Source: an optimization exercise on an open RTL-to-GDS flow (aim: small area). Production flows keep margins and buffers that such runs may drop.
Where RTL was checked, it was by simulation tests only, not by an equivalence proof against the original.
The series may have gaps, and a smaller design here may also do less where the tests do not look.
Function not checked in run 2: the RTL went through the layout flow alone.
Treat power and IR drop as tool artefacts here; the default activity estimate runs too high for this design.

==> flow/run.sh <==
#!/bin/bash
# synth_recipe.tcl (not shown) runs the flow's synth.tcl, then flattens the netlist and writes it again
# the make line also repeats each setting of config.mk as NAME=value (left out here)
make -C /OpenROAD-flow-scripts/flow DESIGN_CONFIG=/design/flow/config.mk WORK_HOME=/design/flow/orfs CLKGATE_MAP_FILE= SYNTH_SCRIPT=/design/flow/synth_recipe.tcl finish
==> flow/config.mk <==
export PLATFORM = sky130hd
export DESIGN_NAME = cpu
export DESIGN_NICKNAME = cpu
export VERILOG_FILES = /design/flow/design.v
export SDC_FILE = /design/flow/constraint.sdc
export NUM_CORES = 4
export LEC_CHECK = 0
export CAP_MARGIN = 20
export CORE_MARGIN = 2
export CORE_UTILIZATION = 40
export SLEW_MARGIN = 20
==> flow/constraint.sdc <==
create_clock -name core_clock -period 5.0 [get_ports {CLOCK}]
set_input_delay 1.0000 -clock core_clock [delete_from_list [all_inputs] [get_ports {CLOCK}]]
set_output_delay 1.0000 -clock core_clock [all_outputs]
set_load 0.01 [all_outputs]
==> flow/design.v <==
typedef logic [8-1:0] DEFAULT_TYPE;
typedef logic [9-1:0] EXTEND_DEFAULT_TYPE;
typedef struct packed{
  DEFAULT_TYPE a;
  DEFAULT_TYPE sp;
  DEFAULT_TYPE flag;
} REGISTER_PACK_TYPE;
typedef enum logic [2:0] {
  RESET_STAGE
  , FETCH_OPERATION
  , DECODE
  , FETCH_IMMEDIATE
  , EXECUTE
  , WRITE_REGISTER
  , WRITE_MEMORY
} STAGE_TYPE;
typedef enum logic [1:0] {
  IDL_FETCH_OPERATION
  , BGN_FETCH_OPERATION
  , END_FETCH_OPERATION
} STAGE_FETCH_OPERATION_TYPE;
typedef enum logic [3:0] {
  IDL_FETCH_IMMEDIATE
  , BGN_FETCH_IMMEDIATE
  , END_FETCH_IMMEDIATE
  , WAIT_IMMEDIATE
  , LOAD_IMMEDIATE
  , WAIT_SRC_ADDR
  , LOAD_SRC_ADDR
  , WAIT_SRC
  , LOAD_SRC
  , WAIT_DST_ADDR
  , LOAD_DST_ADDR
  , WAIT_DST
  , LOAD_DST
} STAGE_FETCH_IMMEDIATE_TYPE;
typedef enum logic [4:0] {ADD, CMP, MOV, HLT, JMP, NOP, PUSH, POP, JO, JNO, JC, JNC, JZ, JNZ, JBE, JA, JS, JNS, JP, JNP, JL, JGE, JLE, JG} OPECODE_TYPE;
typedef enum logic [3:0] {
  REG_A
  , REG_SP
  , ADDRESS_REG_A
  , ADDRESS_REG_SP_PUSH
  , ADDRESS_REG_SP_POP
  , ADDRESS_REG_SP
  , ADDRESS_IMM
  , IMM
  , UNUSED
} OPERAND_TYPE;
typedef enum logic [3:0] {MEMORY_STAY, MEMORY_READ, MEMORY_WRITE} MEMORY_FLAG_TYPE;
typedef enum logic [1:0] {
  IDL_WRITE_MEMORY
  , BGN_WRITE_MEMORY
  , END_WRITE_MEMORY
} STAGE_WRITE_MEMORY_TYPE;
typedef struct packed{
  OPECODE_TYPE ope;
  OPERAND_TYPE src;
  OPERAND_TYPE dst;
} INSTRUCTION_PACK_TYPE;
module cpu( 
  input logic CLOCK
  , input logic RESET
  , input  logic [8-1:0] read_bus
  , output logic [3:0]          ctrl_bus
  , output logic [8-1:0] addr_bus
  , output logic [8-1:0] write_bus
  , output logic [8-1:0] OUT
);
  STAGE_TYPE stage;
  STAGE_FETCH_OPERATION_TYPE stage_fetch_operation;
  STAGE_FETCH_IMMEDIATE_TYPE stage_fetch_immediate;
  STAGE_WRITE_MEMORY_TYPE    stage_write_memory;
  DEFAULT_TYPE ip;
  DEFAULT_TYPE ope;
  INSTRUCTION_PACK_TYPE instruction;
  decoder decoder0(.*);
  REGISTER_PACK_TYPE register;
  DEFAULT_TYPE imm;
  DEFAULT_TYPE mem_src, imm_src_addr;
  DEFAULT_TYPE mem_dst, imm_dst_addr;
  DEFAULT_TYPE addr_immediate;
  DEFAULT_TYPE next_ip_immediate;
  DEFAULT_TYPE src;
  decoder_src decoder_src0(.*);
  DEFAULT_TYPE original_dst;
  update_original_dst update_original_dst0(.*);
  DEFAULT_TYPE dst, dst_register_flag;;
  alu alu0(.*);
  update_register_value update_register_value0(.*);
  DEFAULT_TYPE jmp;
  jmp_addr_bus jmp_addr_bus0(.*);
  DEFAULT_TYPE addr_write;
  MEMORY_FLAG_TYPE ctrl_bus_write;
  update_memory_write update_memory_write0(.*,
    .addr(addr_write),
    .ctrl_bus(ctrl_bus_write)
  );
  update_memory_addr_bus update_memory_addr_bus0(.*);
  update_memory_flag update_memory_flag0(.*);
  update_stage update_stage0(.*);
  DEFAULT_TYPE next_ip_operation;
  update_stage_fetch_operation update_stage_fetch_operation0(.*, .next_ip(next_ip_operation));
  update_ip  update_ip0(.*);
  update_stage_fetch_immediate update_stage_fetch_immediate0(.*,
    .next_ip(next_ip_immediate),
    .addr(addr_immediate)
  );
  assign OUT = register.a;
  logic flag_carry, flag_zero, flag_sign, flag_overflow, flag_underflow;
  assign flag_carry     = register.flag[0];
  assign flag_zero      = register.flag[1];
  assign flag_sign      = register.flag[2];
  assign flag_overflow  = register.flag[3];
  assign flag_underflow = register.flag[4];
endmodule 
module decoder( 
  input    logic        CLOCK
  , input  logic        RESET
  , input  STAGE_TYPE   stage
  , input  DEFAULT_TYPE ope
  , output INSTRUCTION_PACK_TYPE instruction
);
  INSTRUCTION_PACK_TYPE next_instruction;
  always_comb begin
    case (stage)
      DECODE: casez (ope)
        8'b00_???_???: next_instruction.ope = MOV;
        8'b01_???_???: next_instruction.ope = ADD;
        8'b10_???_???: next_instruction.ope = CMP;
        8'b11_000_???: next_instruction.ope = PUSH;
        8'b11_001_???: next_instruction.ope = POP;
        8'b11_010_000: next_instruction.ope = JMP;
        8'b11_100_000: next_instruction.ope = JO;
        8'b11_100_001: next_instruction.ope = JNO;
        8'b11_100_010: next_instruction.ope = JC;
        8'b11_100_011: next_instruction.ope = JNC;
        8'b11_100_100: next_instruction.ope = JZ;
        8'b11_100_101: next_instruction.ope = JNZ;
        8'b11_100_110: next_instruction.ope = JBE;
        8'b11_100_111: next_instruction.ope = JA;
        8'b11_101_000: next_instruction.ope = JS;
        8'b11_101_001: next_instruction.ope = JNS;
        8'b11_101_010: next_instruction.ope = JP;
        8'b11_101_011: next_instruction.ope = JNP;
        8'b11_101_100: next_instruction.ope = JL;
        8'b11_101_101: next_instruction.ope = JGE;
        8'b11_101_110: next_instruction.ope = JLE;
        8'b11_101_111: next_instruction.ope = JG;
        8'b11_111_110: next_instruction.ope = NOP;
        8'b11_111_111: next_instruction.ope = HLT;
        default:              next_instruction.ope = HLT;
      endcase
      default:                next_instruction.ope = instruction.ope;
    endcase
  end
  always_comb begin
    case (stage)
      DECODE: casez (ope)
        8'b0?_000_???: next_instruction.dst = REG_A;
        8'b0?_001_???: next_instruction.dst = ADDRESS_REG_A;
        8'b0?_010_???: next_instruction.dst = ADDRESS_IMM;
        8'b0?_011_???: next_instruction.dst = IMM;
        8'b0?_100_???: next_instruction.dst = REG_SP;
        8'b0?_101_???: next_instruction.dst = ADDRESS_REG_SP;
        8'b0?_110_???: next_instruction.dst = ADDRESS_IMM;
        8'b0?_111_???: next_instruction.dst = IMM;
        8'b10_000_???: next_instruction.dst = REG_A;
        8'b10_001_???: next_instruction.dst = ADDRESS_REG_A;
        8'b10_010_???: next_instruction.dst = ADDRESS_IMM;
        8'b10_011_???: next_instruction.dst = IMM;
        8'b10_100_???: next_instruction.dst = REG_SP;
        8'b10_101_???: next_instruction.dst = ADDRESS_REG_SP;
        8'b10_110_???: next_instruction.dst = ADDRESS_IMM;
        8'b10_111_???: next_instruction.dst = IMM;
        8'b11_000_???: next_instruction.dst = ADDRESS_REG_SP;
        8'b11_001_000: next_instruction.dst = REG_A;
        8'b11_001_001: next_instruction.dst = ADDRESS_REG_A;
        8'b11_001_010: next_instruction.dst = ADDRESS_IMM;
        8'b11_001_011: next_instruction.dst = IMM;
        8'b11_001_100: next_instruction.dst = REG_SP;
        8'b11_001_101: next_instruction.dst = ADDRESS_REG_SP;
        8'b11_001_110: next_instruction.dst = ADDRESS_IMM;
        8'b11_001_111: next_instruction.dst = IMM;
        default:              next_instruction.dst = UNUSED;
        endcase
      default:                next_instruction.dst = instruction.dst;
    endcase
  end
  always_comb begin
    case (stage)
      DECODE: casez (ope)
        8'b0?_???_000: next_instruction.src = REG_A;
        8'b0?_???_001: next_instruction.src = ADDRESS_REG_A;
        8'b0?_???_010: next_instruction.src = ADDRESS_IMM;
        8'b0?_???_011: next_instruction.src = IMM;  
        8'b0?_???_100: next_instruction.src = REG_SP;
        8'b0?_???_101: next_instruction.src = ADDRESS_REG_SP;
        8'b0?_???_110: next_instruction.src = ADDRESS_IMM;
        8'b0?_???_111: next_instruction.src = IMM;
        8'b10_???_000: next_instruction.src = REG_A;
        8'b10_???_001: next_instruction.src = ADDRESS_REG_A;
        8'b10_???_010: next_instruction.src = ADDRESS_IMM;
        8'b10_???_011: next_instruction.src = IMM;  
        8'b10_???_100: next_instruction.src = REG_SP;
        8'b10_???_101: next_instruction.src = ADDRESS_REG_SP;
        8'b10_???_110: next_instruction.src = ADDRESS_IMM;
        8'b10_???_111: next_instruction.src = IMM;
        8'b11_000_000: next_instruction.src = REG_A;
        8'b11_000_001: next_instruction.src = ADDRESS_REG_A;
        8'b11_000_010: next_instruction.src = ADDRESS_IMM;
        8'b11_000_011: next_instruction.src = IMM;
        8'b11_000_100: next_instruction.src = REG_SP;
        8'b11_000_101: next_instruction.src = ADDRESS_REG_SP;
        8'b11_000_110: next_instruction.src = ADDRESS_IMM;
        8'b11_000_111: next_instruction.src = IMM;
        8'b11_001_???: next_instruction.src = ADDRESS_REG_SP;
        8'b11_01?_???: next_instruction.src = IMM;
        8'b11_10?_???: next_instruction.src = IMM;
        default:              next_instruction.src = UNUSED;
        endcase
      default:                next_instruction.src = instruction.src;
    endcase
  end
  always_ff @(posedge CLOCK) begin
    if (RESET) begin
      instruction.ope <= NOP;
      instruction.src <= UNUSED;
      instruction.dst <= UNUSED;
    end else begin
      instruction.ope <= next_instruction.ope;
      instruction.src <= next_instruction.src;
      instruction.dst <= next_instruction.dst;
    end
  end
endmodule 
module decoder_src( 
  input INSTRUCTION_PACK_TYPE instruction
  , input REGISTER_PACK_TYPE register
  , input DEFAULT_TYPE imm
  , input DEFAULT_TYPE mem_src
  , output DEFAULT_TYPE src
);
  always_comb begin
    case (instruction.src)
      REG_A:               src = register.a;
      REG_SP:              src = register.sp;
      ADDRESS_REG_A:       src = mem_src;
      ADDRESS_REG_SP:      src = mem_src;
      ADDRESS_IMM:         src = mem_src;
      IMM:                 src = imm;
      default:             src = 8'd0;
    endcase
  end
endmodule 
module update_original_dst( 
  input    logic        CLOCK
  , input  logic        RESET
  , input INSTRUCTION_PACK_TYPE instruction
  , input  REGISTER_PACK_TYPE register
  , input  DEFAULT_TYPE imm
  , input  DEFAULT_TYPE mem_dst
  , output DEFAULT_TYPE original_dst
);
  DEFAULT_TYPE next_original_dst;
  always_comb begin
    case (instruction.dst)
      REG_A:               next_original_dst = register.a;
      REG_SP:              next_original_dst = register.sp;
      ADDRESS_REG_A:       next_original_dst = mem_dst;
      ADDRESS_REG_SP:      next_original_dst = mem_dst;
      ADDRESS_IMM:         next_original_dst = mem_dst;
      default:             next_original_dst = 8'd0;
    endcase
  end
  always_ff @(posedge CLOCK) begin
    if (RESET) original_dst <= 8'b0;
    else original_dst <= next_original_dst;
  end
endmodule 
module alu( 
  input    logic        CLOCK
  , input  logic        RESET
  , input  STAGE_TYPE   stage
  , input  INSTRUCTION_PACK_TYPE instruction
  , input  DEFAULT_TYPE src
  , input  DEFAULT_TYPE original_dst
  , output DEFAULT_TYPE dst
  , output DEFAULT_TYPE dst_register_flag
);
  EXTEND_DEFAULT_TYPE u_ex_src1, u_ex_src2, u_ex_inv2;
  EXTEND_DEFAULT_TYPE s_ex_src1, s_ex_src2, s_ex_inv2;
  assign u_ex_src1 = {1'b0, original_dst};
  assign u_ex_src2 = {1'b0, src};
  assign u_ex_inv2 = {1'b0, 8'(~(src) + 8'b1)};
  assign s_ex_src1 = {original_dst[8-1], original_dst};
  assign s_ex_src2 = {src[8-1], src};
  assign s_ex_inv2 = ~(s_ex_src2) + 9'b1;
  EXTEND_DEFAULT_TYPE u_ex_dst;
  always_comb begin
    case (instruction.ope)
      ADD:     u_ex_dst = u_ex_src1 + u_ex_src2;
      CMP:     u_ex_dst = u_ex_src1 + u_ex_inv2;
      MOV:     u_ex_dst = u_ex_src2;
      PUSH:    u_ex_dst = u_ex_src2;
      POP:     u_ex_dst = u_ex_src2;
      HLT:     u_ex_dst = u_ex_src1;
      default: u_ex_dst = u_ex_src1;
    endcase
  end
  EXTEND_DEFAULT_TYPE s_ex_dst;
  always_comb begin
    case (instruction.ope)
      ADD:     s_ex_dst = s_ex_src1 + s_ex_src2;
      CMP:     s_ex_dst = s_ex_src1 + s_ex_inv2;
      MOV:     s_ex_dst = s_ex_src2;
      PUSH:    s_ex_dst = s_ex_src2;
      POP:     s_ex_dst = s_ex_src2;
      HLT:     s_ex_dst = s_ex_src1;
      default: s_ex_dst = s_ex_src1;
    endcase
  end
  logic carry, zero, sign, overflow, underflow;
  assign carry     = u_ex_dst[9-1];
  assign zero      = ~(|(u_ex_dst[8-1:0]));
  assign sign      = u_ex_dst[8-1];
  assign overflow  = ((s_ex_dst[9-1] == 1'b0) & (s_ex_dst[8-1] == 1'b1)) ? 1'b1 : 1'b0;
  assign underflow = ((s_ex_dst[9-1] == 1'b1) & (s_ex_dst[8-1] == 1'b0)) ? 1'b1 : 1'b0;
  DEFAULT_TYPE flag;
  assign flag = {1'b0, 1'b0, 1'b0, underflow, overflow, sign, zero, carry};
  DEFAULT_TYPE next_dst;
  always_comb begin
    case (stage)
      EXECUTE: case (instruction.ope)
        CMP:     next_dst = dst;
        default: next_dst = u_ex_dst[8-1:0];
      endcase
      default:   next_dst = dst;
    endcase
  end
  DEFAULT_TYPE next_flag;
  always_comb begin
    case (stage)
      EXECUTE: case (instruction.ope)
        ADD:     next_flag = flag;
        CMP:     next_flag = flag;
        default: next_flag = dst_register_flag;
      endcase
      default:   next_flag = dst_register_flag;
    endcase
  end
  always_ff @(posedge CLOCK) begin
    if (RESET) dst <= 8'd0;
    else dst <= next_dst;
    if (RESET) dst_register_flag <= 8'd0;
    else dst_register_flag <= next_flag;
  end
endmodule 
module jmp_addr_bus( 
  input INSTRUCTION_PACK_TYPE instruction
  , input DEFAULT_TYPE imm
  , input REGISTER_PACK_TYPE register
  , output DEFAULT_TYPE jmp
);
  logic cf, zf, sf, of;
  assign cf = register.flag[0];
  assign zf = register.flag[1];
  assign sf = register.flag[2];
  assign of = register.flag[3];
  always_comb begin
    case (instruction.ope)
      JMP:     jmp = imm;
      JO:      jmp = (of == 1'b1)                   ? imm : 8'd0;
      JNO:     jmp = (of == 1'b0)                   ? imm : 8'd0;
      JC:      jmp = (cf == 1'b1)                   ? imm : 8'd0;
      JNC:     jmp = (cf == 1'b0)                   ? imm : 8'd0;
      JZ:      jmp = (zf == 1'b1)                   ? imm : 8'd0;
      JNZ:     jmp = (zf == 1'b0)                   ? imm : 8'd0;
      JBE:     jmp = ((cf == 1'b1) | (zf == 1'b1))  ? imm : 8'd0;
      JA:      jmp = ((cf == 1'b0) & (zf == 1'b0))  ? imm : 8'd0;
      JS:      jmp = (sf == 1'b1)                   ? imm : 8'd0;
      JNS:     jmp = (sf == 1'b0)                   ? imm : 8'd0;
      JP:      jmp = imm;  
      JNP:     jmp = imm;  
      JL:      jmp = (sf != of)                     ? imm : 8'd0;
      JGE:     jmp = (sf == of)                     ? imm : 8'd0;
      JLE:     jmp = ((zf == 1'b1) | (sf != of))    ? imm : 8'd0;
      JG:      jmp = ((zf != 1'b1) & (sf == of))    ? imm : 8'd0;
      default: jmp = 8'd0;
    endcase
  end
endmodule 
module update_stage( 
  input    logic CLOCK
  , input  logic RESET
  , input STAGE_FETCH_OPERATION_TYPE stage_fetch_operation
  , input STAGE_FETCH_IMMEDIATE_TYPE stage_fetch_immediate
  , input STAGE_WRITE_MEMORY_TYPE    stage_write_memory
  , input INSTRUCTION_PACK_TYPE instruction
  , output STAGE_TYPE stage
);
  STAGE_TYPE next_stage;
  always_comb begin
    case (stage)
      RESET_STAGE: next_stage = FETCH_OPERATION;
      FETCH_OPERATION: case (stage_fetch_operation)
        END_FETCH_OPERATION: next_stage = DECODE;
        default:             next_stage = FETCH_OPERATION;
      endcase
      DECODE: next_stage = FETCH_IMMEDIATE;
      FETCH_IMMEDIATE: case (stage_fetch_immediate)
        END_FETCH_IMMEDIATE: next_stage = EXECUTE;
        default:             next_stage = FETCH_IMMEDIATE;
      endcase
      EXECUTE: next_stage = WRITE_REGISTER;
      WRITE_REGISTER: case (instruction.dst)
        ADDRESS_IMM:         next_stage = WRITE_MEMORY;
        ADDRESS_REG_SP:      next_stage = WRITE_MEMORY;
        default:             next_stage = FETCH_OPERATION;
      endcase
      WRITE_MEMORY: case (stage_write_memory)
        END_WRITE_MEMORY:    next_stage = FETCH_OPERATION;
        default:             next_stage = WRITE_MEMORY;
      endcase
      default: next_stage = FETCH_OPERATION;
    endcase
  end
  always_ff @(posedge CLOCK) begin
    if (RESET) stage <= RESET_STAGE;
    else stage <= next_stage;
  end
endmodule 
module update_register_value( 
  input    logic        CLOCK
  , input  logic        RESET
  , input  STAGE_TYPE   stage
  , input  INSTRUCTION_PACK_TYPE instruction
  , input  DEFAULT_TYPE dst
  , output REGISTER_PACK_TYPE register
  , input  DEFAULT_TYPE dst_register_flag
);
  REGISTER_PACK_TYPE next_register;
  always_comb begin
    if ((stage == WRITE_REGISTER) & (instruction.dst == REG_A )) next_register.a  = dst;
    else next_register.a = register.a;
  end
  always_comb begin
    if (stage == WRITE_REGISTER) begin
      if (instruction.dst == REG_SP)    next_register.sp = dst;
      else if (instruction.ope == PUSH) next_register.sp = register.sp-8'd1;
      else if (instruction.ope == POP)  next_register.sp = register.sp+8'd1;
      else next_register.sp = register.sp;
    end else next_register.sp = register.sp;
  end
  always_comb begin
    if (stage == WRITE_REGISTER) next_register.flag = dst_register_flag;
    else next_register.flag = register.flag;
  end
  always_ff @(posedge CLOCK) begin
    if (RESET) register.a <= 8'd0;
    else              register.a <= next_register.a;
    if (RESET) register.sp <= 8'd128;
    else              register.sp <= next_register.sp;
    if (RESET) register.flag <= 8'd128;
    else              register.flag <= next_register.flag;
  end
endmodule 
module update_ip( 
  input    logic        CLOCK
  , input  logic        RESET
  , input  STAGE_TYPE   stage
  , input INSTRUCTION_PACK_TYPE instruction
  , input  DEFAULT_TYPE next_ip_operation
  , input  DEFAULT_TYPE next_ip_immediate
  , input  DEFAULT_TYPE jmp
  , output DEFAULT_TYPE ip
);
  DEFAULT_TYPE next_ip;
  always_comb begin
    if (instruction.ope == HLT) next_ip = ip;
    else case (stage)
      FETCH_OPERATION: next_ip = next_ip_operation;
      FETCH_IMMEDIATE: next_ip = next_ip_immediate;
      EXECUTE:         next_ip = ip + jmp;
      default:         next_ip = ip;
    endcase
  end
  always_ff @(posedge CLOCK) begin
    if (RESET) ip <= 8'b0;
    else ip <= next_ip;
  end
endmodule 
module update_memory_addr_bus( 
  input    STAGE_TYPE   stage
  , input  DEFAULT_TYPE ip
  , input  DEFAULT_TYPE addr_immediate
  , input  DEFAULT_TYPE addr_write
  , output DEFAULT_TYPE addr_bus
);
  always_comb begin
    case (stage)
      FETCH_OPERATION: addr_bus = ip;
      FETCH_IMMEDIATE: addr_bus = addr_immediate;
      WRITE_MEMORY:    addr_bus = addr_write;
      default:         addr_bus = 8'd0;
    endcase
  end
endmodule 
module update_memory_write( 
  input    logic        CLOCK
  , input  logic        RESET
  , input  REGISTER_PACK_TYPE register
  , input  DEFAULT_TYPE imm_dst_addr
  , output DEFAULT_TYPE addr
  , input  STAGE_TYPE   stage
  , input INSTRUCTION_PACK_TYPE instruction
  , input  DEFAULT_TYPE dst
  , output DEFAULT_TYPE write_bus
  , output STAGE_WRITE_MEMORY_TYPE stage_write_memory
  , output MEMORY_FLAG_TYPE ctrl_bus
);
  STAGE_WRITE_MEMORY_TYPE next_stage_write_memory;
  always_comb begin
    case (stage)
      WRITE_MEMORY: begin
        case (stage_write_memory)
          BGN_WRITE_MEMORY: next_stage_write_memory = END_WRITE_MEMORY;
          END_WRITE_MEMORY: next_stage_write_memory = IDL_WRITE_MEMORY;
          IDL_WRITE_MEMORY: next_stage_write_memory = BGN_WRITE_MEMORY;
          default:          next_stage_write_memory = IDL_WRITE_MEMORY;
        endcase
      end
      default: next_stage_write_memory = IDL_WRITE_MEMORY;
    endcase
  end
  always_comb begin
    case (stage)
      WRITE_MEMORY: case(stage_write_memory)
        BGN_WRITE_MEMORY: ctrl_bus = MEMORY_WRITE;
        END_WRITE_MEMORY: ctrl_bus = MEMORY_WRITE;
        IDL_WRITE_MEMORY: ctrl_bus = MEMORY_STAY;
        default:          ctrl_bus = MEMORY_STAY;
      endcase
      default:            ctrl_bus = MEMORY_STAY;
    endcase
  end
  always_comb begin
    case (stage)
      WRITE_MEMORY: case (instruction.dst)
        ADDRESS_REG_A:  addr = register.a;
        ADDRESS_REG_SP: addr = register.sp;
        ADDRESS_IMM:    addr = imm_dst_addr;
        default:        addr = 8'd0;
      endcase
      default:          addr = 8'd0;
    endcase
  end
  DEFAULT_TYPE next_write_bus;
  always_comb begin
    case (stage)
      WRITE_MEMORY: case (instruction.dst)
        REG_A:          next_write_bus = write_bus;
        REG_SP:         next_write_bus = write_bus;
        ADDRESS_REG_A:  next_write_bus = dst;
        ADDRESS_REG_SP: next_write_bus = dst;
        ADDRESS_IMM:    next_write_bus = dst;
        default:        next_write_bus = write_bus;
      endcase
      default:         next_write_bus = write_bus;
    endcase
  end
  always_ff @(posedge CLOCK) begin
    if (RESET) begin
      stage_write_memory <= IDL_WRITE_MEMORY;
      write_bus <= 8'b0;
    end else begin
      stage_write_memory <= next_stage_write_memory;
      write_bus <= next_write_bus;
    end
  end
endmodule 
module update_memory_flag( 
  input    STAGE_TYPE       stage
  , input  MEMORY_FLAG_TYPE ctrl_bus_write
  , output MEMORY_FLAG_TYPE ctrl_bus
);
  always_comb begin
    case (stage)
      FETCH_OPERATION: ctrl_bus = MEMORY_READ;
      FETCH_IMMEDIATE: ctrl_bus = MEMORY_READ;
      WRITE_MEMORY:    ctrl_bus = ctrl_bus_write;
      default:         ctrl_bus = MEMORY_STAY;
    endcase
  end
endmodule 
module update_stage_fetch_operation( 
  input logic CLOCK
  , input logic RESET
  , input STAGE_TYPE stage
  , input  DEFAULT_TYPE read_bus
  , input  DEFAULT_TYPE ip
  , output STAGE_FETCH_OPERATION_TYPE stage_fetch_operation
  , output DEFAULT_TYPE next_ip
  , output DEFAULT_TYPE ope
);
  STAGE_FETCH_OPERATION_TYPE next_stage_fetch_operation;
  always_comb begin
    case (stage)
      FETCH_OPERATION: begin
        case (stage_fetch_operation)
          BGN_FETCH_OPERATION: next_stage_fetch_operation = END_FETCH_OPERATION;
          END_FETCH_OPERATION: next_stage_fetch_operation = IDL_FETCH_OPERATION;
          IDL_FETCH_OPERATION: next_stage_fetch_operation = BGN_FETCH_OPERATION;
          default:             next_stage_fetch_operation = IDL_FETCH_OPERATION;
        endcase
      end
      default: next_stage_fetch_operation = IDL_FETCH_OPERATION;
    endcase
  end
  DEFAULT_TYPE next_ope;
  always_comb begin
    case (stage)
      FETCH_OPERATION: begin
        case (stage_fetch_operation)
          BGN_FETCH_OPERATION: begin
            next_ope = read_bus;
            next_ip  = ip;
          end
          END_FETCH_OPERATION: begin
            next_ope = ope;
            next_ip  = ip + 8'd1;
          end
          default: begin
            next_ope = ope;
            next_ip  = ip;
          end
        endcase
      end
      default: begin
        next_ope = ope;
        next_ip  = ip;
      end
    endcase
  end
  always_ff @(posedge CLOCK) begin
    if (RESET) begin
      stage_fetch_operation <= IDL_FETCH_OPERATION;
      ope <= 8'b11111110;
    end else begin
      stage_fetch_operation <= next_stage_fetch_operation;
      ope <= next_ope;
    end
  end
endmodule 
module update_stage_fetch_immediate( 
  input logic CLOCK
  , input logic RESET
  , input STAGE_TYPE stage
  , input  DEFAULT_TYPE read_bus
  , input  DEFAULT_TYPE ip
  , input  REGISTER_PACK_TYPE register
  , input  INSTRUCTION_PACK_TYPE instruction
  , output STAGE_FETCH_IMMEDIATE_TYPE stage_fetch_immediate
  , output DEFAULT_TYPE next_ip
  , output DEFAULT_TYPE imm
  , output DEFAULT_TYPE mem_src
  , output DEFAULT_TYPE imm_src_addr
  , output DEFAULT_TYPE mem_dst
  , output DEFAULT_TYPE imm_dst_addr
  , output DEFAULT_TYPE addr
);
  STAGE_FETCH_IMMEDIATE_TYPE next_stage_fetch_immediate;
  always_comb begin
    case (stage)
      FETCH_IMMEDIATE: case (stage_fetch_immediate)
        BGN_FETCH_IMMEDIATE: begin
          if (instruction.src == IMM)            next_stage_fetch_immediate = WAIT_IMMEDIATE;
          else if     (instruction.src == ADDRESS_IMM)    next_stage_fetch_immediate = WAIT_SRC_ADDR;
          else if     (instruction.src == ADDRESS_REG_A)  next_stage_fetch_immediate = WAIT_SRC;
          else if     (instruction.src == ADDRESS_REG_SP) next_stage_fetch_immediate = WAIT_SRC;
          else if     (instruction.dst == ADDRESS_IMM)    next_stage_fetch_immediate = WAIT_DST_ADDR;
          else if     (instruction.dst == ADDRESS_REG_A)  next_stage_fetch_immediate = WAIT_DST;
          else if     (instruction.dst == ADDRESS_REG_SP) next_stage_fetch_immediate = WAIT_DST;
          else                                            next_stage_fetch_immediate = END_FETCH_IMMEDIATE;
        end
        LOAD_IMMEDIATE: begin
          if (instruction.dst == ADDRESS_IMM)    next_stage_fetch_immediate = WAIT_DST_ADDR;
          else if     (instruction.dst == ADDRESS_REG_A)  next_stage_fetch_immediate = WAIT_DST;
          else if     (instruction.dst == ADDRESS_REG_SP) next_stage_fetch_immediate = WAIT_DST;
          else                                            next_stage_fetch_immediate = END_FETCH_IMMEDIATE;
        end
        LOAD_SRC_ADDR: next_stage_fetch_immediate = WAIT_SRC;
        LOAD_SRC: begin
          if (instruction.dst == ADDRESS_IMM)    next_stage_fetch_immediate = WAIT_DST_ADDR;
          else if     (instruction.dst == ADDRESS_REG_A)  next_stage_fetch_immediate = WAIT_DST;
          else if     (instruction.dst == ADDRESS_REG_SP) next_stage_fetch_immediate = WAIT_DST;
          else                                            next_stage_fetch_immediate = END_FETCH_IMMEDIATE;
        end
        LOAD_DST_ADDR: next_stage_fetch_immediate = WAIT_DST;
        LOAD_DST: next_stage_fetch_immediate = END_FETCH_IMMEDIATE;
        WAIT_IMMEDIATE: next_stage_fetch_immediate = LOAD_IMMEDIATE;
        WAIT_SRC_ADDR:  next_stage_fetch_immediate = LOAD_SRC_ADDR;
        WAIT_SRC:       next_stage_fetch_immediate = LOAD_SRC;
        WAIT_DST_ADDR:  next_stage_fetch_immediate = LOAD_DST_ADDR;
        WAIT_DST:       next_stage_fetch_immediate = LOAD_DST;
        END_FETCH_IMMEDIATE: next_stage_fetch_immediate = IDL_FETCH_IMMEDIATE;
        IDL_FETCH_IMMEDIATE: next_stage_fetch_immediate = BGN_FETCH_IMMEDIATE;
        default:             next_stage_fetch_immediate = IDL_FETCH_IMMEDIATE;
      endcase
      default: next_stage_fetch_immediate = IDL_FETCH_IMMEDIATE;
    endcase
  end
  DEFAULT_TYPE next_imm;
  DEFAULT_TYPE next_mem_src;
  DEFAULT_TYPE next_mem_dst;
  DEFAULT_TYPE next_imm_src_addr;
  DEFAULT_TYPE next_imm_dst_addr;
  always_comb begin
    case (stage)
      FETCH_IMMEDIATE: case (stage_fetch_immediate)
        LOAD_IMMEDIATE: begin
          next_ip           = ip + 8'd1;
          next_imm          = read_bus;
          next_imm_src_addr = imm_src_addr;
          next_mem_src      = mem_src;
          next_imm_dst_addr = imm_dst_addr;
          next_mem_dst      = mem_dst;
        end
        LOAD_SRC_ADDR: begin
          next_ip           = ip + 8'd1;
          next_imm          = imm;
          next_imm_src_addr = read_bus;
          next_mem_src      = mem_src;
          next_imm_dst_addr = imm_dst_addr;
          next_mem_dst      = mem_dst;
        end
        LOAD_SRC: begin
          next_ip           = ip;
          next_imm          = imm;
          next_imm_src_addr = imm_src_addr;
          next_mem_src      = read_bus;
          next_imm_dst_addr = imm_dst_addr;
          next_mem_dst      = mem_dst;
        end
        LOAD_DST_ADDR: begin
          next_ip           = ip + 8'd1;
          next_imm          = imm;
          next_imm_src_addr = imm_src_addr;
          next_mem_src      = mem_src;
          next_imm_dst_addr = read_bus;
          next_mem_dst      = mem_dst;
        end
        LOAD_DST: begin
          next_ip           = ip;
          next_imm          = imm;
          next_imm_src_addr = imm_src_addr;
          next_mem_src      = mem_src;
          next_imm_dst_addr = imm_dst_addr;
          next_mem_dst      = read_bus;
        end
        default: begin
          next_ip           = ip;
          next_imm          = imm;
          next_imm_src_addr = imm_src_addr;
          next_mem_src      = mem_src;
          next_imm_dst_addr = imm_dst_addr;
          next_mem_dst      = mem_dst;
        end
      endcase
      default: begin
        next_ip           = ip;
        next_imm          = imm;
        next_imm_src_addr = imm_src_addr;
        next_mem_src      = mem_src;
        next_imm_dst_addr = imm_dst_addr;
        next_mem_dst      = mem_dst;
      end
    endcase
  end
  always_comb begin
    case (stage)
      FETCH_IMMEDIATE: begin
        case (stage_fetch_immediate)
          WAIT_IMMEDIATE, LOAD_IMMEDIATE:  addr = ip;
          WAIT_SRC_ADDR,  LOAD_SRC_ADDR:   addr = ip;
          WAIT_DST_ADDR,  LOAD_DST_ADDR:   addr = ip;
          WAIT_SRC, LOAD_SRC: case (instruction.src)
            ADDRESS_REG_A:       addr = register.a;
            ADDRESS_REG_SP:      addr = register.sp;
            ADDRESS_IMM:         addr = imm_src_addr;
            default:             addr = 8'd0;
          endcase
          WAIT_DST, LOAD_DST: case (instruction.dst)
            ADDRESS_REG_A:  addr = register.a;
            ADDRESS_REG_SP: addr = register.sp;
            ADDRESS_IMM:    addr = imm_dst_addr;
            default:        addr = 8'd0;
          endcase
          default:          addr = 8'd0;
        endcase
      end
      default:              addr = 8'd0;
    endcase
  end
  always_ff @(posedge CLOCK) begin
    if (RESET) begin
      stage_fetch_immediate <= IDL_FETCH_IMMEDIATE;
      imm          <= 8'd0;
      imm_src_addr <= 8'd0;
      mem_src      <= 8'd0;
      imm_dst_addr <= 8'd0;
      mem_dst      <= 8'd0;
    end else begin
      stage_fetch_immediate <= next_stage_fetch_immediate;
      imm          <= next_imm;
      imm_src_addr <= next_imm_src_addr;
      mem_src      <= next_mem_src;
      imm_dst_addr <= next_imm_dst_addr;
      mem_dst      <= next_mem_dst;
    end
  end
endmodule 
Run 1, floorplan with the power grid:
Drawn at 2 px/micron. Pins as bars on the die edge.
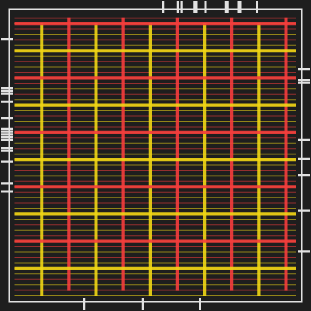
net	colour
VDD	red
VSS	yellow
signal pins	38
met5 straps	10
Die Wd: 146 microns

Run 1, placement by cell class:
Drawn at 4 px/micron.
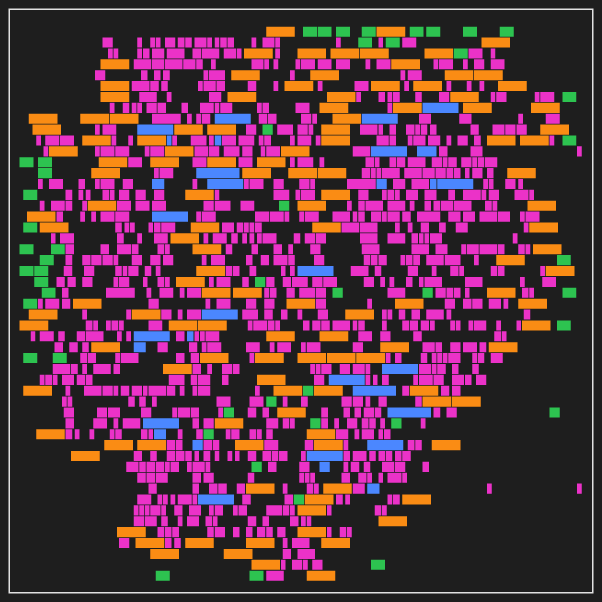
class	colour	cells	share of their area
remaining logic cells	magenta	813	59%
registers	orange	128	29%
remaining buffers and delay cells	green	48	5.1%
clock drivers and dummy loads	blue	32	6.9%
# rows: 51
fin util: 46.5%
core area: 19500 sq um
Seq area share: 28.2%
fin area: 9070 sq um

Run 1, routed clock nets over the placement:
Drawn at 2 px/micron.
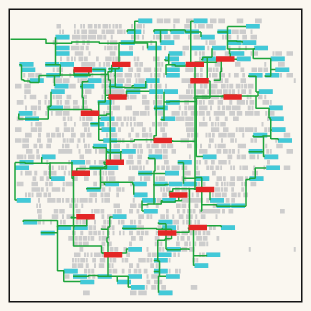
[clock-net drivers] red | count: 17
[flip-flops] cyan | count: 128
[clock wires] green | length: 1890 microns
flops lie	all over the die
routed clock nets	18
Layout Skew: 0.00475 ns
Clk Latency, worst-skew pair: 0.43 ns

Run 1, signal wires by layer:
Drawn at 3 px/micron.
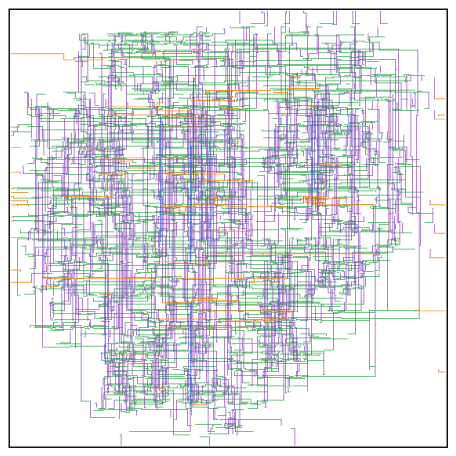
layer	colour	wire length
M3	orange	1240 microns
M2	purple	11100 microns
M1	green	11300 microns
M4	blue	530 microns
drt total wl: 24.2 mm
Via Count: 7334
GRT Overall Usage: 22.9%

==> flow_summary.yaml, run 1 <==
global_route:
  antenna_found_initial: 0
  grt_pass1_wl_mm: 38.1
finish:
  fillCellCount: 2026
  drive_gt1_share_pct: 6.76
  diodes: 0
  area_growth_pct: 13.3
placement:
  dpl.cell_count: 1254
  place.gp.congestion: 0.949
  place_ws_ns: 1.07
clocking:
  cts_made_buffers: 17
  cts_root_buf: "clkbuf_16"
  path_clk_slew_ns: 0.06
  cts_hold_buffers: 0
  tritoncts: "built"
  htree_levels: 4
  ctsResizeCount: 0
worst_setup_path:
  critPathRequiredTime_ns: 4.00
  worstSetupEndpointType: "output pin"
  crit_type: "register to output pin"
  slowest_stage: "dfxtp_1"
  critical_path.max_fanout: 18
  critPathBufInv: 2
  crit_start: "decoder0.instruction[4]"
  r2r-start: "decoder0.instruction[8]"
  critPathTopFamily: "buffers and inverters"
  crit_chain: "nand3b_1 > a21oi_1 > buf_4 > and3_1 > a22oi_1 > o22ai_1 > clkdlybuf4s50_1"
routing:
  via_per_inst: 5.70
  ant_nets: 0
  wire_per_inst_microns: 18.8
  first_pass_iters: 8
  drc: 0
synthesis:
  synthArstFlopShare_pct: 0
  syn-mean-instance-area_sq_um: 7.93
  ys_seq_elements: 128
  yosys.area.top_type: "dfxtp_1"
  yosys_warnings: 13
  synthCells: 1010
  ys_types: 66
  yosysMostFrequentCell: "nor2_1"
  synth_top_area_share_pct: 32.0
timing:
  fin_ws_ns: 0.946
  tightest_slew_ns: 1.08
  slew_headroom_pct: 27.4
  report.final.slew_viol_count: 0
  fin_setup_tns_ns: 0
  fmax_mhz: 247
  min_period_ns: 4.05
run_status:
  outcome: "timing/DRC/antenna clean"
floorplan:
  pin_count: 38
  fp.dieArea_sq_um: 21200
run:
  maxCapViolations: 0
hold_path:
  hp-class: "register to register"
[run 1: stage by stage]
stage          hold slack [ns]
6_report                 0.456
5_1_grt                  0.486
4_1_cts                  0.461
3_5_place_dp             0.457
3_3_place_gp             0.446
2_1_floorplan            0.427
[run 1: logic make-up after synthesis]
| kind of cell | count (synthesis) | synth area share, % |
|---|---|---|
| other | 1 | 0.0468 |
| muxes | 81 | 10.3 |
| and+or+nand+nor | 369 | 21.7 |
| AOI/OAI and AO/OA | 254 | 20.5 |
| xor gates and xnor gates | 20 | 2.19 |
| adders and majority gates | 44 | 7.16 |
| buffers and inverters | 113 | 6.03 |
| DFF | 128 | 32.0 |
[run 1: final timing paths]
kind / end / slack, ns / cells past startpoint
setup / recovery: addr_bus[7] / 0.95 / 7
hold reg to reg: update_register_value0.register[3] / 0.46 / 2
setup reg to reg: update_ip0.ip[7] / 1.00 / 14
hold / removal: update_register_value0.register[3] / 0.46 / 2
[run 1: tightest hold or removal path: cells and delay by family (launching register included)]
family	cells	cell delay, ns
AND/OR/NAND/NOR	1	0.05
AO/OA/AOI/OAI	1	0.05
flip-flops	1	0.31
[run 1: metal layers]
metal  wire, microns  global-route usage (%)  part of all wire, %
met1           11300                    31.1                   47
met2           11100                    37.0                   46
met3            1240                    3.86                  5.1
met4             529                    7.45                  2.2
met5               0                       0                    0
[run 1: final cells by class]
class / instances / share of cell area, %
tap: 265 / 3.65
timing repair buffer: 48 / 4.91
inverter: 43 / 1.78
sequential: 128 / 28.2
multi-input combinational: 770 / 54.7
clock inverter: 13 / 1.79
clock buffer: 19 / 4.88
[run 1: registers in the layout (all words and copies together), names as in the netlist, 4 cells and up]
register                                             count
update_register_value0.register                         20
decoder0.instruction                                    13
alu0.dst                                                 8
update_ip0.ip                                            8
update_memory_write0.write_bus                           8
update_original_dst0.original_dst                        8
update_stage_fetch_immediate0.imm                        8
update_stage_fetch_immediate0.imm_dst_addr               8
update_stage_fetch_immediate0.imm_src_addr               8
update_stage_fetch_immediate0.mem_dst                    8
update_stage_fetch_immediate0.mem_src                    8
update_stage_fetch_operation0.ope                        8
alu0.dst_register_flag                                   4
update_stage_fetch_immediate0.stage_fetch_immediate      4
[run 1: cell usage in the layout, fill, tap and decap left out, types with 7 or more instances in the layout]
cell	n
nand2b_1	16
mux2_2	11
a31oi_1	12
inv_1	42
nor2_1	146
mux2i_1	69
xnor2_1	15
a211oi_1	16
nand2_1	82
buf_4	14
o21a_1	7
clkdlybuf4s50_1	34
nor2b_1	16
o22ai_1	11
and3_1	9
a22oi_1	24
o21ai_0	49
clkbuf_16	17
o211ai_1	9
nor4_1	7
nor3b_1	8
nand3b_1	7
ha_1	41
a21oi_1	71
dfxtp_1	128
nand3_1	26
nor3_1	17
Run 1, static IR drop:
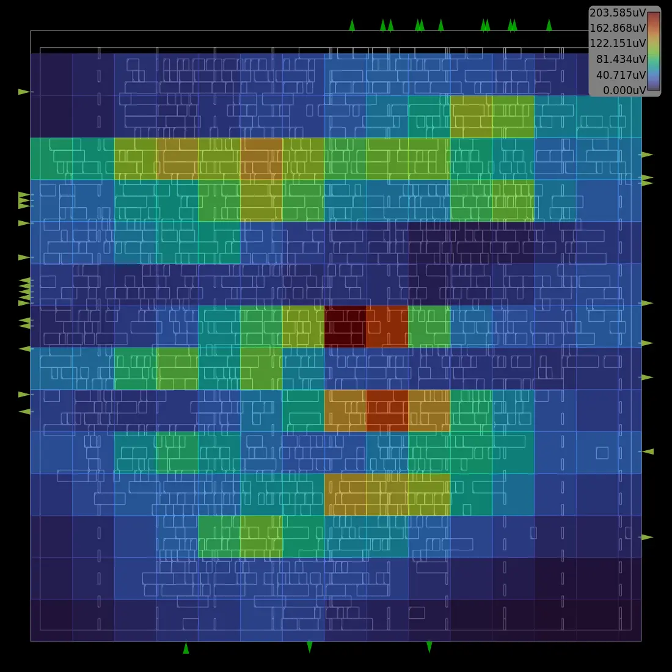

## Run 2: files that changed since run 1, shown whole
==> flow/design.v <==
module cpu (
  input  logic       CLOCK,
  input  logic       RESET,
  input  logic [7:0] read_bus,
  output logic [3:0] ctrl_bus,
  output logic [7:0] addr_bus,
  output logic [7:0] write_bus,
  output logic [7:0] OUT
);
  localparam logic [3:0] F0     = 4'd0;   
  localparam logic [3:0] F1     = 4'd1;   
  localparam logic [3:0] DEC    = 4'd2;   
  localparam logic [3:0] J1     = 4'd3;   
  localparam logic [3:0] J2     = 4'd14;  
  localparam logic [3:0] S_I    = 4'd4;   
  localparam logic [3:0] S_D    = 4'd5;   
  localparam logic [3:0] INC    = 4'd6;   
  localparam logic [3:0] DST0   = 4'd7;   
  localparam logic [3:0] X_I    = 4'd8;   
  localparam logic [3:0] X_D    = 4'd9;   
  localparam logic [3:0] WB0    = 4'd10;  
  localparam logic [3:0] WB1    = 4'd11;  
  localparam logic [3:0] WB_I   = 4'd12;  
  localparam logic [3:0] WB_INC = 4'd13;  
  logic [3:0] st, st_n;
  logic [7:0] opc, t, l, a, sp, ip;
  logic       fc, fz, fs, fo;
  logic is_add, is_cmp, is_arith, is_push, is_pop, is_stk, is_jmp, is_jcc, is_hlt;
  assign is_add   = (opc[7:6] == 2'b01);
  assign is_cmp   = (opc[7:6] == 2'b10);
  assign is_arith = is_add | is_cmp;
  assign is_push  = (opc[7:3] == 5'b11000);
  assign is_pop   = (opc[7:3] == 5'b11001);
  assign is_stk   = is_push | is_pop;
  assign is_jmp   = (opc == 8'b11010000);
  assign is_jcc   = (opc[7:4] == 4'b1110);
  assign is_hlt   = (opc[7:6] == 2'b11) & ~is_stk & ~is_jmp & ~is_jcc & (opc != 8'b11111110);
  logic [2:0] sm, dm;
  assign sm = is_pop ? 3'b101 : (is_jmp | is_jcc) ? 3'b011 : opc[2:0];
  assign dm = is_push ? 3'b101 : is_pop ? opc[2:0] : opc[5:3];
  logic cb, taken;
  always_comb begin
    case (opc[3:1])
      3'b000:  cb = fo;
      3'b001:  cb = fc;
      3'b010:  cb = fz;
      3'b011:  cb = fc | fz;
      3'b100:  cb = fs;
      3'b101:  cb = ~opc[0];
      3'b110:  cb = fs ^ fo;
      default: cb = fz | (fs ^ fo);
    endcase
    taken = is_jmp | (cb ^ opc[0]);
  end
  logic xa, xsp, xip, xd, yt, inv, cin;
  logic [7:0] x, y, r;
  logic [8:0] c;
  assign x = ({8{xa}} & a) | ({8{xsp}} & sp) | ({8{xip}} & ip) | ({8{xd}} & read_bus);
  assign y = ({8{yt}} & t) ^ {8{inv}};
  always_comb begin
    c[0] = cin;
    for (int i = 0; i < 8; i++) begin
      r[i]   = x[i] ^ y[i] ^ c[i];
      c[i+1] = (x[i] & y[i]) | (x[i] & c[i]) | (y[i] & c[i]);
    end
  end
  logic ld_opc, ld_ip, ld_t, ld_l, clr_l, ld_f, ld_a, ld_sp_r, ld_sp_l, we;
  always_comb begin
    xa = 1'b0; xsp = 1'b0; xip = 1'b0; xd = 1'b0;
    yt = 1'b0; inv = 1'b0; cin = 1'b0;
    ld_opc = 1'b0; ld_ip = 1'b0; ld_t = 1'b0; ld_l = 1'b0; clr_l = 1'b0;
    ld_f = 1'b0; ld_a = 1'b0; ld_sp_r = 1'b0; ld_sp_l = 1'b0; we = 1'b0;
    st_n = F0;
    case (st)
      F0: begin
        xip = 1'b1;
        st_n = F1;
      end
      F1: begin
        xip = 1'b1; cin = ~is_hlt; ld_ip = 1'b1; ld_opc = 1'b1;
        st_n = DEC;
      end
      DEC: begin
        if (is_jmp | is_jcc) begin
          clr_l = 1'b1; xip = 1'b1;
          st_n = J1;
        end else if (~is_arith & (opc[7:6] != 2'b00) & ~is_stk) begin
          clr_l = 1'b1;   
          st_n = F0;
        end else begin
          case (sm[1:0])
            2'b00: begin
              xa = ~sm[2]; xsp = sm[2]; ld_t = 1'b1; ld_l = ~is_arith;
              st_n = is_arith ? DST0 : is_stk ? WB0 : WB1;
            end
            2'b01: begin
              xa = ~sm[2]; xsp = sm[2];
              st_n = S_D;
            end
            2'b10: begin
              xip = 1'b1;
              st_n = S_I;
            end
            default: begin
              xip = 1'b1;
              st_n = S_D;
            end
          endcase
        end
      end
      J1: begin
        xd = 1'b1; ld_t = 1'b1;
        st_n = J2;
      end
      J2: begin
        xip = 1'b1; yt = taken; cin = 1'b1; ld_ip = 1'b1;
        st_n = F0;
      end
      S_I: begin
        xd = 1'b1;
        st_n = S_D;
      end
      S_D: begin
        xd = 1'b1; ld_t = 1'b1; ld_l = ~is_arith;
        st_n = sm[1] ? INC : is_arith ? DST0 : is_stk ? WB0 : WB1;
      end
      INC: begin
        xip = 1'b1; cin = 1'b1; ld_ip = 1'b1;
        st_n = is_arith ? DST0 : is_stk ? WB0 : WB1;
      end
      DST0: begin
        case (dm[1:0])
          2'b00: begin
            xa = ~dm[2]; xsp = dm[2]; yt = 1'b1; inv = is_cmp; cin = is_cmp;
            ld_f = 1'b1; ld_l = ~is_cmp;
            st_n = WB1;
          end
          2'b01: begin
            xa = ~dm[2]; xsp = dm[2];
            st_n = X_D;
          end
          2'b10: begin
            xip = 1'b1;
            st_n = X_I;
          end
          default: begin
            yt = 1'b1; inv = is_cmp; cin = is_cmp;
            ld_f = 1'b1; ld_l = ~is_cmp;
            st_n = F0;
          end
        endcase
      end
      X_I: begin
        xd = 1'b1;
        st_n = X_D;
      end
      X_D: begin
        xd = 1'b1; yt = 1'b1; inv = is_cmp; cin = is_cmp;
        ld_f = 1'b1; ld_l = ~is_cmp;
        st_n = WB1;
      end
      WB0: begin
        xsp = 1'b1; inv = is_push; cin = is_pop; ld_sp_r = 1'b1;
        st_n = WB1;
      end
      WB1: begin
        case (dm[1:0])
          2'b00: begin
            ld_a = ~dm[2]; ld_sp_l = dm[2];
            st_n = F0;
          end
          2'b01: begin
            xsp = 1'b1; we = dm[2];
            st_n = F0;
          end
          2'b10: begin
            xip = 1'b1;
            st_n = WB_I;
          end
          default: st_n = F0;
        endcase
      end
      WB_I: begin
        xd = 1'b1; we = 1'b1;
        st_n = WB_INC;
      end
      WB_INC: begin
        xip = 1'b1; cin = 1'b1; ld_ip = 1'b1;
        st_n = F0;
      end
      default: st_n = F0;
    endcase
  end
  logic nc, nz, ns, no;
  assign nc = c[8] & (is_add | (|t));
  assign nz = ~|r;
  assign ns = r[7];
  assign no = ~x[7] & ~y[7] & r[7];
  always_ff @(posedge CLOCK) begin
    if (RESET) begin
      st <= F0;
      ip <= 8'd0;
      a  <= 8'd0;
      sp <= 8'h80;
      l  <= 8'd0;
      fc <= 1'b0; fz <= 1'b0; fs <= 1'b0; fo <= 1'b0;
      opc[7] <= 1'b0;
    end else begin
      st <= st_n;
      if (ld_ip) ip <= r;
      if (ld_a) a <= l;
      if (ld_sp_r) sp <= r;
      else if (ld_sp_l) sp <= l;
      if (clr_l) l <= 8'd0;
      else if (ld_l) l <= r;
      if (ld_f) begin
        fc <= nc; fz <= nz; fs <= ns; fo <= no;
      end
      if (ld_opc) opc[7] <= read_bus[7];
    end
  end
  always_ff @(posedge CLOCK) begin
    if (ld_opc) opc[6:0] <= read_bus[6:0];
    if (ld_t) t <= r;
  end
  assign addr_bus  = x;
  assign write_bus = l;
  assign ctrl_bus  = {2'b00, we, 1'b0};
  assign OUT       = a;
endmodule
==> flow/config.mk <==
export PLATFORM = sky130hd
export DESIGN_NAME = cpu
export DESIGN_NICKNAME = cpu
export VERILOG_FILES = /design/flow/design.v
export SDC_FILE = /design/flow/constraint.sdc
export NUM_CORES = 4
export LEC_CHECK = 0
export ABC_AREA = 1
export CAP_MARGIN = 20
export CORE_MARGIN = 2
export CORE_UTILIZATION = 40
export SLEW_MARGIN = 20
Run 2, static IR drop:
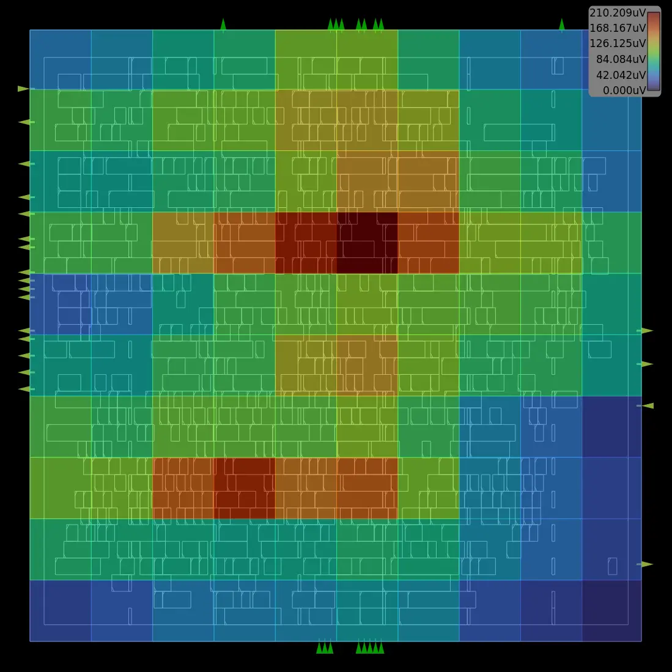

Run 2, the worst timing path:
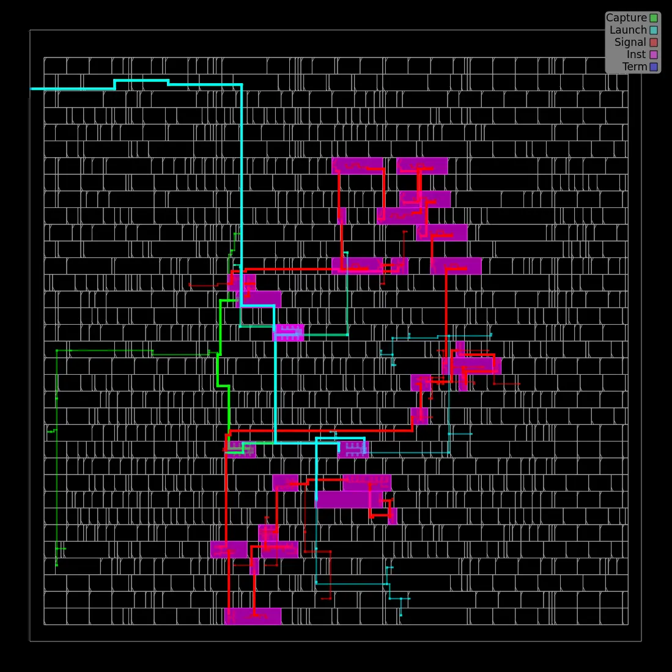
setup ws final: -0.466 ns
Final Non-Filler Cells: 703
fin util: 54.0%

==> flow_summary.yaml, run 2 <==
timing:
  finalSetupViolations: 10
  slew_headroom_pct: 47.6
  fin_ws_ns: -0.466
  min_period_ns: 5.47
  fmax_mhz: 183
  report.final.slew_viol_count: 0
  tightest_slew_ns: 0.783
  fin_skew_ns: 0.0101
  min_period_over_period_pct: 109
synthesis:
  yosysMostFrequentCell: "nand2_1"
  synthArstFlopShare_pct: 0
  yosys.area.top_type: "dfxtp_1"
  synthCells: 496
  yosys_warnings: 1
  ys_seq_elements: 56
  ys_types: 44
finish:
  diodes: 0
  layout_common_cells: "nand2_1, buf_4, inv_1, nor2_1, dfxtp_1"
  fillCellCount: 863
  area_growth_pct: 29.9
  drive_gt1_share_pct: 23.5
  layout_commonest_cell: "nand2_1"
floorplan:
  rows: 34
  core_area_sq_um: 8810
  fp.dieArea_sq_um: 9940
  pin_count: 38
worst_setup_path:
  worstSetupEndpointType: "register"
  critPathBufInv: 7
  critPathRequiredTime_ns: 5.18
  ff2ff_setup_slack_ns: -0.47
global_route:
  antenna_found_initial: 0
  grt_pass1_wl_mm: 17.4
  busiest_layer: "met2"
  gr-usage-met1_pct: 32.7
  met3_usage_pct: 3.58
  gr-usage-all-layers_pct: 22.4
clocking:
  cts_root_buf: "clkbuf_8"
  clk_latency_ns: 0.31
  tritoncts: "built"
  path_clk_slew_ns: 0.10
placement:
  place.gp.congestion: 0.879
  dpl.cell_count: 686
  place_ws_ns: -0.478
run:
  maxCapViolations: 0
routing:
  ant_nets: 0
  first_pass_iters: 4
  via_per_inst: 5.05
  wire_per_inst_microns: 15.2
  num_vias: 3551
  drc: 0
run_status:
  so_faults: "negative setup slack"
  outcome: "failed layout checks"
## run 2: cell types whose count changed in the layout (fill, tap and decap cells not counted), moves of 37 or more
cell,previous run,this run
mux2i_1,69,0
dfxtp_1,128,41
buf_4,14,70
nor2_1,146,41
nand2_1,82,120
a21oi_1,71,34
## run 2: repair_timing
action | 4_1_cts | 5_1_grt
setup endpoints to repair | 11 | 12
hold endpoints to repair | 0 | 0
setup buffers | 5 | 4
hold buffers | 0 | 0
pin swaps | 7 | 5
gates resized for setup | 5 | 8
## run 2: worst register-to-register path, stage by stage, from the launching register on
cell      delay [ns]
edfxtp_1        0.41
inv_2           0.09
nand4_4         0.14
nor2_4          0.15
clkinv_4        0.07
o21ai_4         0.15
inv_2           0.07
ha_4            0.27
a21oi_4         0.07
buf_4           0.17
o21ai_2         0.18
inv_2           0.06
nand2_1         0.07
nand2_1         0.07
fa_2            0.37
fa_2            0.35
fa_2            0.35
fa_2            0.35
fa_2            0.35
fa_2            0.35
fa_2            0.34
inv_2           0.06
fa_2            0.45
buf_4           0.16
o211ai_1        0.16
nand3_1         0.08
## run 2: per-stage QoR
stage / cell area [sq um] / TNS, ns / hold WS [ns]
floorplan: 3720 / -3.81 / 0.430
global placement: 4560 / -2.16 / 0.448
detailed placement: 4560 / -3.08 / 0.455
CTS: 4700 / -2.77 / 0.473
global route: 4760 / -5.28 / 0.501
finish: 4760 / -2.73 / 0.482
## run 2: cells by family (layout without fill, tap and decap cells)
group | count (synthesis) | after routing | share of synthesized area, %
simple gates | 251 | 251 | 32.5
buf+inv | 78 | 175 | 9.19
other cells | 1 | 3 | 0.102
fa+ha+maj | 17 | 17 | 7.45
flops | 56 | 56 | 34.7
compound gates | 93 | 93 | 16.1
## run 2: per-layer routing
metal	vias up	part of all wire, %	wire, microns
li1	1837	-	-
met1	1624	49	5270
met2	76	44	4660
met3	14	4.9	518
met4	0	2.0	214
met5	-	0	0
## run 2: path summary, 6_finish.rpt
path           from     to  cells past startpoint
max          opc[4]  sp[7]                     25
min           ip[7]  ip[7]                      2
max reg2reg  opc[4]  sp[7]                     25
min reg2reg   ip[7]  ip[7]                      2
## run 2: area by class of cell
cell class,count,area (sq um),area share [%]
Sequential cell,56,1270,26.7
Timing Repair Buffer,105,877,18.4
Clock buffer,5,68.8,1.45
Multi-Input combinational cell,364,2140,45.1
Tap cell,108,135,2.84
Clock inverter,3,20.0,0.421
Inverter,62,240,5.05
Run 2, routed clock nets over the placement:
Drawn at 4 px/micron.
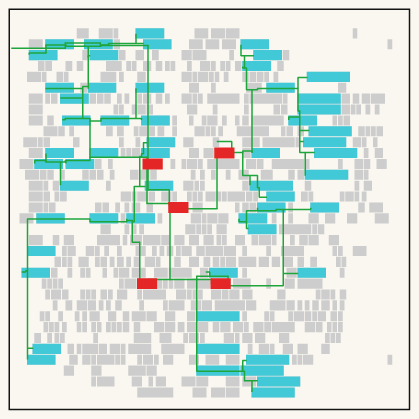

==> run 3, diff against run 2 <==
--- a/flow/design.v
+++ b/flow/design.v
@@ -12,5 +12,4 @@
   localparam logic [3:0] DEC    = 4'd2;   
   localparam logic [3:0] J1     = 4'd3;   
-  localparam logic [3:0] J2     = 4'd14;  
   localparam logic [3:0] S_I    = 4'd4;   
   localparam logic [3:0] S_D    = 4'd5;   
@@ -53,9 +52,9 @@
     taken = is_jmp | (cb ^ opc[0]);
   end
-  logic xa, xsp, xip, xd, yt, inv, cin;
+  logic xa, xsp, xip, xd, yt, yd, inv, cin;
   logic [7:0] x, y, r;
   logic [8:0] c;
   assign x = ({8{xa}} & a) | ({8{xsp}} & sp) | ({8{xip}} & ip) | ({8{xd}} & read_bus);
-  assign y = ({8{yt}} & t) ^ {8{inv}};
+  assign y = (({8{yt}} & t) | ({8{yd}} & read_bus)) ^ {8{inv}};
   always_comb begin
     c[0] = cin;
@@ -68,5 +67,5 @@
   always_comb begin
     xa = 1'b0; xsp = 1'b0; xip = 1'b0; xd = 1'b0;
-    yt = 1'b0; inv = 1'b0; cin = 1'b0;
+    yt = 1'b0; yd = 1'b0; inv = 1'b0; cin = 1'b0;
     ld_opc = 1'b0; ld_ip = 1'b0; ld_t = 1'b0; ld_l = 1'b0; clr_l = 1'b0;
     ld_f = 1'b0; ld_a = 1'b0; ld_sp_r = 1'b0; ld_sp_l = 1'b0; we = 1'b0;
@@ -110,9 +109,5 @@
       end
       J1: begin
-        xd = 1'b1; ld_t = 1'b1;
-        st_n = J2;
-      end
-      J2: begin
-        xip = 1'b1; yt = taken; cin = 1'b1; ld_ip = 1'b1;
+        xip = 1'b1; yd = taken; cin = 1'b1; ld_ip = 1'b1;
         st_n = F0;
       end
@@ -224,5 +219,5 @@
     if (ld_t) t <= r;
   end
-  assign addr_bus  = x;
+  assign addr_bus  = r;
   assign write_bus = l;
   assign ctrl_bus  = {2'b00, we, 1'b0};
--- a/flow/config.mk
+++ b/flow/config.mk
@@ -6,5 +6,4 @@
 export NUM_CORES = 4
 export LEC_CHECK = 0
-export ABC_AREA = 1
 export CAP_MARGIN = 20
 export CORE_MARGIN = 2
Run 3, routed clock nets over the placement:
Drawn at 4 px/micron.
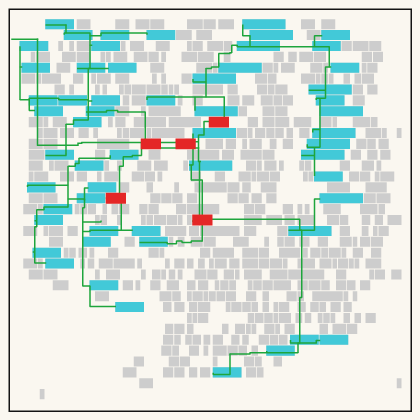
[clock-net drivers] red | count: 5
[flip-flops] cyan | count: 56
[clock wires] green | length: 705 microns
routed clock nets	6
Clk Latency, worst-skew pair: 0.31 ns

==> flow_summary.yaml, run 3 <==
worst_setup_path:
  critPathTopFamily: "adder cells"
  crit_type: "register to output pin"
  critPathRequiredTime_ns: 4.00
  slowest_stage: "fa_2"
  critPathBufInv: 2
  worstSetupEndpointType: "output pin"
synthesis:
  synth_xor_area_share_pct: 0.237
  yosysMostFrequentCell: "nor2_1"
  synthSimpleGateAreaFrac_pct: 19.9
  synth_top_family_by_area: "compound AO/OA/AOI/OAI gates"
  ys_seq_elements: 56
  ys_types: 69
  synthArstFlopShare_pct: 0
  synthCells: 421
  synth_top_area_share_pct: 22.2
  yosys_warnings: 1
  muxShareOfSynthArea_pct: 7.62
  synth_compound_area_share_pct: 23.4
  yosys.area.top_type: "dfxtp_1"
  synth_adder_area_share_pct: 7.38
finish:
  drive_gt1_share_pct: 30.8
  diodes: 0
  area_growth_pct: 35.6
  fillCellCount: 850
  layout_common_cells: "buf_4, nor2_1, dfxtp_1, nand2_1"
  layout_commonest_cell: "buf_4"
placement:
  place.gp.congestion: 0.914
routing:
  via_per_inst: 5.53
  ant_nets: 0
  first_pass_iters: 5
  wire_per_inst_microns: 17.4
  drc: 0
timing:
  report.final.slew_viol_count: 0
  tightest_slew_ns: 0.614
  fin_setup_tns_ns: -10.58
  fin_ws_ns: -1.56
  min_period_over_period_pct: 131
  fin_skew_ns: 0.0102
  fmax_mhz: 152
  min_period_ns: 6.56
  finalSetupViolations: 18
floorplan:
  die_x_microns: 100
  fp.dieArea_sq_um: 10000
  pin_count: 38
run_status:
  outcome: "failed layout checks"
  so_faults: "negative setup slack"
global_route:
  gr-usage-all-layers_pct: 22.9
  antenna_found_initial: 0
  grt_pass1_wl_mm: 18.0
clocking:
  htree_levels: 2
  cts_made_buffers: 5
  cts_root_buf: "clkbuf_8"
  tritoncts: "built"
hold_path:
  hp-class: "register to register"
run:
  maxCapViolations: 0
Run 3, placement by cell class:
Drawn at 6 px/micron.
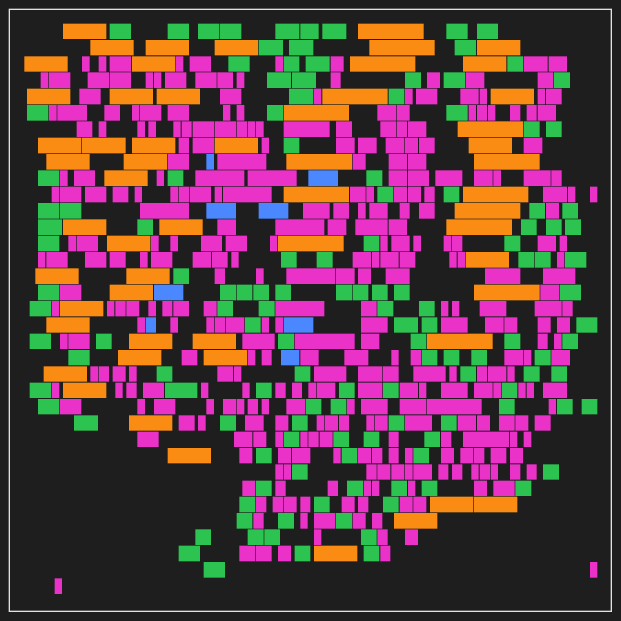
class	colour	cells	share of their area
registers	orange	56	26%
remaining buffers and delay cells	green	132	23%
clock drivers and dummy loads	blue	8	1.8%
remaining logic cells	magenta	337	49%
# rows: 35
fin util: 55.0%
fin area: 5010 sq um
Seq area share: 25.4%
core area: 9110 sq um

-- run 3: cell types whose count changed in the layout (fill, tap and decap cells not counted), moves of 11 or more --
cell and change:
a21oi_1 -17, buf_4 +23, inv_1 -23, inv_2 -11
mux2i_1 +26, nand2_1 -89, nand3_1 -34, nand4_1 -11
-- run 3: worst register-to-register path, cell delays in order, from the launching register on --
cell,delay (ns)
edfxtp_1,0.41
and4bb_4,0.39
nor2_1,0.05
or2_4,0.27
ha_4,0.26
and4bb_2,0.25
nor2_4,0.10
nor2_4,0.05
a22o_1,0.25
a221oi_2,0.18
a211o_1,0.16
fa_2,0.20
fa_2,0.19
inv_2,0.04
fa_2,0.33
fa_2,0.34
fa_2,0.35
fa_2,0.35
fa_2,0.36
fa_2,0.50
buf_4,0.16
buf_8,0.13
or3_1,0.33
o211ai_1,0.10
o211ai_1,0.12
-- run 3: worst paths after layout --
path,startpoint,end,depth (start not counted)
min reg2reg,fc,fc,2
max reg2reg,opc[4],sp[7],24
max,opc[4],addr_bus[7],20
min,fc,fc,2
-- run 3: cell families (layout without fill, tap and decap cells) --
kind of cell    after synthesis  count (layout)
buf+inv                      55             165
other cells                   1               3
simple gates                145             145
mux                          28              28
fa+ha+maj                    17              17
compound gates              118             118
xor+xnor                      1               1
flops                        56              56
-- run 3: cell type report --
cell class                 count  area (sq um)  area share (%)
inverter                      25          93.8            1.87
sequential                    56          1270            25.4
multi-input combinational    312          2310            46.2
clock inverter                 2          13.8           0.275
timing repair buffer         132          1110            22.1
tap                          111           139            2.77
clock buffer                   6          72.6            1.45
-- run 3: repair_timing --
action	4_1_cts	5_1_grt
gates resized for setup	18	46
pin swaps	7	5
setup buffers	2	6
endpoints found under the setup margin	20	27
-- run 3: through the flow --
| step | setup WS, ns | hold slack, ns | area (sq um) | std cells |
|---|---|---|---|---|
| after floorplan | -1.29 | 0.436 | 3770 | 423 |
| after global placement | -1.61 | 0.457 | 4740 | 628 |
| after detailed placement | -1.64 | 0.456 | 4740 | 628 |
| after CTS | -1.53 | 0.474 | 4860 | 638 |
| after global routing | -1.75 | 0.500 | 5010 | 644 |
| final | -1.56 | 0.484 | 5010 | 644 |
-- run 3: metal layers --
layer / vias to the layer above / routed length [microns] / share of wire, % / track usage, %
met2: 121 / 5070 / 45 / 36.0
met3: 19 / 608 / 5.4 / 4.25
met4: 0 / 156 / 1.4 / 4.00
li1: 1748 / - / - / -
met5: - / 0 / 0 / 0
met1: 1671 / 5340 / 48 / 33.5
Run 3, static IR drop:
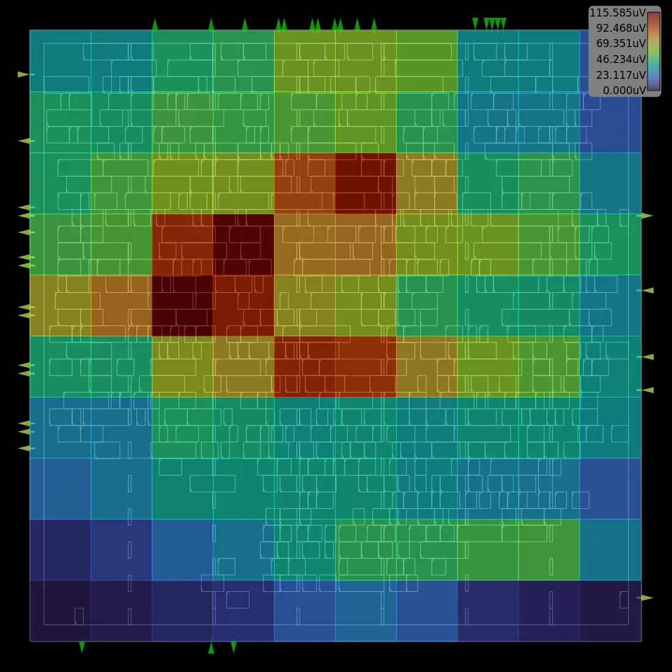

==> run 4, diff against run 3 <==
--- a/flow/design.v
+++ b/flow/design.v
@@ -12,4 +12,5 @@
   localparam logic [3:0] DEC    = 4'd2;   
   localparam logic [3:0] J1     = 4'd3;   
+  localparam logic [3:0] J2     = 4'd14;  
   localparam logic [3:0] S_I    = 4'd4;   
   localparam logic [3:0] S_D    = 4'd5;   
@@ -52,14 +53,20 @@
     taken = is_jmp | (cb ^ opc[0]);
   end
-  logic xa, xsp, xip, xd, yt, yd, inv, cin;
+  logic xa, xsp, xip, xd, yt, inv, cin;
   logic [7:0] x, y, r;
   logic [8:0] c;
   assign x = ({8{xa}} & a) | ({8{xsp}} & sp) | ({8{xip}} & ip) | ({8{xd}} & read_bus);
-  assign y = (({8{yt}} & t) | ({8{yd}} & read_bus)) ^ {8{inv}};
+  assign y = ({8{yt}} & t) ^ {8{inv}};
+  logic [7:0] p, g;
+  assign p = x ^ y;
+  assign g = x & y;
   always_comb begin
     c[0] = cin;
     for (int i = 0; i < 8; i++) begin
-      r[i]   = x[i] ^ y[i] ^ c[i];
-      c[i+1] = (x[i] & y[i]) | (x[i] & c[i]) | (y[i] & c[i]);
+      if (i == 4)
+        c[4] = g[3] | (p[3] & g[2]) | (p[3] & p[2] & g[1]) | (p[3] & p[2] & p[1] & g[0])
+             | (p[3] & p[2] & p[1] & p[0] & cin);
+      r[i]   = p[i] ^ c[i];
+      if (i != 3) c[i+1] = g[i] | (p[i] & c[i]);
     end
   end
@@ -67,5 +74,5 @@
   always_comb begin
     xa = 1'b0; xsp = 1'b0; xip = 1'b0; xd = 1'b0;
-    yt = 1'b0; yd = 1'b0; inv = 1'b0; cin = 1'b0;
+    yt = 1'b0; inv = 1'b0; cin = 1'b0;
     ld_opc = 1'b0; ld_ip = 1'b0; ld_t = 1'b0; ld_l = 1'b0; clr_l = 1'b0;
     ld_f = 1'b0; ld_a = 1'b0; ld_sp_r = 1'b0; ld_sp_l = 1'b0; we = 1'b0;
@@ -109,5 +116,9 @@
       end
       J1: begin
-        xip = 1'b1; yd = taken; cin = 1'b1; ld_ip = 1'b1;
+        xd = 1'b1; ld_t = 1'b1;
+        st_n = J2;
+      end
+      J2: begin
+        xip = 1'b1; yt = taken; cin = 1'b1; ld_ip = 1'b1;
         st_n = F0;
       end
@@ -124,13 +135,13 @@
         st_n = is_arith ? DST0 : is_stk ? WB0 : WB1;
       end
-      DST0: begin
-        case (dm[1:0])
+      DST0: begin   
+        case (opc[4:3])
           2'b00: begin
-            xa = ~dm[2]; xsp = dm[2]; yt = 1'b1; inv = is_cmp; cin = is_cmp;
-            ld_f = 1'b1; ld_l = ~is_cmp;
+            xa = ~opc[5]; xsp = opc[5]; yt = 1'b1; inv = opc[7]; cin = opc[7];
+            ld_f = 1'b1; ld_l = ~opc[7];
             st_n = WB1;
           end
           2'b01: begin
-            xa = ~dm[2]; xsp = dm[2];
+            xa = ~opc[5]; xsp = opc[5];
             st_n = X_D;
           end
@@ -140,6 +151,6 @@
           end
           default: begin
-            yt = 1'b1; inv = is_cmp; cin = is_cmp;
-            ld_f = 1'b1; ld_l = ~is_cmp;
+            yt = 1'b1; inv = opc[7]; cin = opc[7];
+            ld_f = 1'b1; ld_l = ~opc[7];
             st_n = F0;
           end
@@ -151,10 +162,10 @@
       end
       X_D: begin
-        xd = 1'b1; yt = 1'b1; inv = is_cmp; cin = is_cmp;
-        ld_f = 1'b1; ld_l = ~is_cmp;
+        xd = 1'b1; yt = 1'b1; inv = opc[7]; cin = opc[7];
+        ld_f = 1'b1; ld_l = ~opc[7];
         st_n = WB1;
       end
       WB0: begin
-        xsp = 1'b1; inv = is_push; cin = is_pop; ld_sp_r = 1'b1;
+        xsp = 1'b1; inv = ~opc[3]; cin = opc[3]; ld_sp_r = 1'b1;   
         st_n = WB1;
       end
@@ -188,5 +199,5 @@
   end
   logic nc, nz, ns, no;
-  assign nc = c[8] & (is_add | (|t));
+  assign nc = c[8] & (~opc[7] | (|t));
   assign nz = ~|r;
   assign ns = r[7];
@@ -219,5 +230,5 @@
     if (ld_t) t <= r;
   end
-  assign addr_bus  = r;
+  assign addr_bus  = x;
   assign write_bus = l;
   assign ctrl_bus  = {2'b00, we, 1'b0};
--- a/flow/config.mk
+++ b/flow/config.mk
@@ -6,4 +6,5 @@
 export NUM_CORES = 4
 export LEC_CHECK = 0
+export ABC_AREA = 1
 export CAP_MARGIN = 20
 export CORE_MARGIN = 2
Run 4, static IR drop:
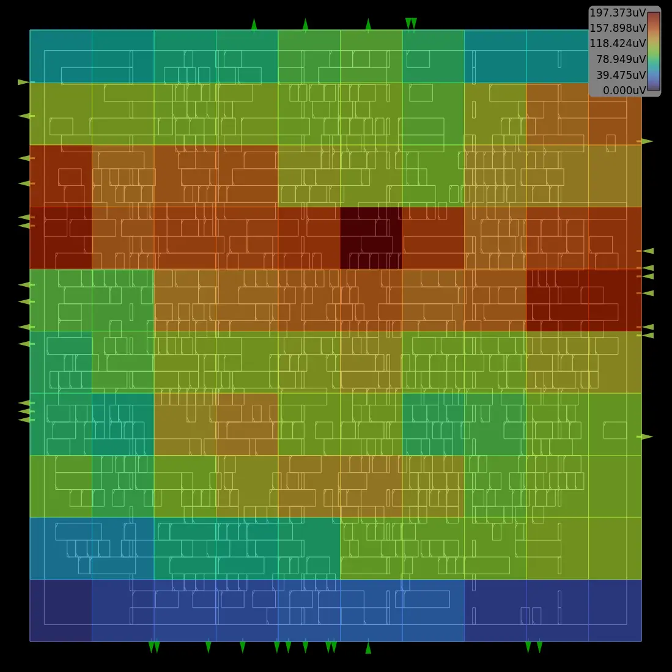

==> flow_summary.yaml, run 4 <==
routing:
  via_per_inst: 5.32
  first_pass_iters: 5
floorplan:
  rows: 34
  core_area_sq_um: 8680
  pin_count: 38
timing:
  fmax_mhz: 205
  hold_ws_ns: 0.491
  min_period_ns: 4.88
synthesis:
  muxShareOfSynthArea_pct: 0
  syn-mean-instance-area_sq_um: 7.05
  yosysMostFrequentCell: "nand2_1"
  synth_compound_area_share_pct: 14.8
  synthSimpleGateAreaFrac_pct: 31.8
  ys_types: 37
  synth_top_family_by_area: "simple AND/OR/NAND/NOR gates"
hold_path:
  holdPathStages: 2
  hold_end: "sp[7]"
clocking:
  tritoncts: "built"
  cts_root_buf: "clkbuf_8"
  htree_levels: 2
finish:
  fin_cells: 702
  area_growth_pct: 33.5
  drive_gt1_share_pct: 24.4
  final_core_util_pct: 55.0
global_route:
  grt_pass1_wl_mm: 17.2
worst_setup_path:
  critPathRequiredTime_ns: 5.19
  worstSetupEndpointType: "register"
run:
  maxCapViolations: 0
placement:
  dpl.cell_count: 675
run_status:
  outcome: "timing/DRC/antenna clean"
Run 4, signal wires by layer:
Drawn at 4 px/micron.
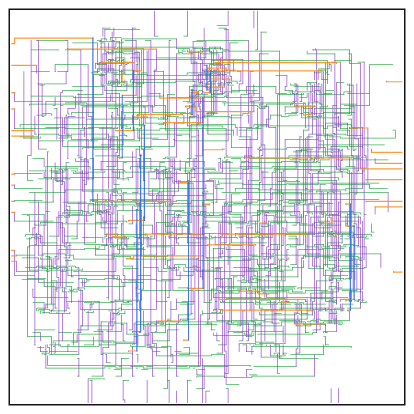
layer	colour	wire length
M3	orange	535 microns
M1	green	5110 microns
M2	purple	5540 microns
M4	blue	324 microns
Via Count: 3733
Routed WL per cell: 16.4 microns
drt total wl: 11.5 mm

-- run 4: cell count changes after synthesis, sizes merged, moves of 12 or more --
cell,before,now
nand3,8,46
o21ai,26,43
inv,25,69
nand2,33,116
a21oi,22,44
mux2i,27,0
nand4,2,14
-- run 4: worst max path at each step --
stage / startpoint / to / slack [ns] / depth (start not counted)
floorplan: opc[3] / fz / 0.11 / 26
global placement: read_bus[3] / sp[7] / 0.03 / 21
detailed placement: read_bus[3] / sp[7] / -0.06 / 21
CTS: opc[4] / sp[7] / 0.006 / 27
global route: opc[3] / sp[7] / -0.06 / 27
finish: opc[3] / sp[7] / 0.12 / 27
-- run 4: cell families (layout without fill, tap and decap cells) --
group	after synthesis	count (layout)
XOR/XNOR	1	1
other	1	3
AO/OA/AOI/OAI	97	97
AND/OR/NAND/NOR	250	251
buffers and inverters	84	168
flip-flops	56	56
adder cells (fa/ha/maj)	18	18
-- run 4: layer usage --
layer  global-route usage [%]  share of wire [%]  vias up
li1                         -                  -     1844
met1                     30.2                 44     1726
met2                     37.9                 48      134
met3                     2.62                4.6       29
met4                     8.01                2.8        0
met5                        0                  0        -
-- run 4: cell type report --
type,instances,area [sq um]
Fill cell,846,3910
Multi-Input combinational cell,370,2230
Sequential cell,56,1270
Timing Repair Buffer,91,776
Inverter,69,259
Tap cell,108,135
Clock buffer,5,68.8
Clock inverter,3,28.8
-- run 4: repair_timing --
action / CTS / global route
pin swaps: 0 / 32
setup endpoints to repair: 3 / 8
setup buffers: 0 / 18
gates cloned: 0 / 1
hold endpoints to repair: 0 / 0
gates resized for setup: 3 / 58
hold buffers: 0 / 0
-- run 4: critical path, cell delays in order (launching register included) --
cell,delay (ns)
edfxtp_1,0.50
inv_2,0.10
ha_1,0.18
nand2_2,0.08
a21oi_2,0.22
nor2_4,0.08
nor2_4,0.10
buf_4,0.13
nand3_2,0.10
nand2_4,0.13
a21oi_2,0.07
nand3_2,0.11
ha_4,0.20
nand2_1,0.06
inv_1,0.06
nand2_1,0.08
inv_1,0.06
a221oi_2,0.25
nand2_1,0.12
fa_2,0.38
fa_2,0.37
fa_2,0.38
fa_1,0.49
buf_4,0.17
inv_1,0.08
nand2_1,0.06
o211ai_1,0.09
nand3_1,0.09
-- run 4: per-stage QoR --
step           instance area (sq um)  setup slack [ns]
2_1_floorplan                   3580             0.111
3_5_place_dp                    4260           -0.0648
3_3_place_gp                    4260            0.0264
5_1_grt                         4770           -0.0612
4_1_cts                         4370           0.00587
6_report                        4770             0.125
Run 4, routed clock nets over the placement:
Drawn at 4 px/micron.
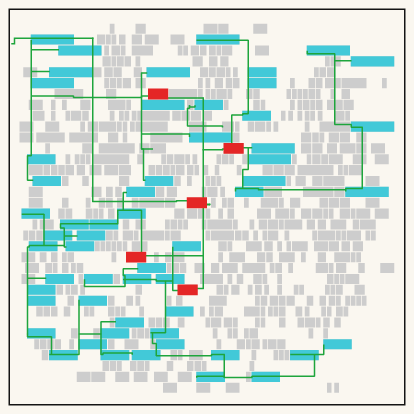

## Run 5: files that changed since run 4, shown whole
==> flow/design.v <==
module cpu (
  input  logic       CLOCK,
  input  logic       RESET,
  input  logic [7:0] read_bus,
  output logic [3:0] ctrl_bus,
  output logic [7:0] addr_bus,
  output logic [7:0] write_bus,
  output logic [7:0] OUT
);
  localparam logic [3:0] FA   = 4'd0;    
  localparam logic [3:0] FB   = 4'd1;    
  localparam logic [3:0] SA   = 4'd2;    
  localparam logic [3:0] SB   = 4'd3;    
  localparam logic [3:0] SC   = 4'd4;    
  localparam logic [3:0] JC   = 4'd5;    
  localparam logic [3:0] DA   = 4'd6;    
  localparam logic [3:0] DB   = 4'd7;    
  localparam logic [3:0] CM   = 4'd8;    
  localparam logic [3:0] WB   = 4'd9;    
  localparam logic [3:0] WR   = 4'd10;   
  localparam logic [3:0] PU   = 4'd11;   
  localparam logic [3:0] PO   = 4'd12;   
  localparam logic [3:0] CL   = 4'd13;   
  localparam logic [3:0] IN   = 4'd14;   
  logic [3:0] st, st_n;
  logic [2:0] ph;
  logic [7:0] a, l, ip, sp, t, opc, mar;
  logic       fc, fz, fs, fo, cy;
  logic is_mov, is_cmp, is_arith, is_push, is_pop, is_jmp, is_jcc, is_jump, is_hlt, is_nop;
  assign is_mov   = (opc[7:6] == 2'b00);
  assign is_cmp   = (opc[7:6] == 2'b10);
  assign is_arith = (opc[7:6] == 2'b01) | is_cmp;
  assign is_push  = (opc[7:3] == 5'b11000);
  assign is_pop   = (opc[7:3] == 5'b11001);
  assign is_jmp   = (opc == 8'b11010000);
  assign is_jcc   = (opc[7:4] == 4'b1110);
  assign is_jump  = is_jmp | is_jcc;
  assign is_nop   = (opc == 8'b11111110);
  assign is_hlt   = (opc[7:6] == 2'b11) & ~is_push & ~is_pop & ~is_jump & ~is_nop;
  logic [2:0] sm, dm;
  assign sm = is_pop ? 3'b101 : is_jump ? 3'b011 : opc[2:0];
  assign dm = is_push ? 3'b101 : is_pop ? opc[2:0] : opc[5:3];
  logic cb, taken;
  always_comb begin
    case (opc[3:1])
      3'b000:  cb = fo;
      3'b001:  cb = fc;
      3'b010:  cb = fz;
      3'b011:  cb = fc | fz;
      3'b100:  cb = fs;
      3'b101:  cb = ~opc[0];
      3'b110:  cb = fs ^ fo;
      default: cb = fz | (fs ^ fo);
    endcase
    taken = is_jmp | (cb ^ opc[0]);
  end
  logic a_bit, d_bit;
  assign a_bit = a[ph];
  assign d_bit = read_bus[ph];
  logic xa, xsp, xip, xd, xl, yt, yd, y1, neg, cin;
  logic ld_ip, ld_sp, ld_t, ld_l, clr_l, ld_f, ld_a, ld_opc, sh_mar, ld_mar, we;
  logic ph0, ph7, init;
  assign ph0 = (ph == 3'd0);
  assign ph7 = (ph == 3'd7);
  always_comb begin
    xa = 1'b0; xsp = 1'b0; xip = 1'b0; xd = 1'b0; xl = 1'b0;
    yt = 1'b0; yd = 1'b0; y1 = 1'b0; neg = 1'b0; cin = 1'b0;
    ld_ip = 1'b0; ld_sp = 1'b0; ld_t = 1'b0; ld_l = 1'b0; clr_l = 1'b0; ld_f = 1'b0;
    ld_a = 1'b0; ld_opc = 1'b0; sh_mar = 1'b0; ld_mar = 1'b0; we = 1'b0;
    init = 1'b0;
    st_n = FA;
    case (st)
      FA: begin
        xip = 1'b1; cin = 1'b1; ld_ip = ~is_hlt; sh_mar = 1'b1;
        st_n = FB;
      end
      FB: begin
        ld_opc = (ph == 3'd1);
        if (is_jump | is_pop) st_n = SA;
        else if (is_hlt | is_nop) st_n = CL;
        else if (opc[1:0] == 2'b00) st_n = SC;
        else st_n = SA;
      end
      SA: begin
        xip = sm[1]; xsp = ~sm[1] & sm[2]; xa = ~sm[1] & ~sm[2];
        cin = sm[1]; ld_ip = sm[1]; sh_mar = 1'b1; clr_l = is_jump;
        st_n = SB;
      end
      SB: begin
        ld_mar = (ph == 3'd1) & (sm[1:0] == 2'b10);
        st_n = is_jump ? JC : SC;
      end
      JC: begin
        xip = 1'b1; yd = taken; ld_ip = 1'b1;
        st_n = FA;
      end
      SC: begin
        if (sm[1:0] == 2'b00) begin
          xsp = sm[2]; xa = ~sm[2];
        end else xd = 1'b1;
        ld_t = 1'b1; ld_l = ~is_cmp;
        if (is_arith) st_n = (dm[1:0] == 2'b00 || dm[1:0] == 2'b11) ? CM : DA;
        else if (is_push) st_n = PU;
        else if (is_pop) st_n = PO;
        else st_n = (dm[1:0] == 2'b10) ? DA : WB;
      end
      DA: begin
        xip = dm[1]; xsp = ~dm[1] & dm[2]; xa = ~dm[1] & ~dm[2];
        cin = dm[1]; ld_ip = dm[1]; sh_mar = 1'b1;
        st_n = DB;
      end
      DB: begin
        ld_mar = (ph == 3'd1) & (dm[1:0] == 2'b10);
        st_n = is_arith ? CM : WR;
      end
      CM: begin
        case (dm[1:0])
          2'b00: begin xsp = dm[2]; xa = ~dm[2]; end
          2'b11: ;
          default: xd = 1'b1;
        endcase
        yt = 1'b1; neg = is_cmp; ld_l = ~is_cmp; ld_f = 1'b1;
        st_n = WB;
      end
      WB: begin
        case (dm[1:0])
          2'b00: begin
            ld_a = ~dm[2] & ph0;
            xl = 1'b1; ld_sp = dm[2];
            st_n = FA;
          end
          2'b01: begin
            xsp = 1'b1; sh_mar = dm[2];
            st_n = dm[2] ? WR : FA;
          end
          2'b10: st_n = WR;
          default: st_n = FA;
        endcase
      end
      WR: begin
        we = ph0;
        st_n = FA;
      end
      PU: begin
        xsp = 1'b1; y1 = 1'b1; ld_sp = 1'b1; sh_mar = 1'b1;
        st_n = WR;
      end
      PO: begin
        xsp = 1'b1; cin = 1'b1; ld_sp = 1'b1; sh_mar = 1'b1;
        st_n = (dm[1:0] == 2'b10) ? DA : WB;
      end
      CL: begin
        clr_l = 1'b1;
        st_n = FA;
      end
      IN: begin
        clr_l = 1'b1; init = 1'b1;
        st_n = FA;
      end
      default: st_n = FA;
    endcase
  end
  logic xb, yb, seen, b, ci, sum, co;
  assign xb   = (xa & a_bit) | (xsp & sp[0]) | (xip & ip[0]) | (xd & d_bit) | (xl & l[0]);
  assign yb   = (yt & t[0]) | (yd & d_bit) | y1;
  assign seen = ~ph0 & fo;
  assign b    = yb ^ (neg & seen);
  assign ci   = ph0 ? cin : cy;
  assign sum  = xb ^ b ^ ci;
  assign co   = (xb & b) | (xb & ci) | (b & ci);
  always_ff @(posedge CLOCK) begin
    if (RESET) begin
      st <= IN;
      ph <= 3'd0;
      a  <= 8'd0;
      fc <= 1'b0; fz <= 1'b0; fs <= 1'b0; fo <= 1'b0;
      opc[7] <= 1'b0;
    end else begin
      ph <= ph + 3'd1;
      if (ph7) st <= st_n;
      if (ld_a) a <= l;
      if (ld_f) begin
        fz <= (ph0 | fz) & ~sum;
        fo <= ph7 ? (~xb & ~(yb ^ neg) & sum) : (seen | yb);
        if (ph7) begin
          fs <= sum;
          fc <= co;
        end
      end
      if (ld_opc) opc[7] <= read_bus[7];
    end
  end
  always_ff @(posedge CLOCK) begin
    cy <= co;
    l  <= {clr_l ? 1'b0 : ld_l ? sum : l[0], l[7:1]};
    ip <= {init | (ld_ip ? sum : ip[0]), ip[7:1]};
    sp <= {init ? ph7 : ld_sp ? sum : sp[0], sp[7:1]};
    t  <= {ld_t ? sum : t[0], t[7:1]};
    if (ld_opc) opc[6:0] <= read_bus[6:0];
    if (ld_mar) mar <= read_bus;
    else if (sh_mar) mar <= {sum, mar[7:1]};
  end
  assign addr_bus  = mar;
  assign write_bus = l;
  assign ctrl_bus  = {2'b00, we, 1'b0};
  assign OUT       = a;
endmodule
==> flow/config.mk <==
export PLATFORM = sky130hd
export DESIGN_NAME = cpu
export DESIGN_NICKNAME = cpu
export VERILOG_FILES = /design/flow/design.v
export SDC_FILE = /design/flow/constraint.sdc
export NUM_CORES = 4
export LEC_CHECK = 0
export ABC_AREA = 1
export CAP_MARGIN = 20
export CORE_MARGIN = 2
export CORE_UTILIZATION = 40
export CTS_BUF_LIST = sky130_fd_sc_hd__clkbuf_16
export CTS_CLUSTER_DIAMETER = 500
export CTS_CLUSTER_SIZE = 70
export SLEW_MARGIN = 20
Run 5, routed clock nets over the placement:
Drawn at 4 px/micron.
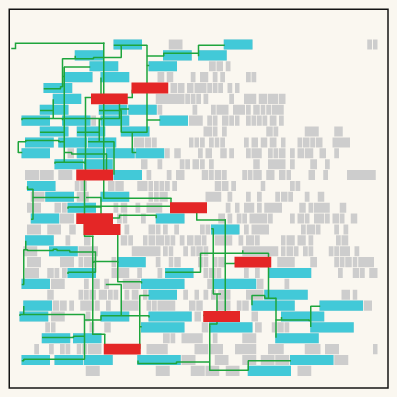
[clock-net drivers] red | count: 9
[flip-flops] cyan | count: 68
[clock wires] green | length: 887 microns
flops lie	all over the die
Clk Latency, worst-skew pair: 0.33 ns

==> flow_summary.yaml, run 5 <==
run_status:
  outcome: "timing/DRC/antenna clean"
timing:
  fmax_mhz: 297
  fin_skew_ns: 0.00725
  fin_setup_tns_ns: 0
  tightest_slew_ns: 0.506
  finalSetupViolations: 0
  slew_headroom_pct: 66.1
  min_period_ns: 3.36
synthesis:
  yosys.area.top_type: "dfxtp_1"
  synthCells: 408
  synthArstFlopShare_pct: 0
  ys_types: 44
  synth_top_area_share_pct: 32.5
  yosysMostFrequentCell: "nand2_1"
  yosys_warnings: 1
  syn-mean-instance-area_sq_um: 7.99
hold_path:
  hp-class: "register to register"
floorplan:
  pin_count: 38
  core_area_sq_um: 7810
  rows: 32
routing:
  first_pass_iters: 4
  num_vias: 2819
  wire_per_inst_microns: 14.6
  drt-total-wl_mm: 8.08
  ant_nets: 0
  drc: 0
global_route:
  antenna_found_initial: 0
worst_setup_path:
  timing.rr.end: "l[7]"
  crit_type: "primary input to register"
  crit_start: "read_bus[1]"
  crit_chain: "clkdlybuf4s50_1 > inv_1 > a21oi_1 > o21ai_0 > o21ai_0 > nand2_1 > a21oi_1 > nand2_1 > nand3_1 > nand2_1 > o21ai_0 > inv_1 > fa_1 > inv_1 > o21ai_0 > o311a_1"
  ff2ff_setup_slack_ns: 1.85
  endpoint: "l[7]"
  critPathRequiredTime_ns: 5.27
  r2r-start: "opc[5]"
  crit_top_cell: "o21ai_0"
  slowest_stage: "fa_1"
finish:
  area_growth_pct: 21.9
  multi_input_area_sq_um: 1490
  seq_area_sq_um: 1510
  layout_commonest_cell: "nand2_1"
  diodes: 0
  drive_gt1_share_pct: 11.7
  final_core_util_pct: 50.9
clocking:
  htree_levels: 3
  postCtsSetupRepairBufs: 0
  ctsResizeCount: 0
  path_clk_slew_ns: 0.06
  cts_hold_buffers: 0
Run 5, floorplan with the power grid:
Drawn at 4 px/micron. Pins as bars on the die edge.
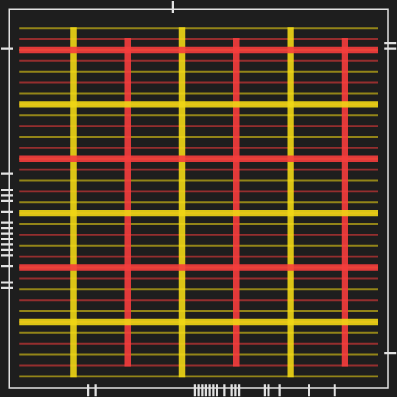
net	colour
VDD	red
VSS	yellow
met1 rails	33
met5 straps	6
signal pins	38
rows	32
Die Wd: 94.3 microns
die height: 94.3 microns

-- run 5: cell types whose count changed after synthesis, moves of 9 or more --
| cell | change |
|---|---|
| nand3_1 | -20 |
| dfxtp_1 | +12 |
| a21oi_1 | -24 |
| nand2_1 | -28 |
| o21ai_0 | -9 |
| nand4_1 | -9 |
-- run 5: metal layers --
layer / GRT usage [%] / wire length, microns
met1: 27.1 / 3850
met2: 30.4 / 3610
met3: 4.65 / 447
met4: 8.33 / 172
met5: 0 / 0
-- run 5: cell families after synthesis --
kind of cell,synth area share [%]
buf+inv,8.32
fa+ha+maj,4.07
other cells,0.115
simple gates,26.4
mux,2.07
compound gates,12.7
flops,46.3
-- run 5: area by class of cell --
type	instances	share of cell area, %
Clock inverter	6	0.975
Inverter	59	5.57
Multi-Input combinational cell	276	37.4
Timing Repair Buffer	34	8.56
Clock buffer	10	6.29
Tap cell	102	3.21
Sequential cell	68	38.0
-- run 5: critical path: cells and delay by family --
| kind | cells | cell delay [ns] |
|---|---|---|
| AOI/OAI and AO/OA | 7 | 0.97 |
| buffers and inverters | 4 | 0.74 |
| and+or+nand+nor | 4 | 0.34 |
| adders and majority gates | 1 | 0.59 |
-- run 5: worst min path at each step --
| stage | from | end | slack [ns] | cells past startpoint |
|---|---|---|---|---|
| after floorplan | ip[1] | ip[0] | 0.31 | 0 |
| final | t[3] | t[2] | 0.32 | 0 |
| after detailed placement | t[5] | t[4] | 0.31 | 0 |
| after global routing | t[3] | t[2] | 0.33 | 0 |
| after CTS | t[1] | t[0] | 0.32 | 0 |
| after global placement | t[5] | t[4] | 0.31 | 0 |
-- run 5: through the flow --
stage | setup slack [ns] | hold slack [ns] | cells | instance area [sq um]
floorplan | 2.10 | 0.310 | 410 | 3270
global placement | 1.45 | 0.311 | 539 | 3690
detailed placement | 1.32 | 0.313 | 539 | 3690
CTS | 1.65 | 0.322 | 555 | 3980
global route | 1.35 | 0.325 | 555 | 3980
finish | 1.64 | 0.323 | 555 | 3980
Run 5, static IR drop:
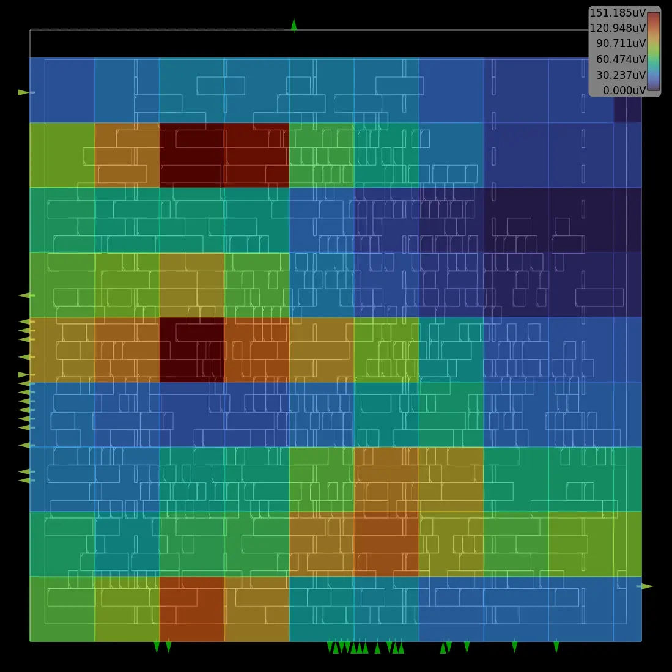

==> run 6, diff against run 5 <==
--- a/flow/config.mk
+++ b/flow/config.mk
@@ -10,6 +10,6 @@
 export CORE_MARGIN = 2
 export CORE_UTILIZATION = 40
-export CTS_BUF_LIST = sky130_fd_sc_hd__clkbuf_16
+export CTS_BUF_LIST = sky130_fd_sc_hd__clkbuf_8
 export CTS_CLUSTER_DIAMETER = 500
-export CTS_CLUSTER_SIZE = 70
+export CTS_CLUSTER_SIZE = 40
 export SLEW_MARGIN = 20
Run 6, static IR drop:
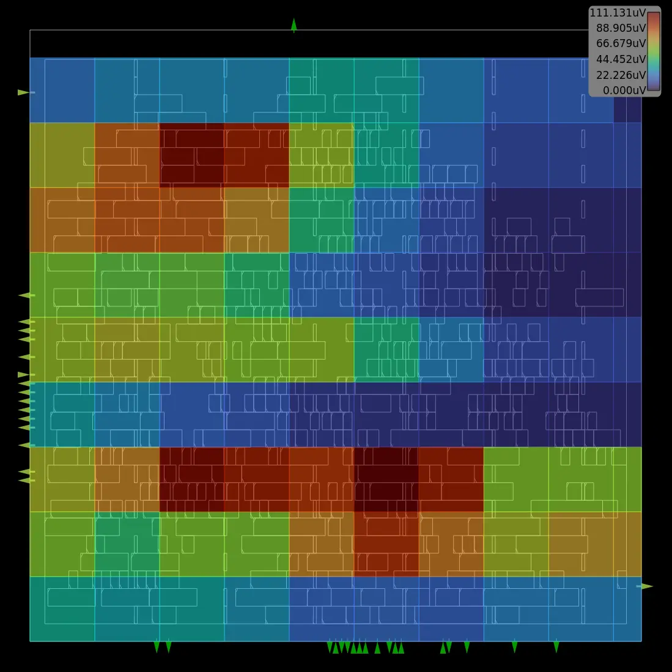

==> flow_summary.yaml, run 6 <==
worst_setup_path:
  crit_chain: "clkdlybuf4s50_1 > inv_1 > a21oi_1 > o21ai_0 > o21ai_0 > nand2_1 > a21oi_1 > nand2_1 > nand3_1 > nand2_1 > o21ai_0 > inv_1 > fa_1 > inv_1 > o21ai_0 > o311a_1"
  critPathRequiredTime_ns: 5.29
  crit_top_cell: "o21ai_0"
  critPathTopFamily: "compound AO/OA/AOI/OAI gates"
  max_stage_delay_ns: 0.59
  crit_type: "primary input to register"
  slowest_stage: "fa_1"
floorplan:
  rows: 32
  die-height_microns: 94.3
  fp.dieArea_sq_um: 8890
  core_area_sq_um: 7810
finish:
  drive_gt1_share_pct: 11.9
  area_growth_pct: 19.3
  diodes: 0
  layout_common_cells: "nand2_1, nor2_1, dfxtp_1, inv_1, clkdlybuf4s50_1"
timing:
  fin_skew_ns: 0.00759
  slew_headroom_pct: 66.3
  tightest_slew_ns: 0.504
  fmax_mhz: 299
  min_period_over_period_pct: 66.9
  finalSetupViolations: 0
clocking:
  cts_made_buffers: 9
  cts_hold_buffers: 0
  ctsResizeCount: 0
  cts_root_buf: "clkbuf_8"
  tritoncts: "built"
  path_clk_slew_ns: 0.08
  htree_levels: 3
synthesis:
  synth_top_family_by_area: "simple AND/OR/NAND/NOR gates"
  yosysMostFrequentCell: "nand2_1"
  synthCells: 408
  ys_seq_elements: 68
  synth_adder_area_share_pct: 4.07
  synthArstFlopShare_pct: 0
  yosys.area.top_type: "dfxtp_1"
  syn-mean-instance-area_sq_um: 7.99
  synth_xor_area_share_pct: 0
  synthSimpleGateAreaFrac_pct: 26.4
routing:
  num_vias: 2806
  ant_nets: 0
  first_pass_iters: 5
  wire_per_inst_microns: 14.6
  drt-total-wl_mm: 8.10
run:
  maxCapViolations: 0
run_status:
  outcome: "timing/DRC/antenna clean"
global_route:
  grt_pass1_wl_mm: 13.5
Run 6, the worst timing path:
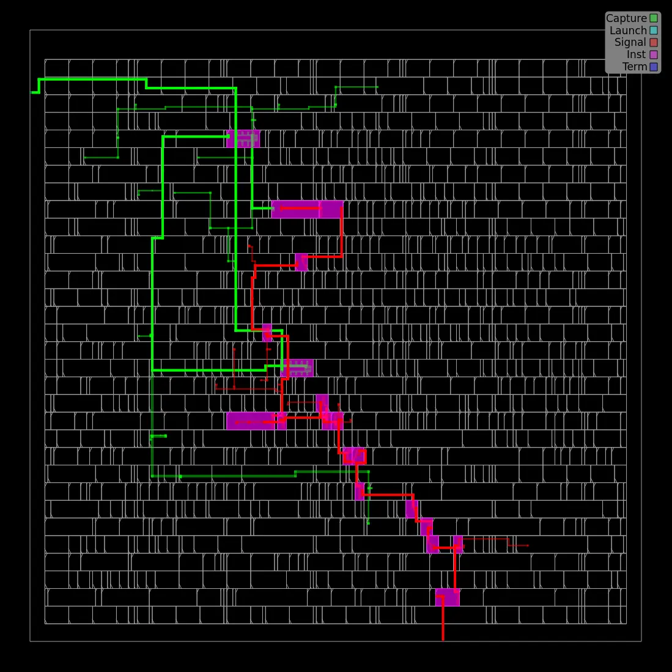
final worst path period need: 3.34 ns
fin util: 49.8%
Setup TNS Final: 0 ns
setup ws final: 1.66 ns

## run 6: through the flow
step	worst slack [ns]	cells	util, %	cell area, sq um
6_report	1.66	555	49.8	3890
5_1_grt	1.37	555	49.8	3890
4_1_cts	1.67	555	49.8	3890
3_5_place_dp	1.32	539	47.2	3690
3_3_place_gp	1.45	539	47.2	3690
2_1_floorplan	2.10	410	-	3270
## run 6: layout make-up
class,count,area [sq um]
Inverter,59,221
Clock buffer,10,138
Clock inverter,6,65.1
Sequential cell,68,1510
Fill cell,783,3920
Multi-Input combinational cell,276,1490
Timing Repair Buffer,34,340
Tap cell,102,128
## run 6: cells by family (layout without fill, tap and decap cells)
group / count (synthesis) / in the layout
other: 1 / 3
AOI/OAI and AO/OA: 70 / 70
and+or+nand+nor: 188 / 188
muxes: 5 / 5
DFF: 68 / 68
buffers and inverters: 66 / 109
adders and majority gates: 10 / 10
## run 6: metal layers
metal	global-route usage (%)	wire, microns	vias to the layer above
met2	30.4	3650	79
met3	5.14	420	15
li1	-	-	1405
met4	6.88	140	0
met5	0	0	-
met1	27.0	3890	1307
## run 6: final timing paths
check                    from  endpoint  slack [ns]  cells after the start
setup reg to reg       opc[5]      l[7]        1.85                     17
hold / removal          ip[3]     ip[2]        0.33                      0
setup / recovery  read_bus[1]      l[7]        1.66                     16
hold reg to reg         ip[3]     ip[2]        0.33                      0
## run 6: worst register-to-register path, stage by stage (launching register included)
cell and delay [ns]:
edfxtp_1 0.41, inv_1 0.16, nand2_1 0.08, nor2_2 0.19, nor2_1 0.06, a21oi_1 0.23
inv_1 0.08, ha_1 0.20, inv_1 0.08, o21ai_1 0.07, a21oi_1 0.12, nand2_1 0.09
nand2_1 0.09, nand3_1 0.11, fa_1 0.63, inv_1 0.12, o21ai_0 0.21, o311a_1 0.18
Run 6, signal wires by layer:
Drawn at 4 px/micron.
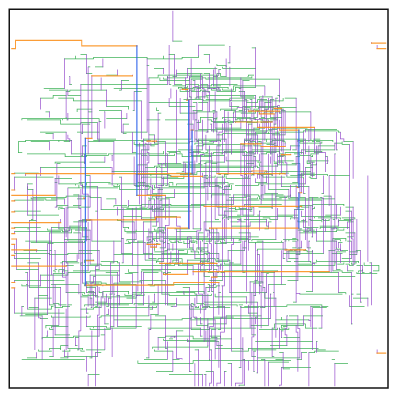

==> run 7, diff against run 6 <==
--- a/flow/config.mk
+++ b/flow/config.mk
@@ -10,6 +10,3 @@
 export CORE_MARGIN = 2
 export CORE_UTILIZATION = 40
-export CTS_BUF_LIST = sky130_fd_sc_hd__clkbuf_8
-export CTS_CLUSTER_DIAMETER = 500
-export CTS_CLUSTER_SIZE = 40
 export SLEW_MARGIN = 20
Run 7, signal wires by layer:
Drawn at 4 px/micron.
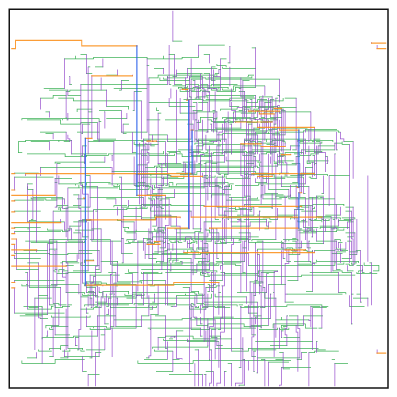
layer	colour	wire length
M3	orange	429 microns
M4	blue	140 microns
M2	purple	3620 microns
M1	green	3870 microns
drt total wl: 8.07 mm
Via Count: 2787
Routed WL per cell: 14.5 microns

Run 7, static IR drop:
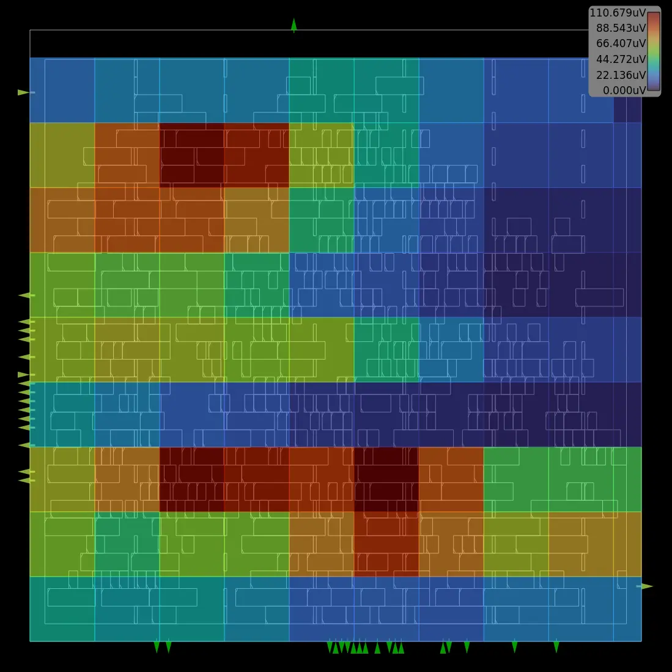

==> flow_summary.yaml, run 7 <==
synthesis:
  yosysMostFrequentCell: "nand2_1"
  ys_types: 44
  synth_top_area_share_pct: 32.5
  syn-mean-instance-area_sq_um: 7.99
  synthArstFlopShare_pct: 0
  synthCells: 408
  ys_seq_elements: 68
worst_setup_path:
  critPathBufInv: 4
  worstSetupEndpointType: "register"
  max_stage_delay_ns: 0.59
  critical_path.max_fanout: 5
  path_depth: 16
  r2r-start: "opc[4]"
  ff2ff_setup_slack_ns: 1.86
  endpoint: "l[7]"
  reg2reg_depth: 17
  crit_type: "primary input to register"
  crit_top_cell: "o21ai_0"
  crit_start: "read_bus[1]"
  crit_chain: "clkdlybuf4s50_1 > inv_1 > a21oi_1 > o21ai_0 > o21ai_0 > nand2_1 > a21oi_1 > nand2_1 > nand3_1 > nand2_1 > o21ai_0 > inv_1 > fa_1 > inv_1 > o21ai_0 > o311a_1"
  critPathRequiredTime_ns: 5.29
finish:
  fin_area_sq_um: 3880
  layout_common_cells: "nand2_1, nor2_1, dfxtp_1, inv_1, clkdlybuf4s50_1"
  diodes: 0
  fin_cells: 555
  drive_gt1_share_pct: 11.9
  final_core_util_pct: 49.8
  fillCellCount: 786
  layout_commonest_cell: "nand2_1"
floorplan:
  die_x_microns: 94.3
  core_area_sq_um: 7810
  die-height_microns: 94.3
  fp.dieArea_sq_um: 8890
  pin_count: 38
run:
  maxCapViolations: 0
clocking:
  cts_hold_buffers: 0
  ctsResizeCount: 0
  path_clk_slew_ns: 0.08
  postCtsSetupRepairBufs: 0
  cts_root_buf: "clkbuf_8"
  tritoncts: "built"
  cts_made_buffers: 9
hold_path:
  hp-class: "register to register"
timing:
  finalSetupViolations: 0
  tightest_slew_ns: 0.515
  fin_skew_ns: 0.00857
  min_period_ns: 3.35
  report.final.slew_viol_count: 0
  fin_setup_tns_ns: 0
  slew_headroom_pct: 65.6
global_route:
  gr-usage-all-layers_pct: 19.8
placement:
  dpl_cell_area_sq_um: 3690
  dpl.cell_count: 539
  place.gp.congestion: 0.892
routing:
  drc: 0
  ant_nets: 0
  via_per_inst: 5.02
  first_pass_iters: 5
run_status:
  outcome: "timing/DRC/antenna clean"
[run 7: cell types whose count changed in the layout (fill, tap and decap cells not counted), sizes merged]
cell	previous run	this run
clkbuf	10	12
bufinv	1	0
inv	59	58
[run 7: logic make-up after synthesis]
kind of cell / count (synthesis) / share of synthesized area (%)
DFF: 68 / 46.3
AOI/OAI and AO/OA: 70 / 12.7
other: 1 / 0.115
buffers and inverters: 66 / 8.32
adders and majority gates: 10 / 4.07
muxes: 5 / 2.07
and+or+nand+nor: 188 / 26.4
[run 7: metal layers]
layer	routed length [microns]	track usage (%)	vias to the layer above
met5	0	0	-
met4	140	6.88	0
met3	428	5.14	15
met2	3620	30.4	75
met1	3870	27.0	1294
li1	-	-	1403
[run 7: how the worst min path moves through the flow]
stage               start  endpoint  slack (ns)  cells past startpoint
global placement     t[5]      t[4]        0.31                      0
detailed placement   t[5]      t[4]        0.31                      0
global route        ip[3]     ip[2]        0.33                      0
CTS                  t[1]      t[0]        0.33                      0
floorplan           ip[1]     ip[0]        0.31                      0
finish              ip[3]     ip[2]        0.33                      0
[run 7: layout make-up]
type,count,area [sq um],area share (%)
sequential,68,1510,38.9
timing repair buffer,34,340,8.76
tap,102,128,3.29
clock inverter,4,31.3,0.805
multi-input combinational,276,1490,38.3
inverter,59,221,5.70
clock buffer,12,166,4.28
[run 7: worst reg2reg max path: stages, from the launching register on]
cell and delay [ns]:
edfxtp_1 0.42, inv_2 0.10, nand2_1 0.09, nor2_2 0.22, nor2_1 0.06, a21oi_1 0.23
inv_1 0.08, ha_1 0.20, inv_1 0.08, o21ai_1 0.07, a21oi_1 0.12, nand2_1 0.09
nand2_1 0.09, nand3_1 0.11, fa_1 0.63, inv_1 0.12, o21ai_0 0.21, o311a_1 0.18
[run 7: through the flow]
| stage | worst slack, ns | hold WS [ns] |
|---|---|---|
| final | 1.65 | 0.326 |
| after global routing | 1.37 | 0.328 |
| after CTS | 1.67 | 0.325 |
| after detailed placement | 1.32 | 0.313 |
| after global placement | 1.45 | 0.311 |
| after floorplan | 2.10 | 0.310 |
Run 7, placement by cell class:
Drawn at 6 px/micron.
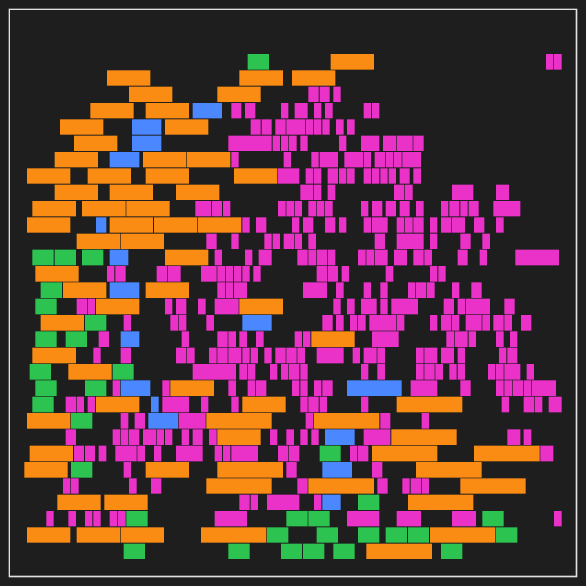

==> run 8, diff against run 7 <==
==> flow/flow/run.sh (new file) <==
#!/bin/bash
set -e
export BUFFER_PORTS_ARGS="-buffer_cell sky130_fd_sc_hd__buf_1"
export CTS_ARGS="-buf_list sky130_fd_sc_hd__clkbuf_8 -root_buf sky130_fd_sc_hd__clkbuf_8 -dont_use_dummy_load -repair_clock_nets"
bash standard.sh > standard.log 2>&1
==> flow/standard.sh (new file) <==
#!/bin/bash
# synth_recipe.tcl (not shown) runs the flow's synth.tcl, then flattens the netlist and writes it again
# the make line also repeats each setting of config.mk as NAME=value (left out here)
make -C /OpenROAD-flow-scripts/flow DESIGN_CONFIG=/design/flow/config.mk WORK_HOME=/design/flow/orfs CLKGATE_MAP_FILE= SYNTH_SCRIPT=/design/flow/synth_recipe.tcl "${@:-finish}"
removed: flow/run.sh
Run 8, placement by cell class:
Drawn at 6 px/micron.
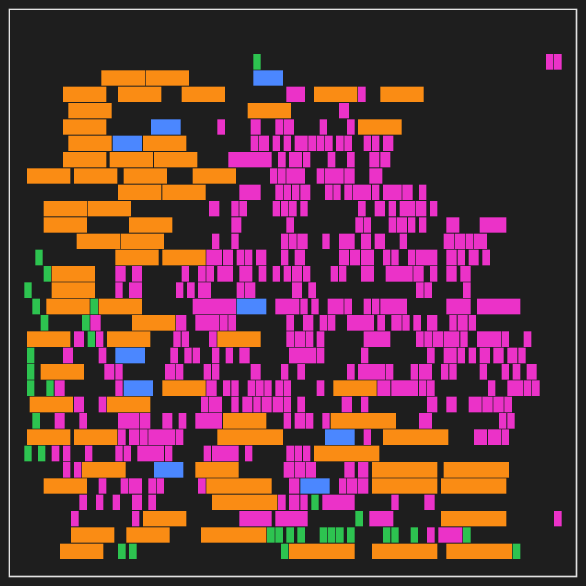
class	colour	cells	share of their area
clock-net drivers	blue	9	3.6%
remaining logic cells	magenta	335	49%
remaining buffers and delay cells	green	34	3.7%
registers	orange	68	44%
# rows: 32
fin util: 46.1%
fin area: 3600 sq um

==> flow_summary.yaml, run 8 <==
synthesis:
  synth_top_area_share_pct: 32.5
  syn-mean-instance-area_sq_um: 7.99
  yosys_warnings: 1
  yosys.area.top_type: "dfxtp_1"
  synthCells: 408
  synthArstFlopShare_pct: 0
worst_setup_path:
  critPathRequiredTime_ns: 5.26
  crit_type: "register to register"
  critical_path.max_fanout: 6
floorplan:
  fp.dieArea_sq_um: 8890
  die-height_microns: 94.3
  pin_count: 38
  die_x_microns: 94.3
  core_area_sq_um: 7810
global_route:
  antenna_found_initial: 0
  grt_pass1_wl_mm: 12.6
timing:
  fin_ws_ns: 1.78
  fin_setup_tns_ns: 0
  min_period_over_period_pct: 64.3
  hold_ws_ns: 0.314
  fmax_mhz: 311
placement:
  place_ws_ns: 1.75
run_status:
  outcome: "timing/DRC/antenna clean"
hold_path:
  hp-class: "register to register"
run:
  maxCapViolations: 0
routing:
  drc: 0
  ant_nets: 0
  first_pass_iters: 5
clocking:
  tritoncts: "built"
  htree_levels: 3
  cts_hold_buffers: 0
finish:
  diodes: 0
  layout_commonest_cell: "nand2_1"
Run 8, static IR drop:
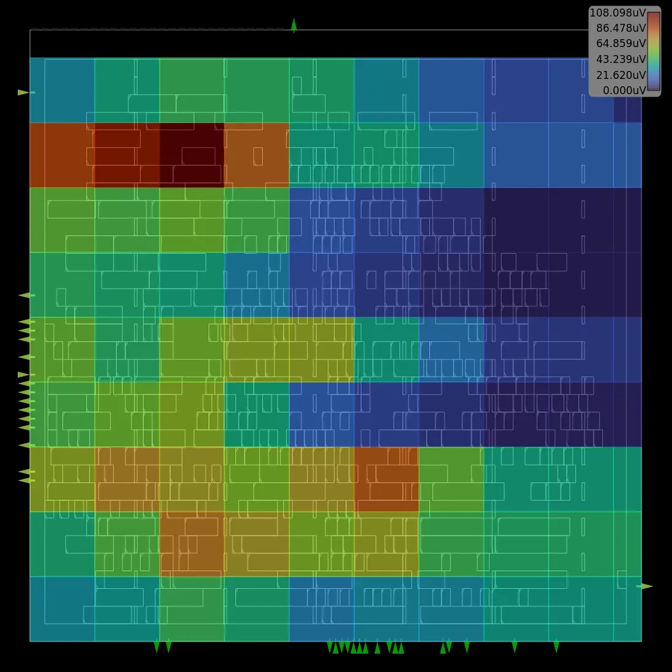

-- run 8: cell counts after synthesis --
Identical to the previous run, type by type.
-- run 8: critical path: stages (launching register included) --
cell	delay [ns]
edfxtp_1	0.42
inv_1	0.15
nand2_1	0.08
nor2_2	0.20
nor2_1	0.07
a21oi_1	0.23
inv_1	0.08
ha_1	0.20
inv_1	0.08
o21ai_1	0.07
a21oi_1	0.13
nand2_1	0.08
nand2_1	0.10
nand3_1	0.12
fa_1	0.63
inv_1	0.12
o21ai_0	0.20
o311a_1	0.19
-- run 8: final cells by class --
| type | instances | area [sq um] |
|---|---|---|
| Timing Repair Buffer | 34 | 128 |
| Clock buffer | 9 | 124 |
| Tap cell | 102 | 128 |
| Multi-Input combinational cell | 276 | 1490 |
| Inverter | 59 | 221 |
| Fill cell | 822 | 4210 |
| Sequential cell | 68 | 1510 |
-- run 8: final timing paths --
kind                            cells after the start   start  slack, ns    end
worst max-delay path                               17  opc[5]       1.78   l[7]
worst min-delay path                                0   ip[7]       0.31  ip[6]
worst max register to register                     17  opc[5]       1.78   l[7]
worst min register to register                      0   ip[7]       0.31  ip[6]
-- run 8: metal layers --
layer | up-vias | GRT usage [%] | routed length (microns)
met5 | - | 0 | 0
met4 | 0 | 7.97 | 127
met3 | 9 | 4.90 | 390
met2 | 85 | 28.2 | 3480
met1 | 1273 | 25.3 | 3750
li1 | 1395 | - | -
-- run 8: per-stage QoR --
step / instances / cell area, sq um
global route: 548 / 3600
global placement: 539 / 3470
detailed placement: 539 / 3470
finish: 548 / 3600
floorplan: 410 / 3270
CTS: 548 / 3600
-- run 8: logic make-up after synthesis --
kind of cell / Yosys count / synth area share (%)
DFF: 68 / 46.3
adders and majority gates: 10 / 4.07
and+or+nand+nor: 188 / 26.4
buffers and inverters: 66 / 8.32
muxes: 5 / 2.07
other: 1 / 0.115
AOI/OAI and AO/OA: 70 / 12.7
Run 8, routed clock nets over the placement:
Drawn at 4 px/micron.
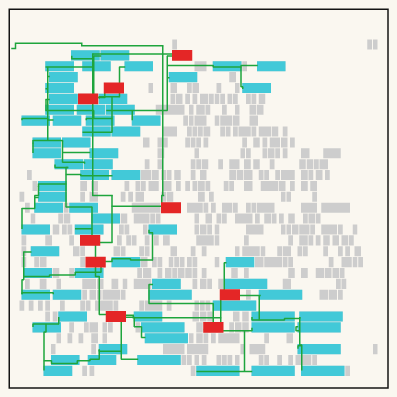

==> run 9, diff against run 8 <==
==> flow/flow/run.sh (replaced) <==
#!/bin/bash
set -e
export BUFFER_PORTS_ARGS="-buffer_cell sky130_fd_sc_hd__buf_1"
export CTS_ARGS="-sink_clustering_enable -sink_clustering_size 80 -sink_clustering_max_diameter 1000 -buf_list sky130_fd_sc_hd__clkbuf_16 -dont_use_dummy_load -repair_clock_nets"
bash standard.sh > standard.log 2>&1
Run 9, routed clock nets over the placement:
Drawn at 4 px/micron.
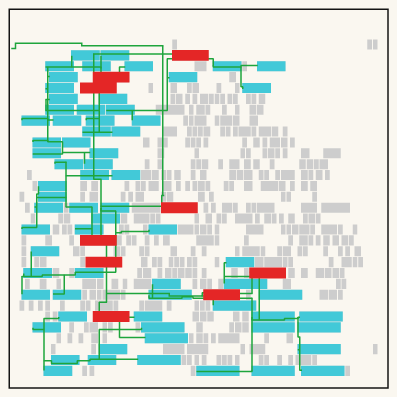
[clock wires] green | length: 784 microns
[flip-flops] cyan | count: 68
[clock-net drivers] red | count: 9
routed clock nets	10
Clk Latency, worst-skew pair: 0.32 ns

Run 9, the worst timing path:
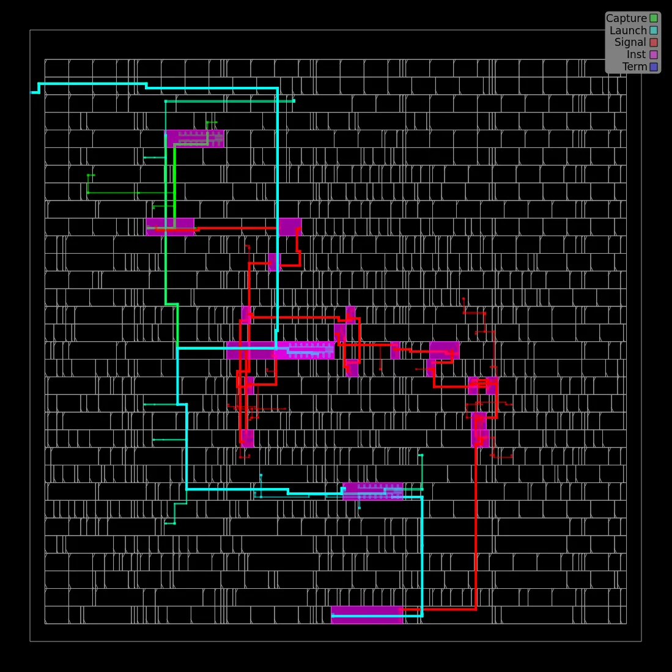
setup ws final: 1.79 ns
Final Non-Filler Cells: 548
final worst path period need: 3.21 ns

==> flow_summary.yaml, run 9 <==
clocking:
  cts_root_buf: "clkbuf_16"
  cts_made_buffers: 9
  path_clk_slew_ns: 0.06
  tritoncts: "built"
  cts_hold_buffers: 0
hold_path:
  hp-class: "register to register"
  hold_end: "ip[6]"
worst_setup_path:
  crit_type: "register to register"
  timing.rr.end: "l[7]"
  critical_path.max_fanout: 6
  critPathRequiredTime_ns: 5.25
  worstSetupEndpointType: "register"
  reg2reg_depth: 17
floorplan:
  pin_count: 38
  core_area_sq_um: 7810
  rows: 32
  die_x_microns: 94.3
  die-height_microns: 94.3
synthesis:
  ys_types: 44
  yosysMostFrequentCell: "nand2_1"
  yosys.area.top_type: "dfxtp_1"
  synthArstFlopShare_pct: 0
  syn-mean-instance-area_sq_um: 7.99
  synthCells: 408
  ys_seq_elements: 68
global_route:
  antenna_found_initial: 0
  busiest_layer: "met2"
  gr-usage-all-layers_pct: 18.8
  gr-usage-met1_pct: 25.4
  met3_usage_pct: 4.33
routing:
  via_per_inst: 5.02
  ant_nets: 0
  first_pass_iters: 4
  drt-total-wl_mm: 7.78
  wire_per_inst_microns: 14.2
timing:
  fin_setup_tns_ns: 0
  slew_headroom_pct: 58.0
  report.final.slew_viol_count: 0
  finalSetupViolations: 0
  tightest_slew_ns: 0.631
finish:
  layout_commonest_cell: "nand2_1"
  diodes: 0
  drive_gt1_share_pct: 10.8
run_status:
  outcome: "timing/DRC/antenna clean"
run:
  maxCapViolations: 0
placement:
  place.gp.congestion: 0.935
run 9: metrics by stage:
| step | setup slack [ns] | cell area [sq um] | std cells |
|---|---|---|---|
| global route | 1.41 | 3700 | 548 |
| global placement | 1.84 | 3470 | 539 |
| CTS | 1.81 | 3700 | 548 |
| finish | 1.79 | 3700 | 548 |
| detailed placement | 1.75 | 3470 | 539 |
| floorplan | 2.10 | 3270 | 410 |
run 9: cell families after synthesis:
family / count (synthesis) / synth area share (%)
buffers and inverters: 66 / 8.32
DFF: 68 / 46.3
and+or+nand+nor: 188 / 26.4
AOI/OAI and AO/OA: 70 / 12.7
muxes: 5 / 2.07
adders and majority gates: 10 / 4.07
other: 1 / 0.115
run 9: layer usage:
layer | up-vias | share of wire [%]
met1 | 1265 | 47
met4 | 0 | 0.68
met2 | 85 | 46
li1 | 1395 | -
met3 | 4 | 6.2
met5 | - | 0
run 9: worst max-delay path by stage:
stage               depth (start not counted)  slack, ns   startpoint  endpoint
finish                                     17       1.79       opc[5]      l[7]
floorplan                                  14       2.10  read_bus[5]        fz
global route                               17       1.41       opc[5]      l[7]
detailed placement                         16       1.75  read_bus[1]      l[7]
global placement                           15       1.84  read_bus[1]        fz
CTS                                        17       1.81       opc[5]      l[7]
run 9: layout make-up:
cell class / count / area, sq um / share of cell area, %
tap: 102 / 128 / 3.45
clock buffer: 9 / 225 / 6.09
multi-input combinational: 276 / 1490 / 40.2
timing repair buffer: 34 / 128 / 3.45
inverter: 59 / 221 / 5.99
sequential: 68 / 1510 / 40.9
run 9: worst max-delay path, cell delays in order (launching register included):
cell and delay [ns]:
edfxtp_1 0.42, inv_1 0.15, nand2_1 0.08, nor2_2 0.20, nor2_1 0.07, a21oi_1 0.23, inv_1 0.08, ha_1 0.20
inv_1 0.08, o21ai_1 0.07, a21oi_1 0.14, nand2_1 0.09, nand2_1 0.10, nand3_1 0.13, fa_1 0.63, inv_1 0.12
o21ai_0 0.19, o311a_1 0.19

==> screenshots <==
Signal wires by layer.
Drawn at 4 px/micron.
Plate I
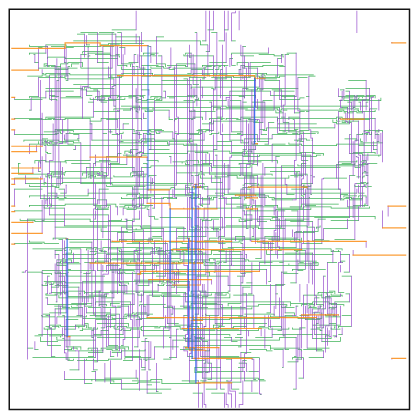
Plate II
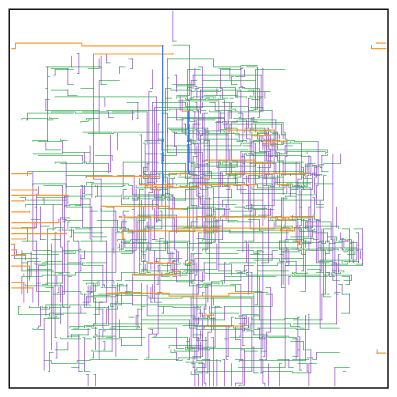
Plate III
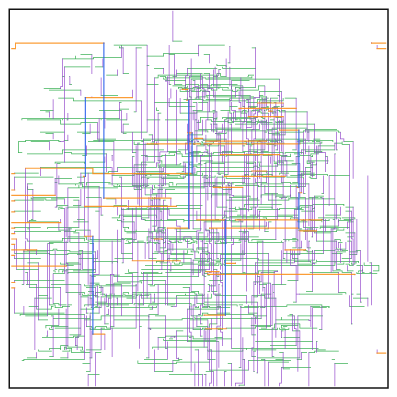
Plate IV
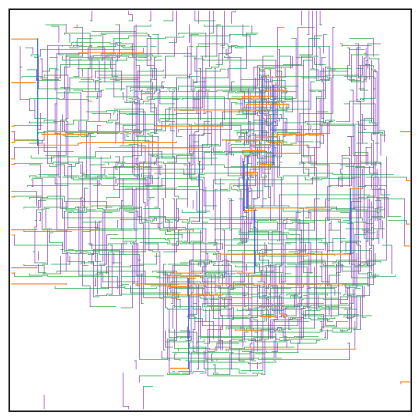
For run 9, see Plate II.
For run 2, see Plate I.
For run 3, see Plate IV.
For run 5, see Plate III.

Key to Plate III:
layer	colour	wire length
M3	orange	448 microns
M1	green	3850 microns
M2	purple	3610 microns
M4	blue	172 microns


==> layout pictures side by side <==
Placement by cell class.
Drawn at 6 px/micron.
(a)
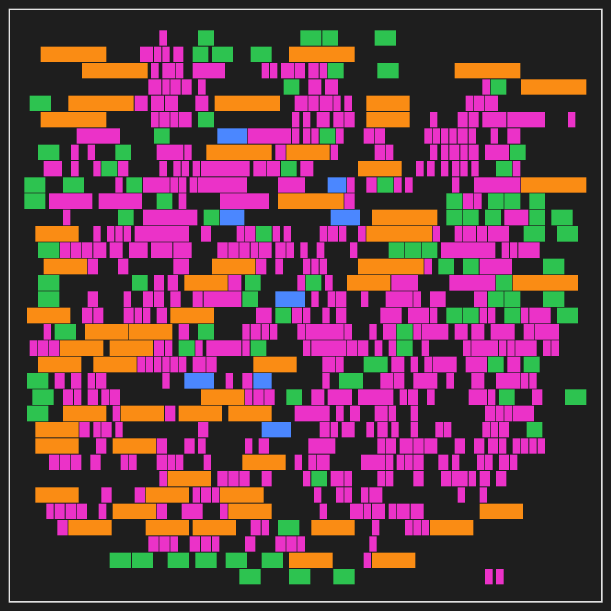
(b)
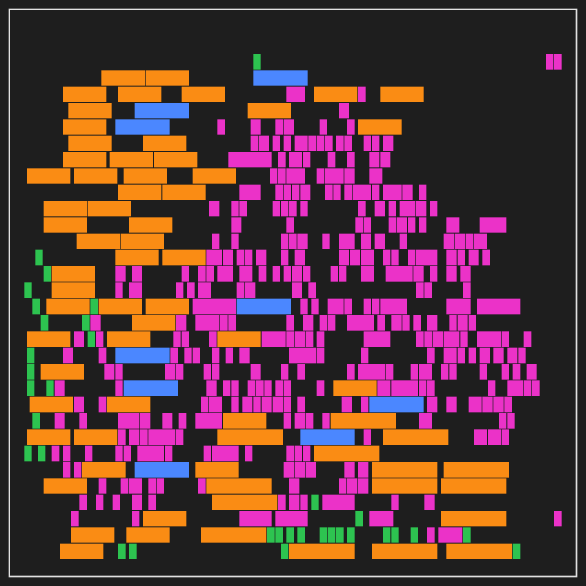
(c)
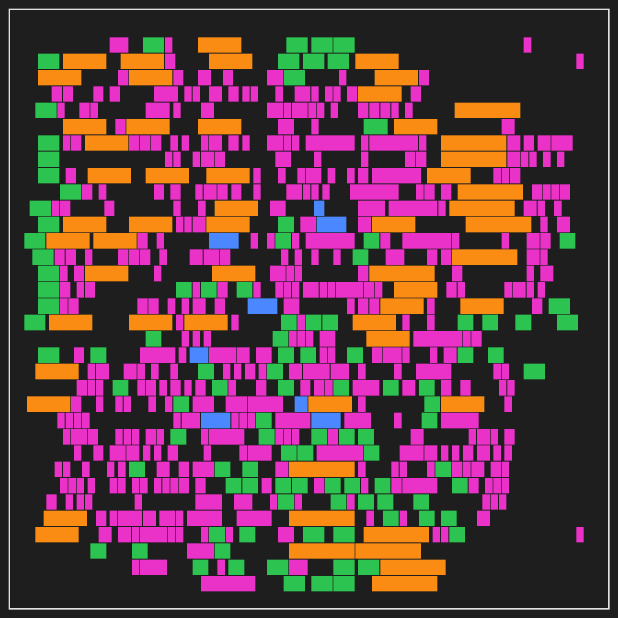
run 9: (b)
run 2: (c)
run 4: (a)
The one with the fewest cells is (b).
The one with the most sequential cells is (b).

Key to (c):
class	colour	cells	share of their area
registers	orange	56	28%
remaining buffers and delay cells	green	105	19%
remaining logic cells	magenta	426	52%
clock drivers and dummy loads	blue	8	1.9%

==> re-timing with driven ports <==
How much do the figures lean on ideal ports? The routed layouts below were timed once more, with nothing changed but the port constraints.
Step 1, drivers: a clkbuf_16 drives CLOCK and a buf_2 each remaining input, both assumed.
Step 2 times the ports against the registers' clock, not the clock port: input delays grow and output delays shrink by t, the midpoint of the rising clock arrivals with the driver on.
Slacks: ideal ports / drivers / drivers and shift; pairs: ideal ports / drivers.
run	shift t [ns]	slack for setup (ns)	worst hold slack (ns)
run 1	0.475	0.946 / 0.900 / 1.000	0.456 / 0.456 / 0.456
run 2	0.341	-0.466 / -0.466 / -0.466	0.482 / 0.482 / 0.482
run 3	0.334	-1.559 / -1.587 / -1.253	0.484 / 0.484 / 0.484
run 4	0.357	0.125 / 0.125 / -0.030	0.491 / 0.491 / 0.491
run 5	0.355	1.636 / 1.644 / 1.289	0.323 / 0.323 / 0.323
run 6	0.363	1.656 / 1.662 / 1.299	0.326 / 0.326 / 0.326
run 7	0.362	1.653 / 1.659 / 1.297	0.326 / 0.326 / 0.326
run 8	0.357	1.785 / 1.785 / 1.656	0.314 / 0.314 / 0.314
run 9	0.350	1.788 / 1.788 / 1.686	0.318 / 0.318 / 0.318
With both steps, setup timing fails in run 4, where it was met with ideal ports. The setup slack of run 6, which loses most, moves by +0.006 ns with the drivers and by -0.357 ns with both steps.
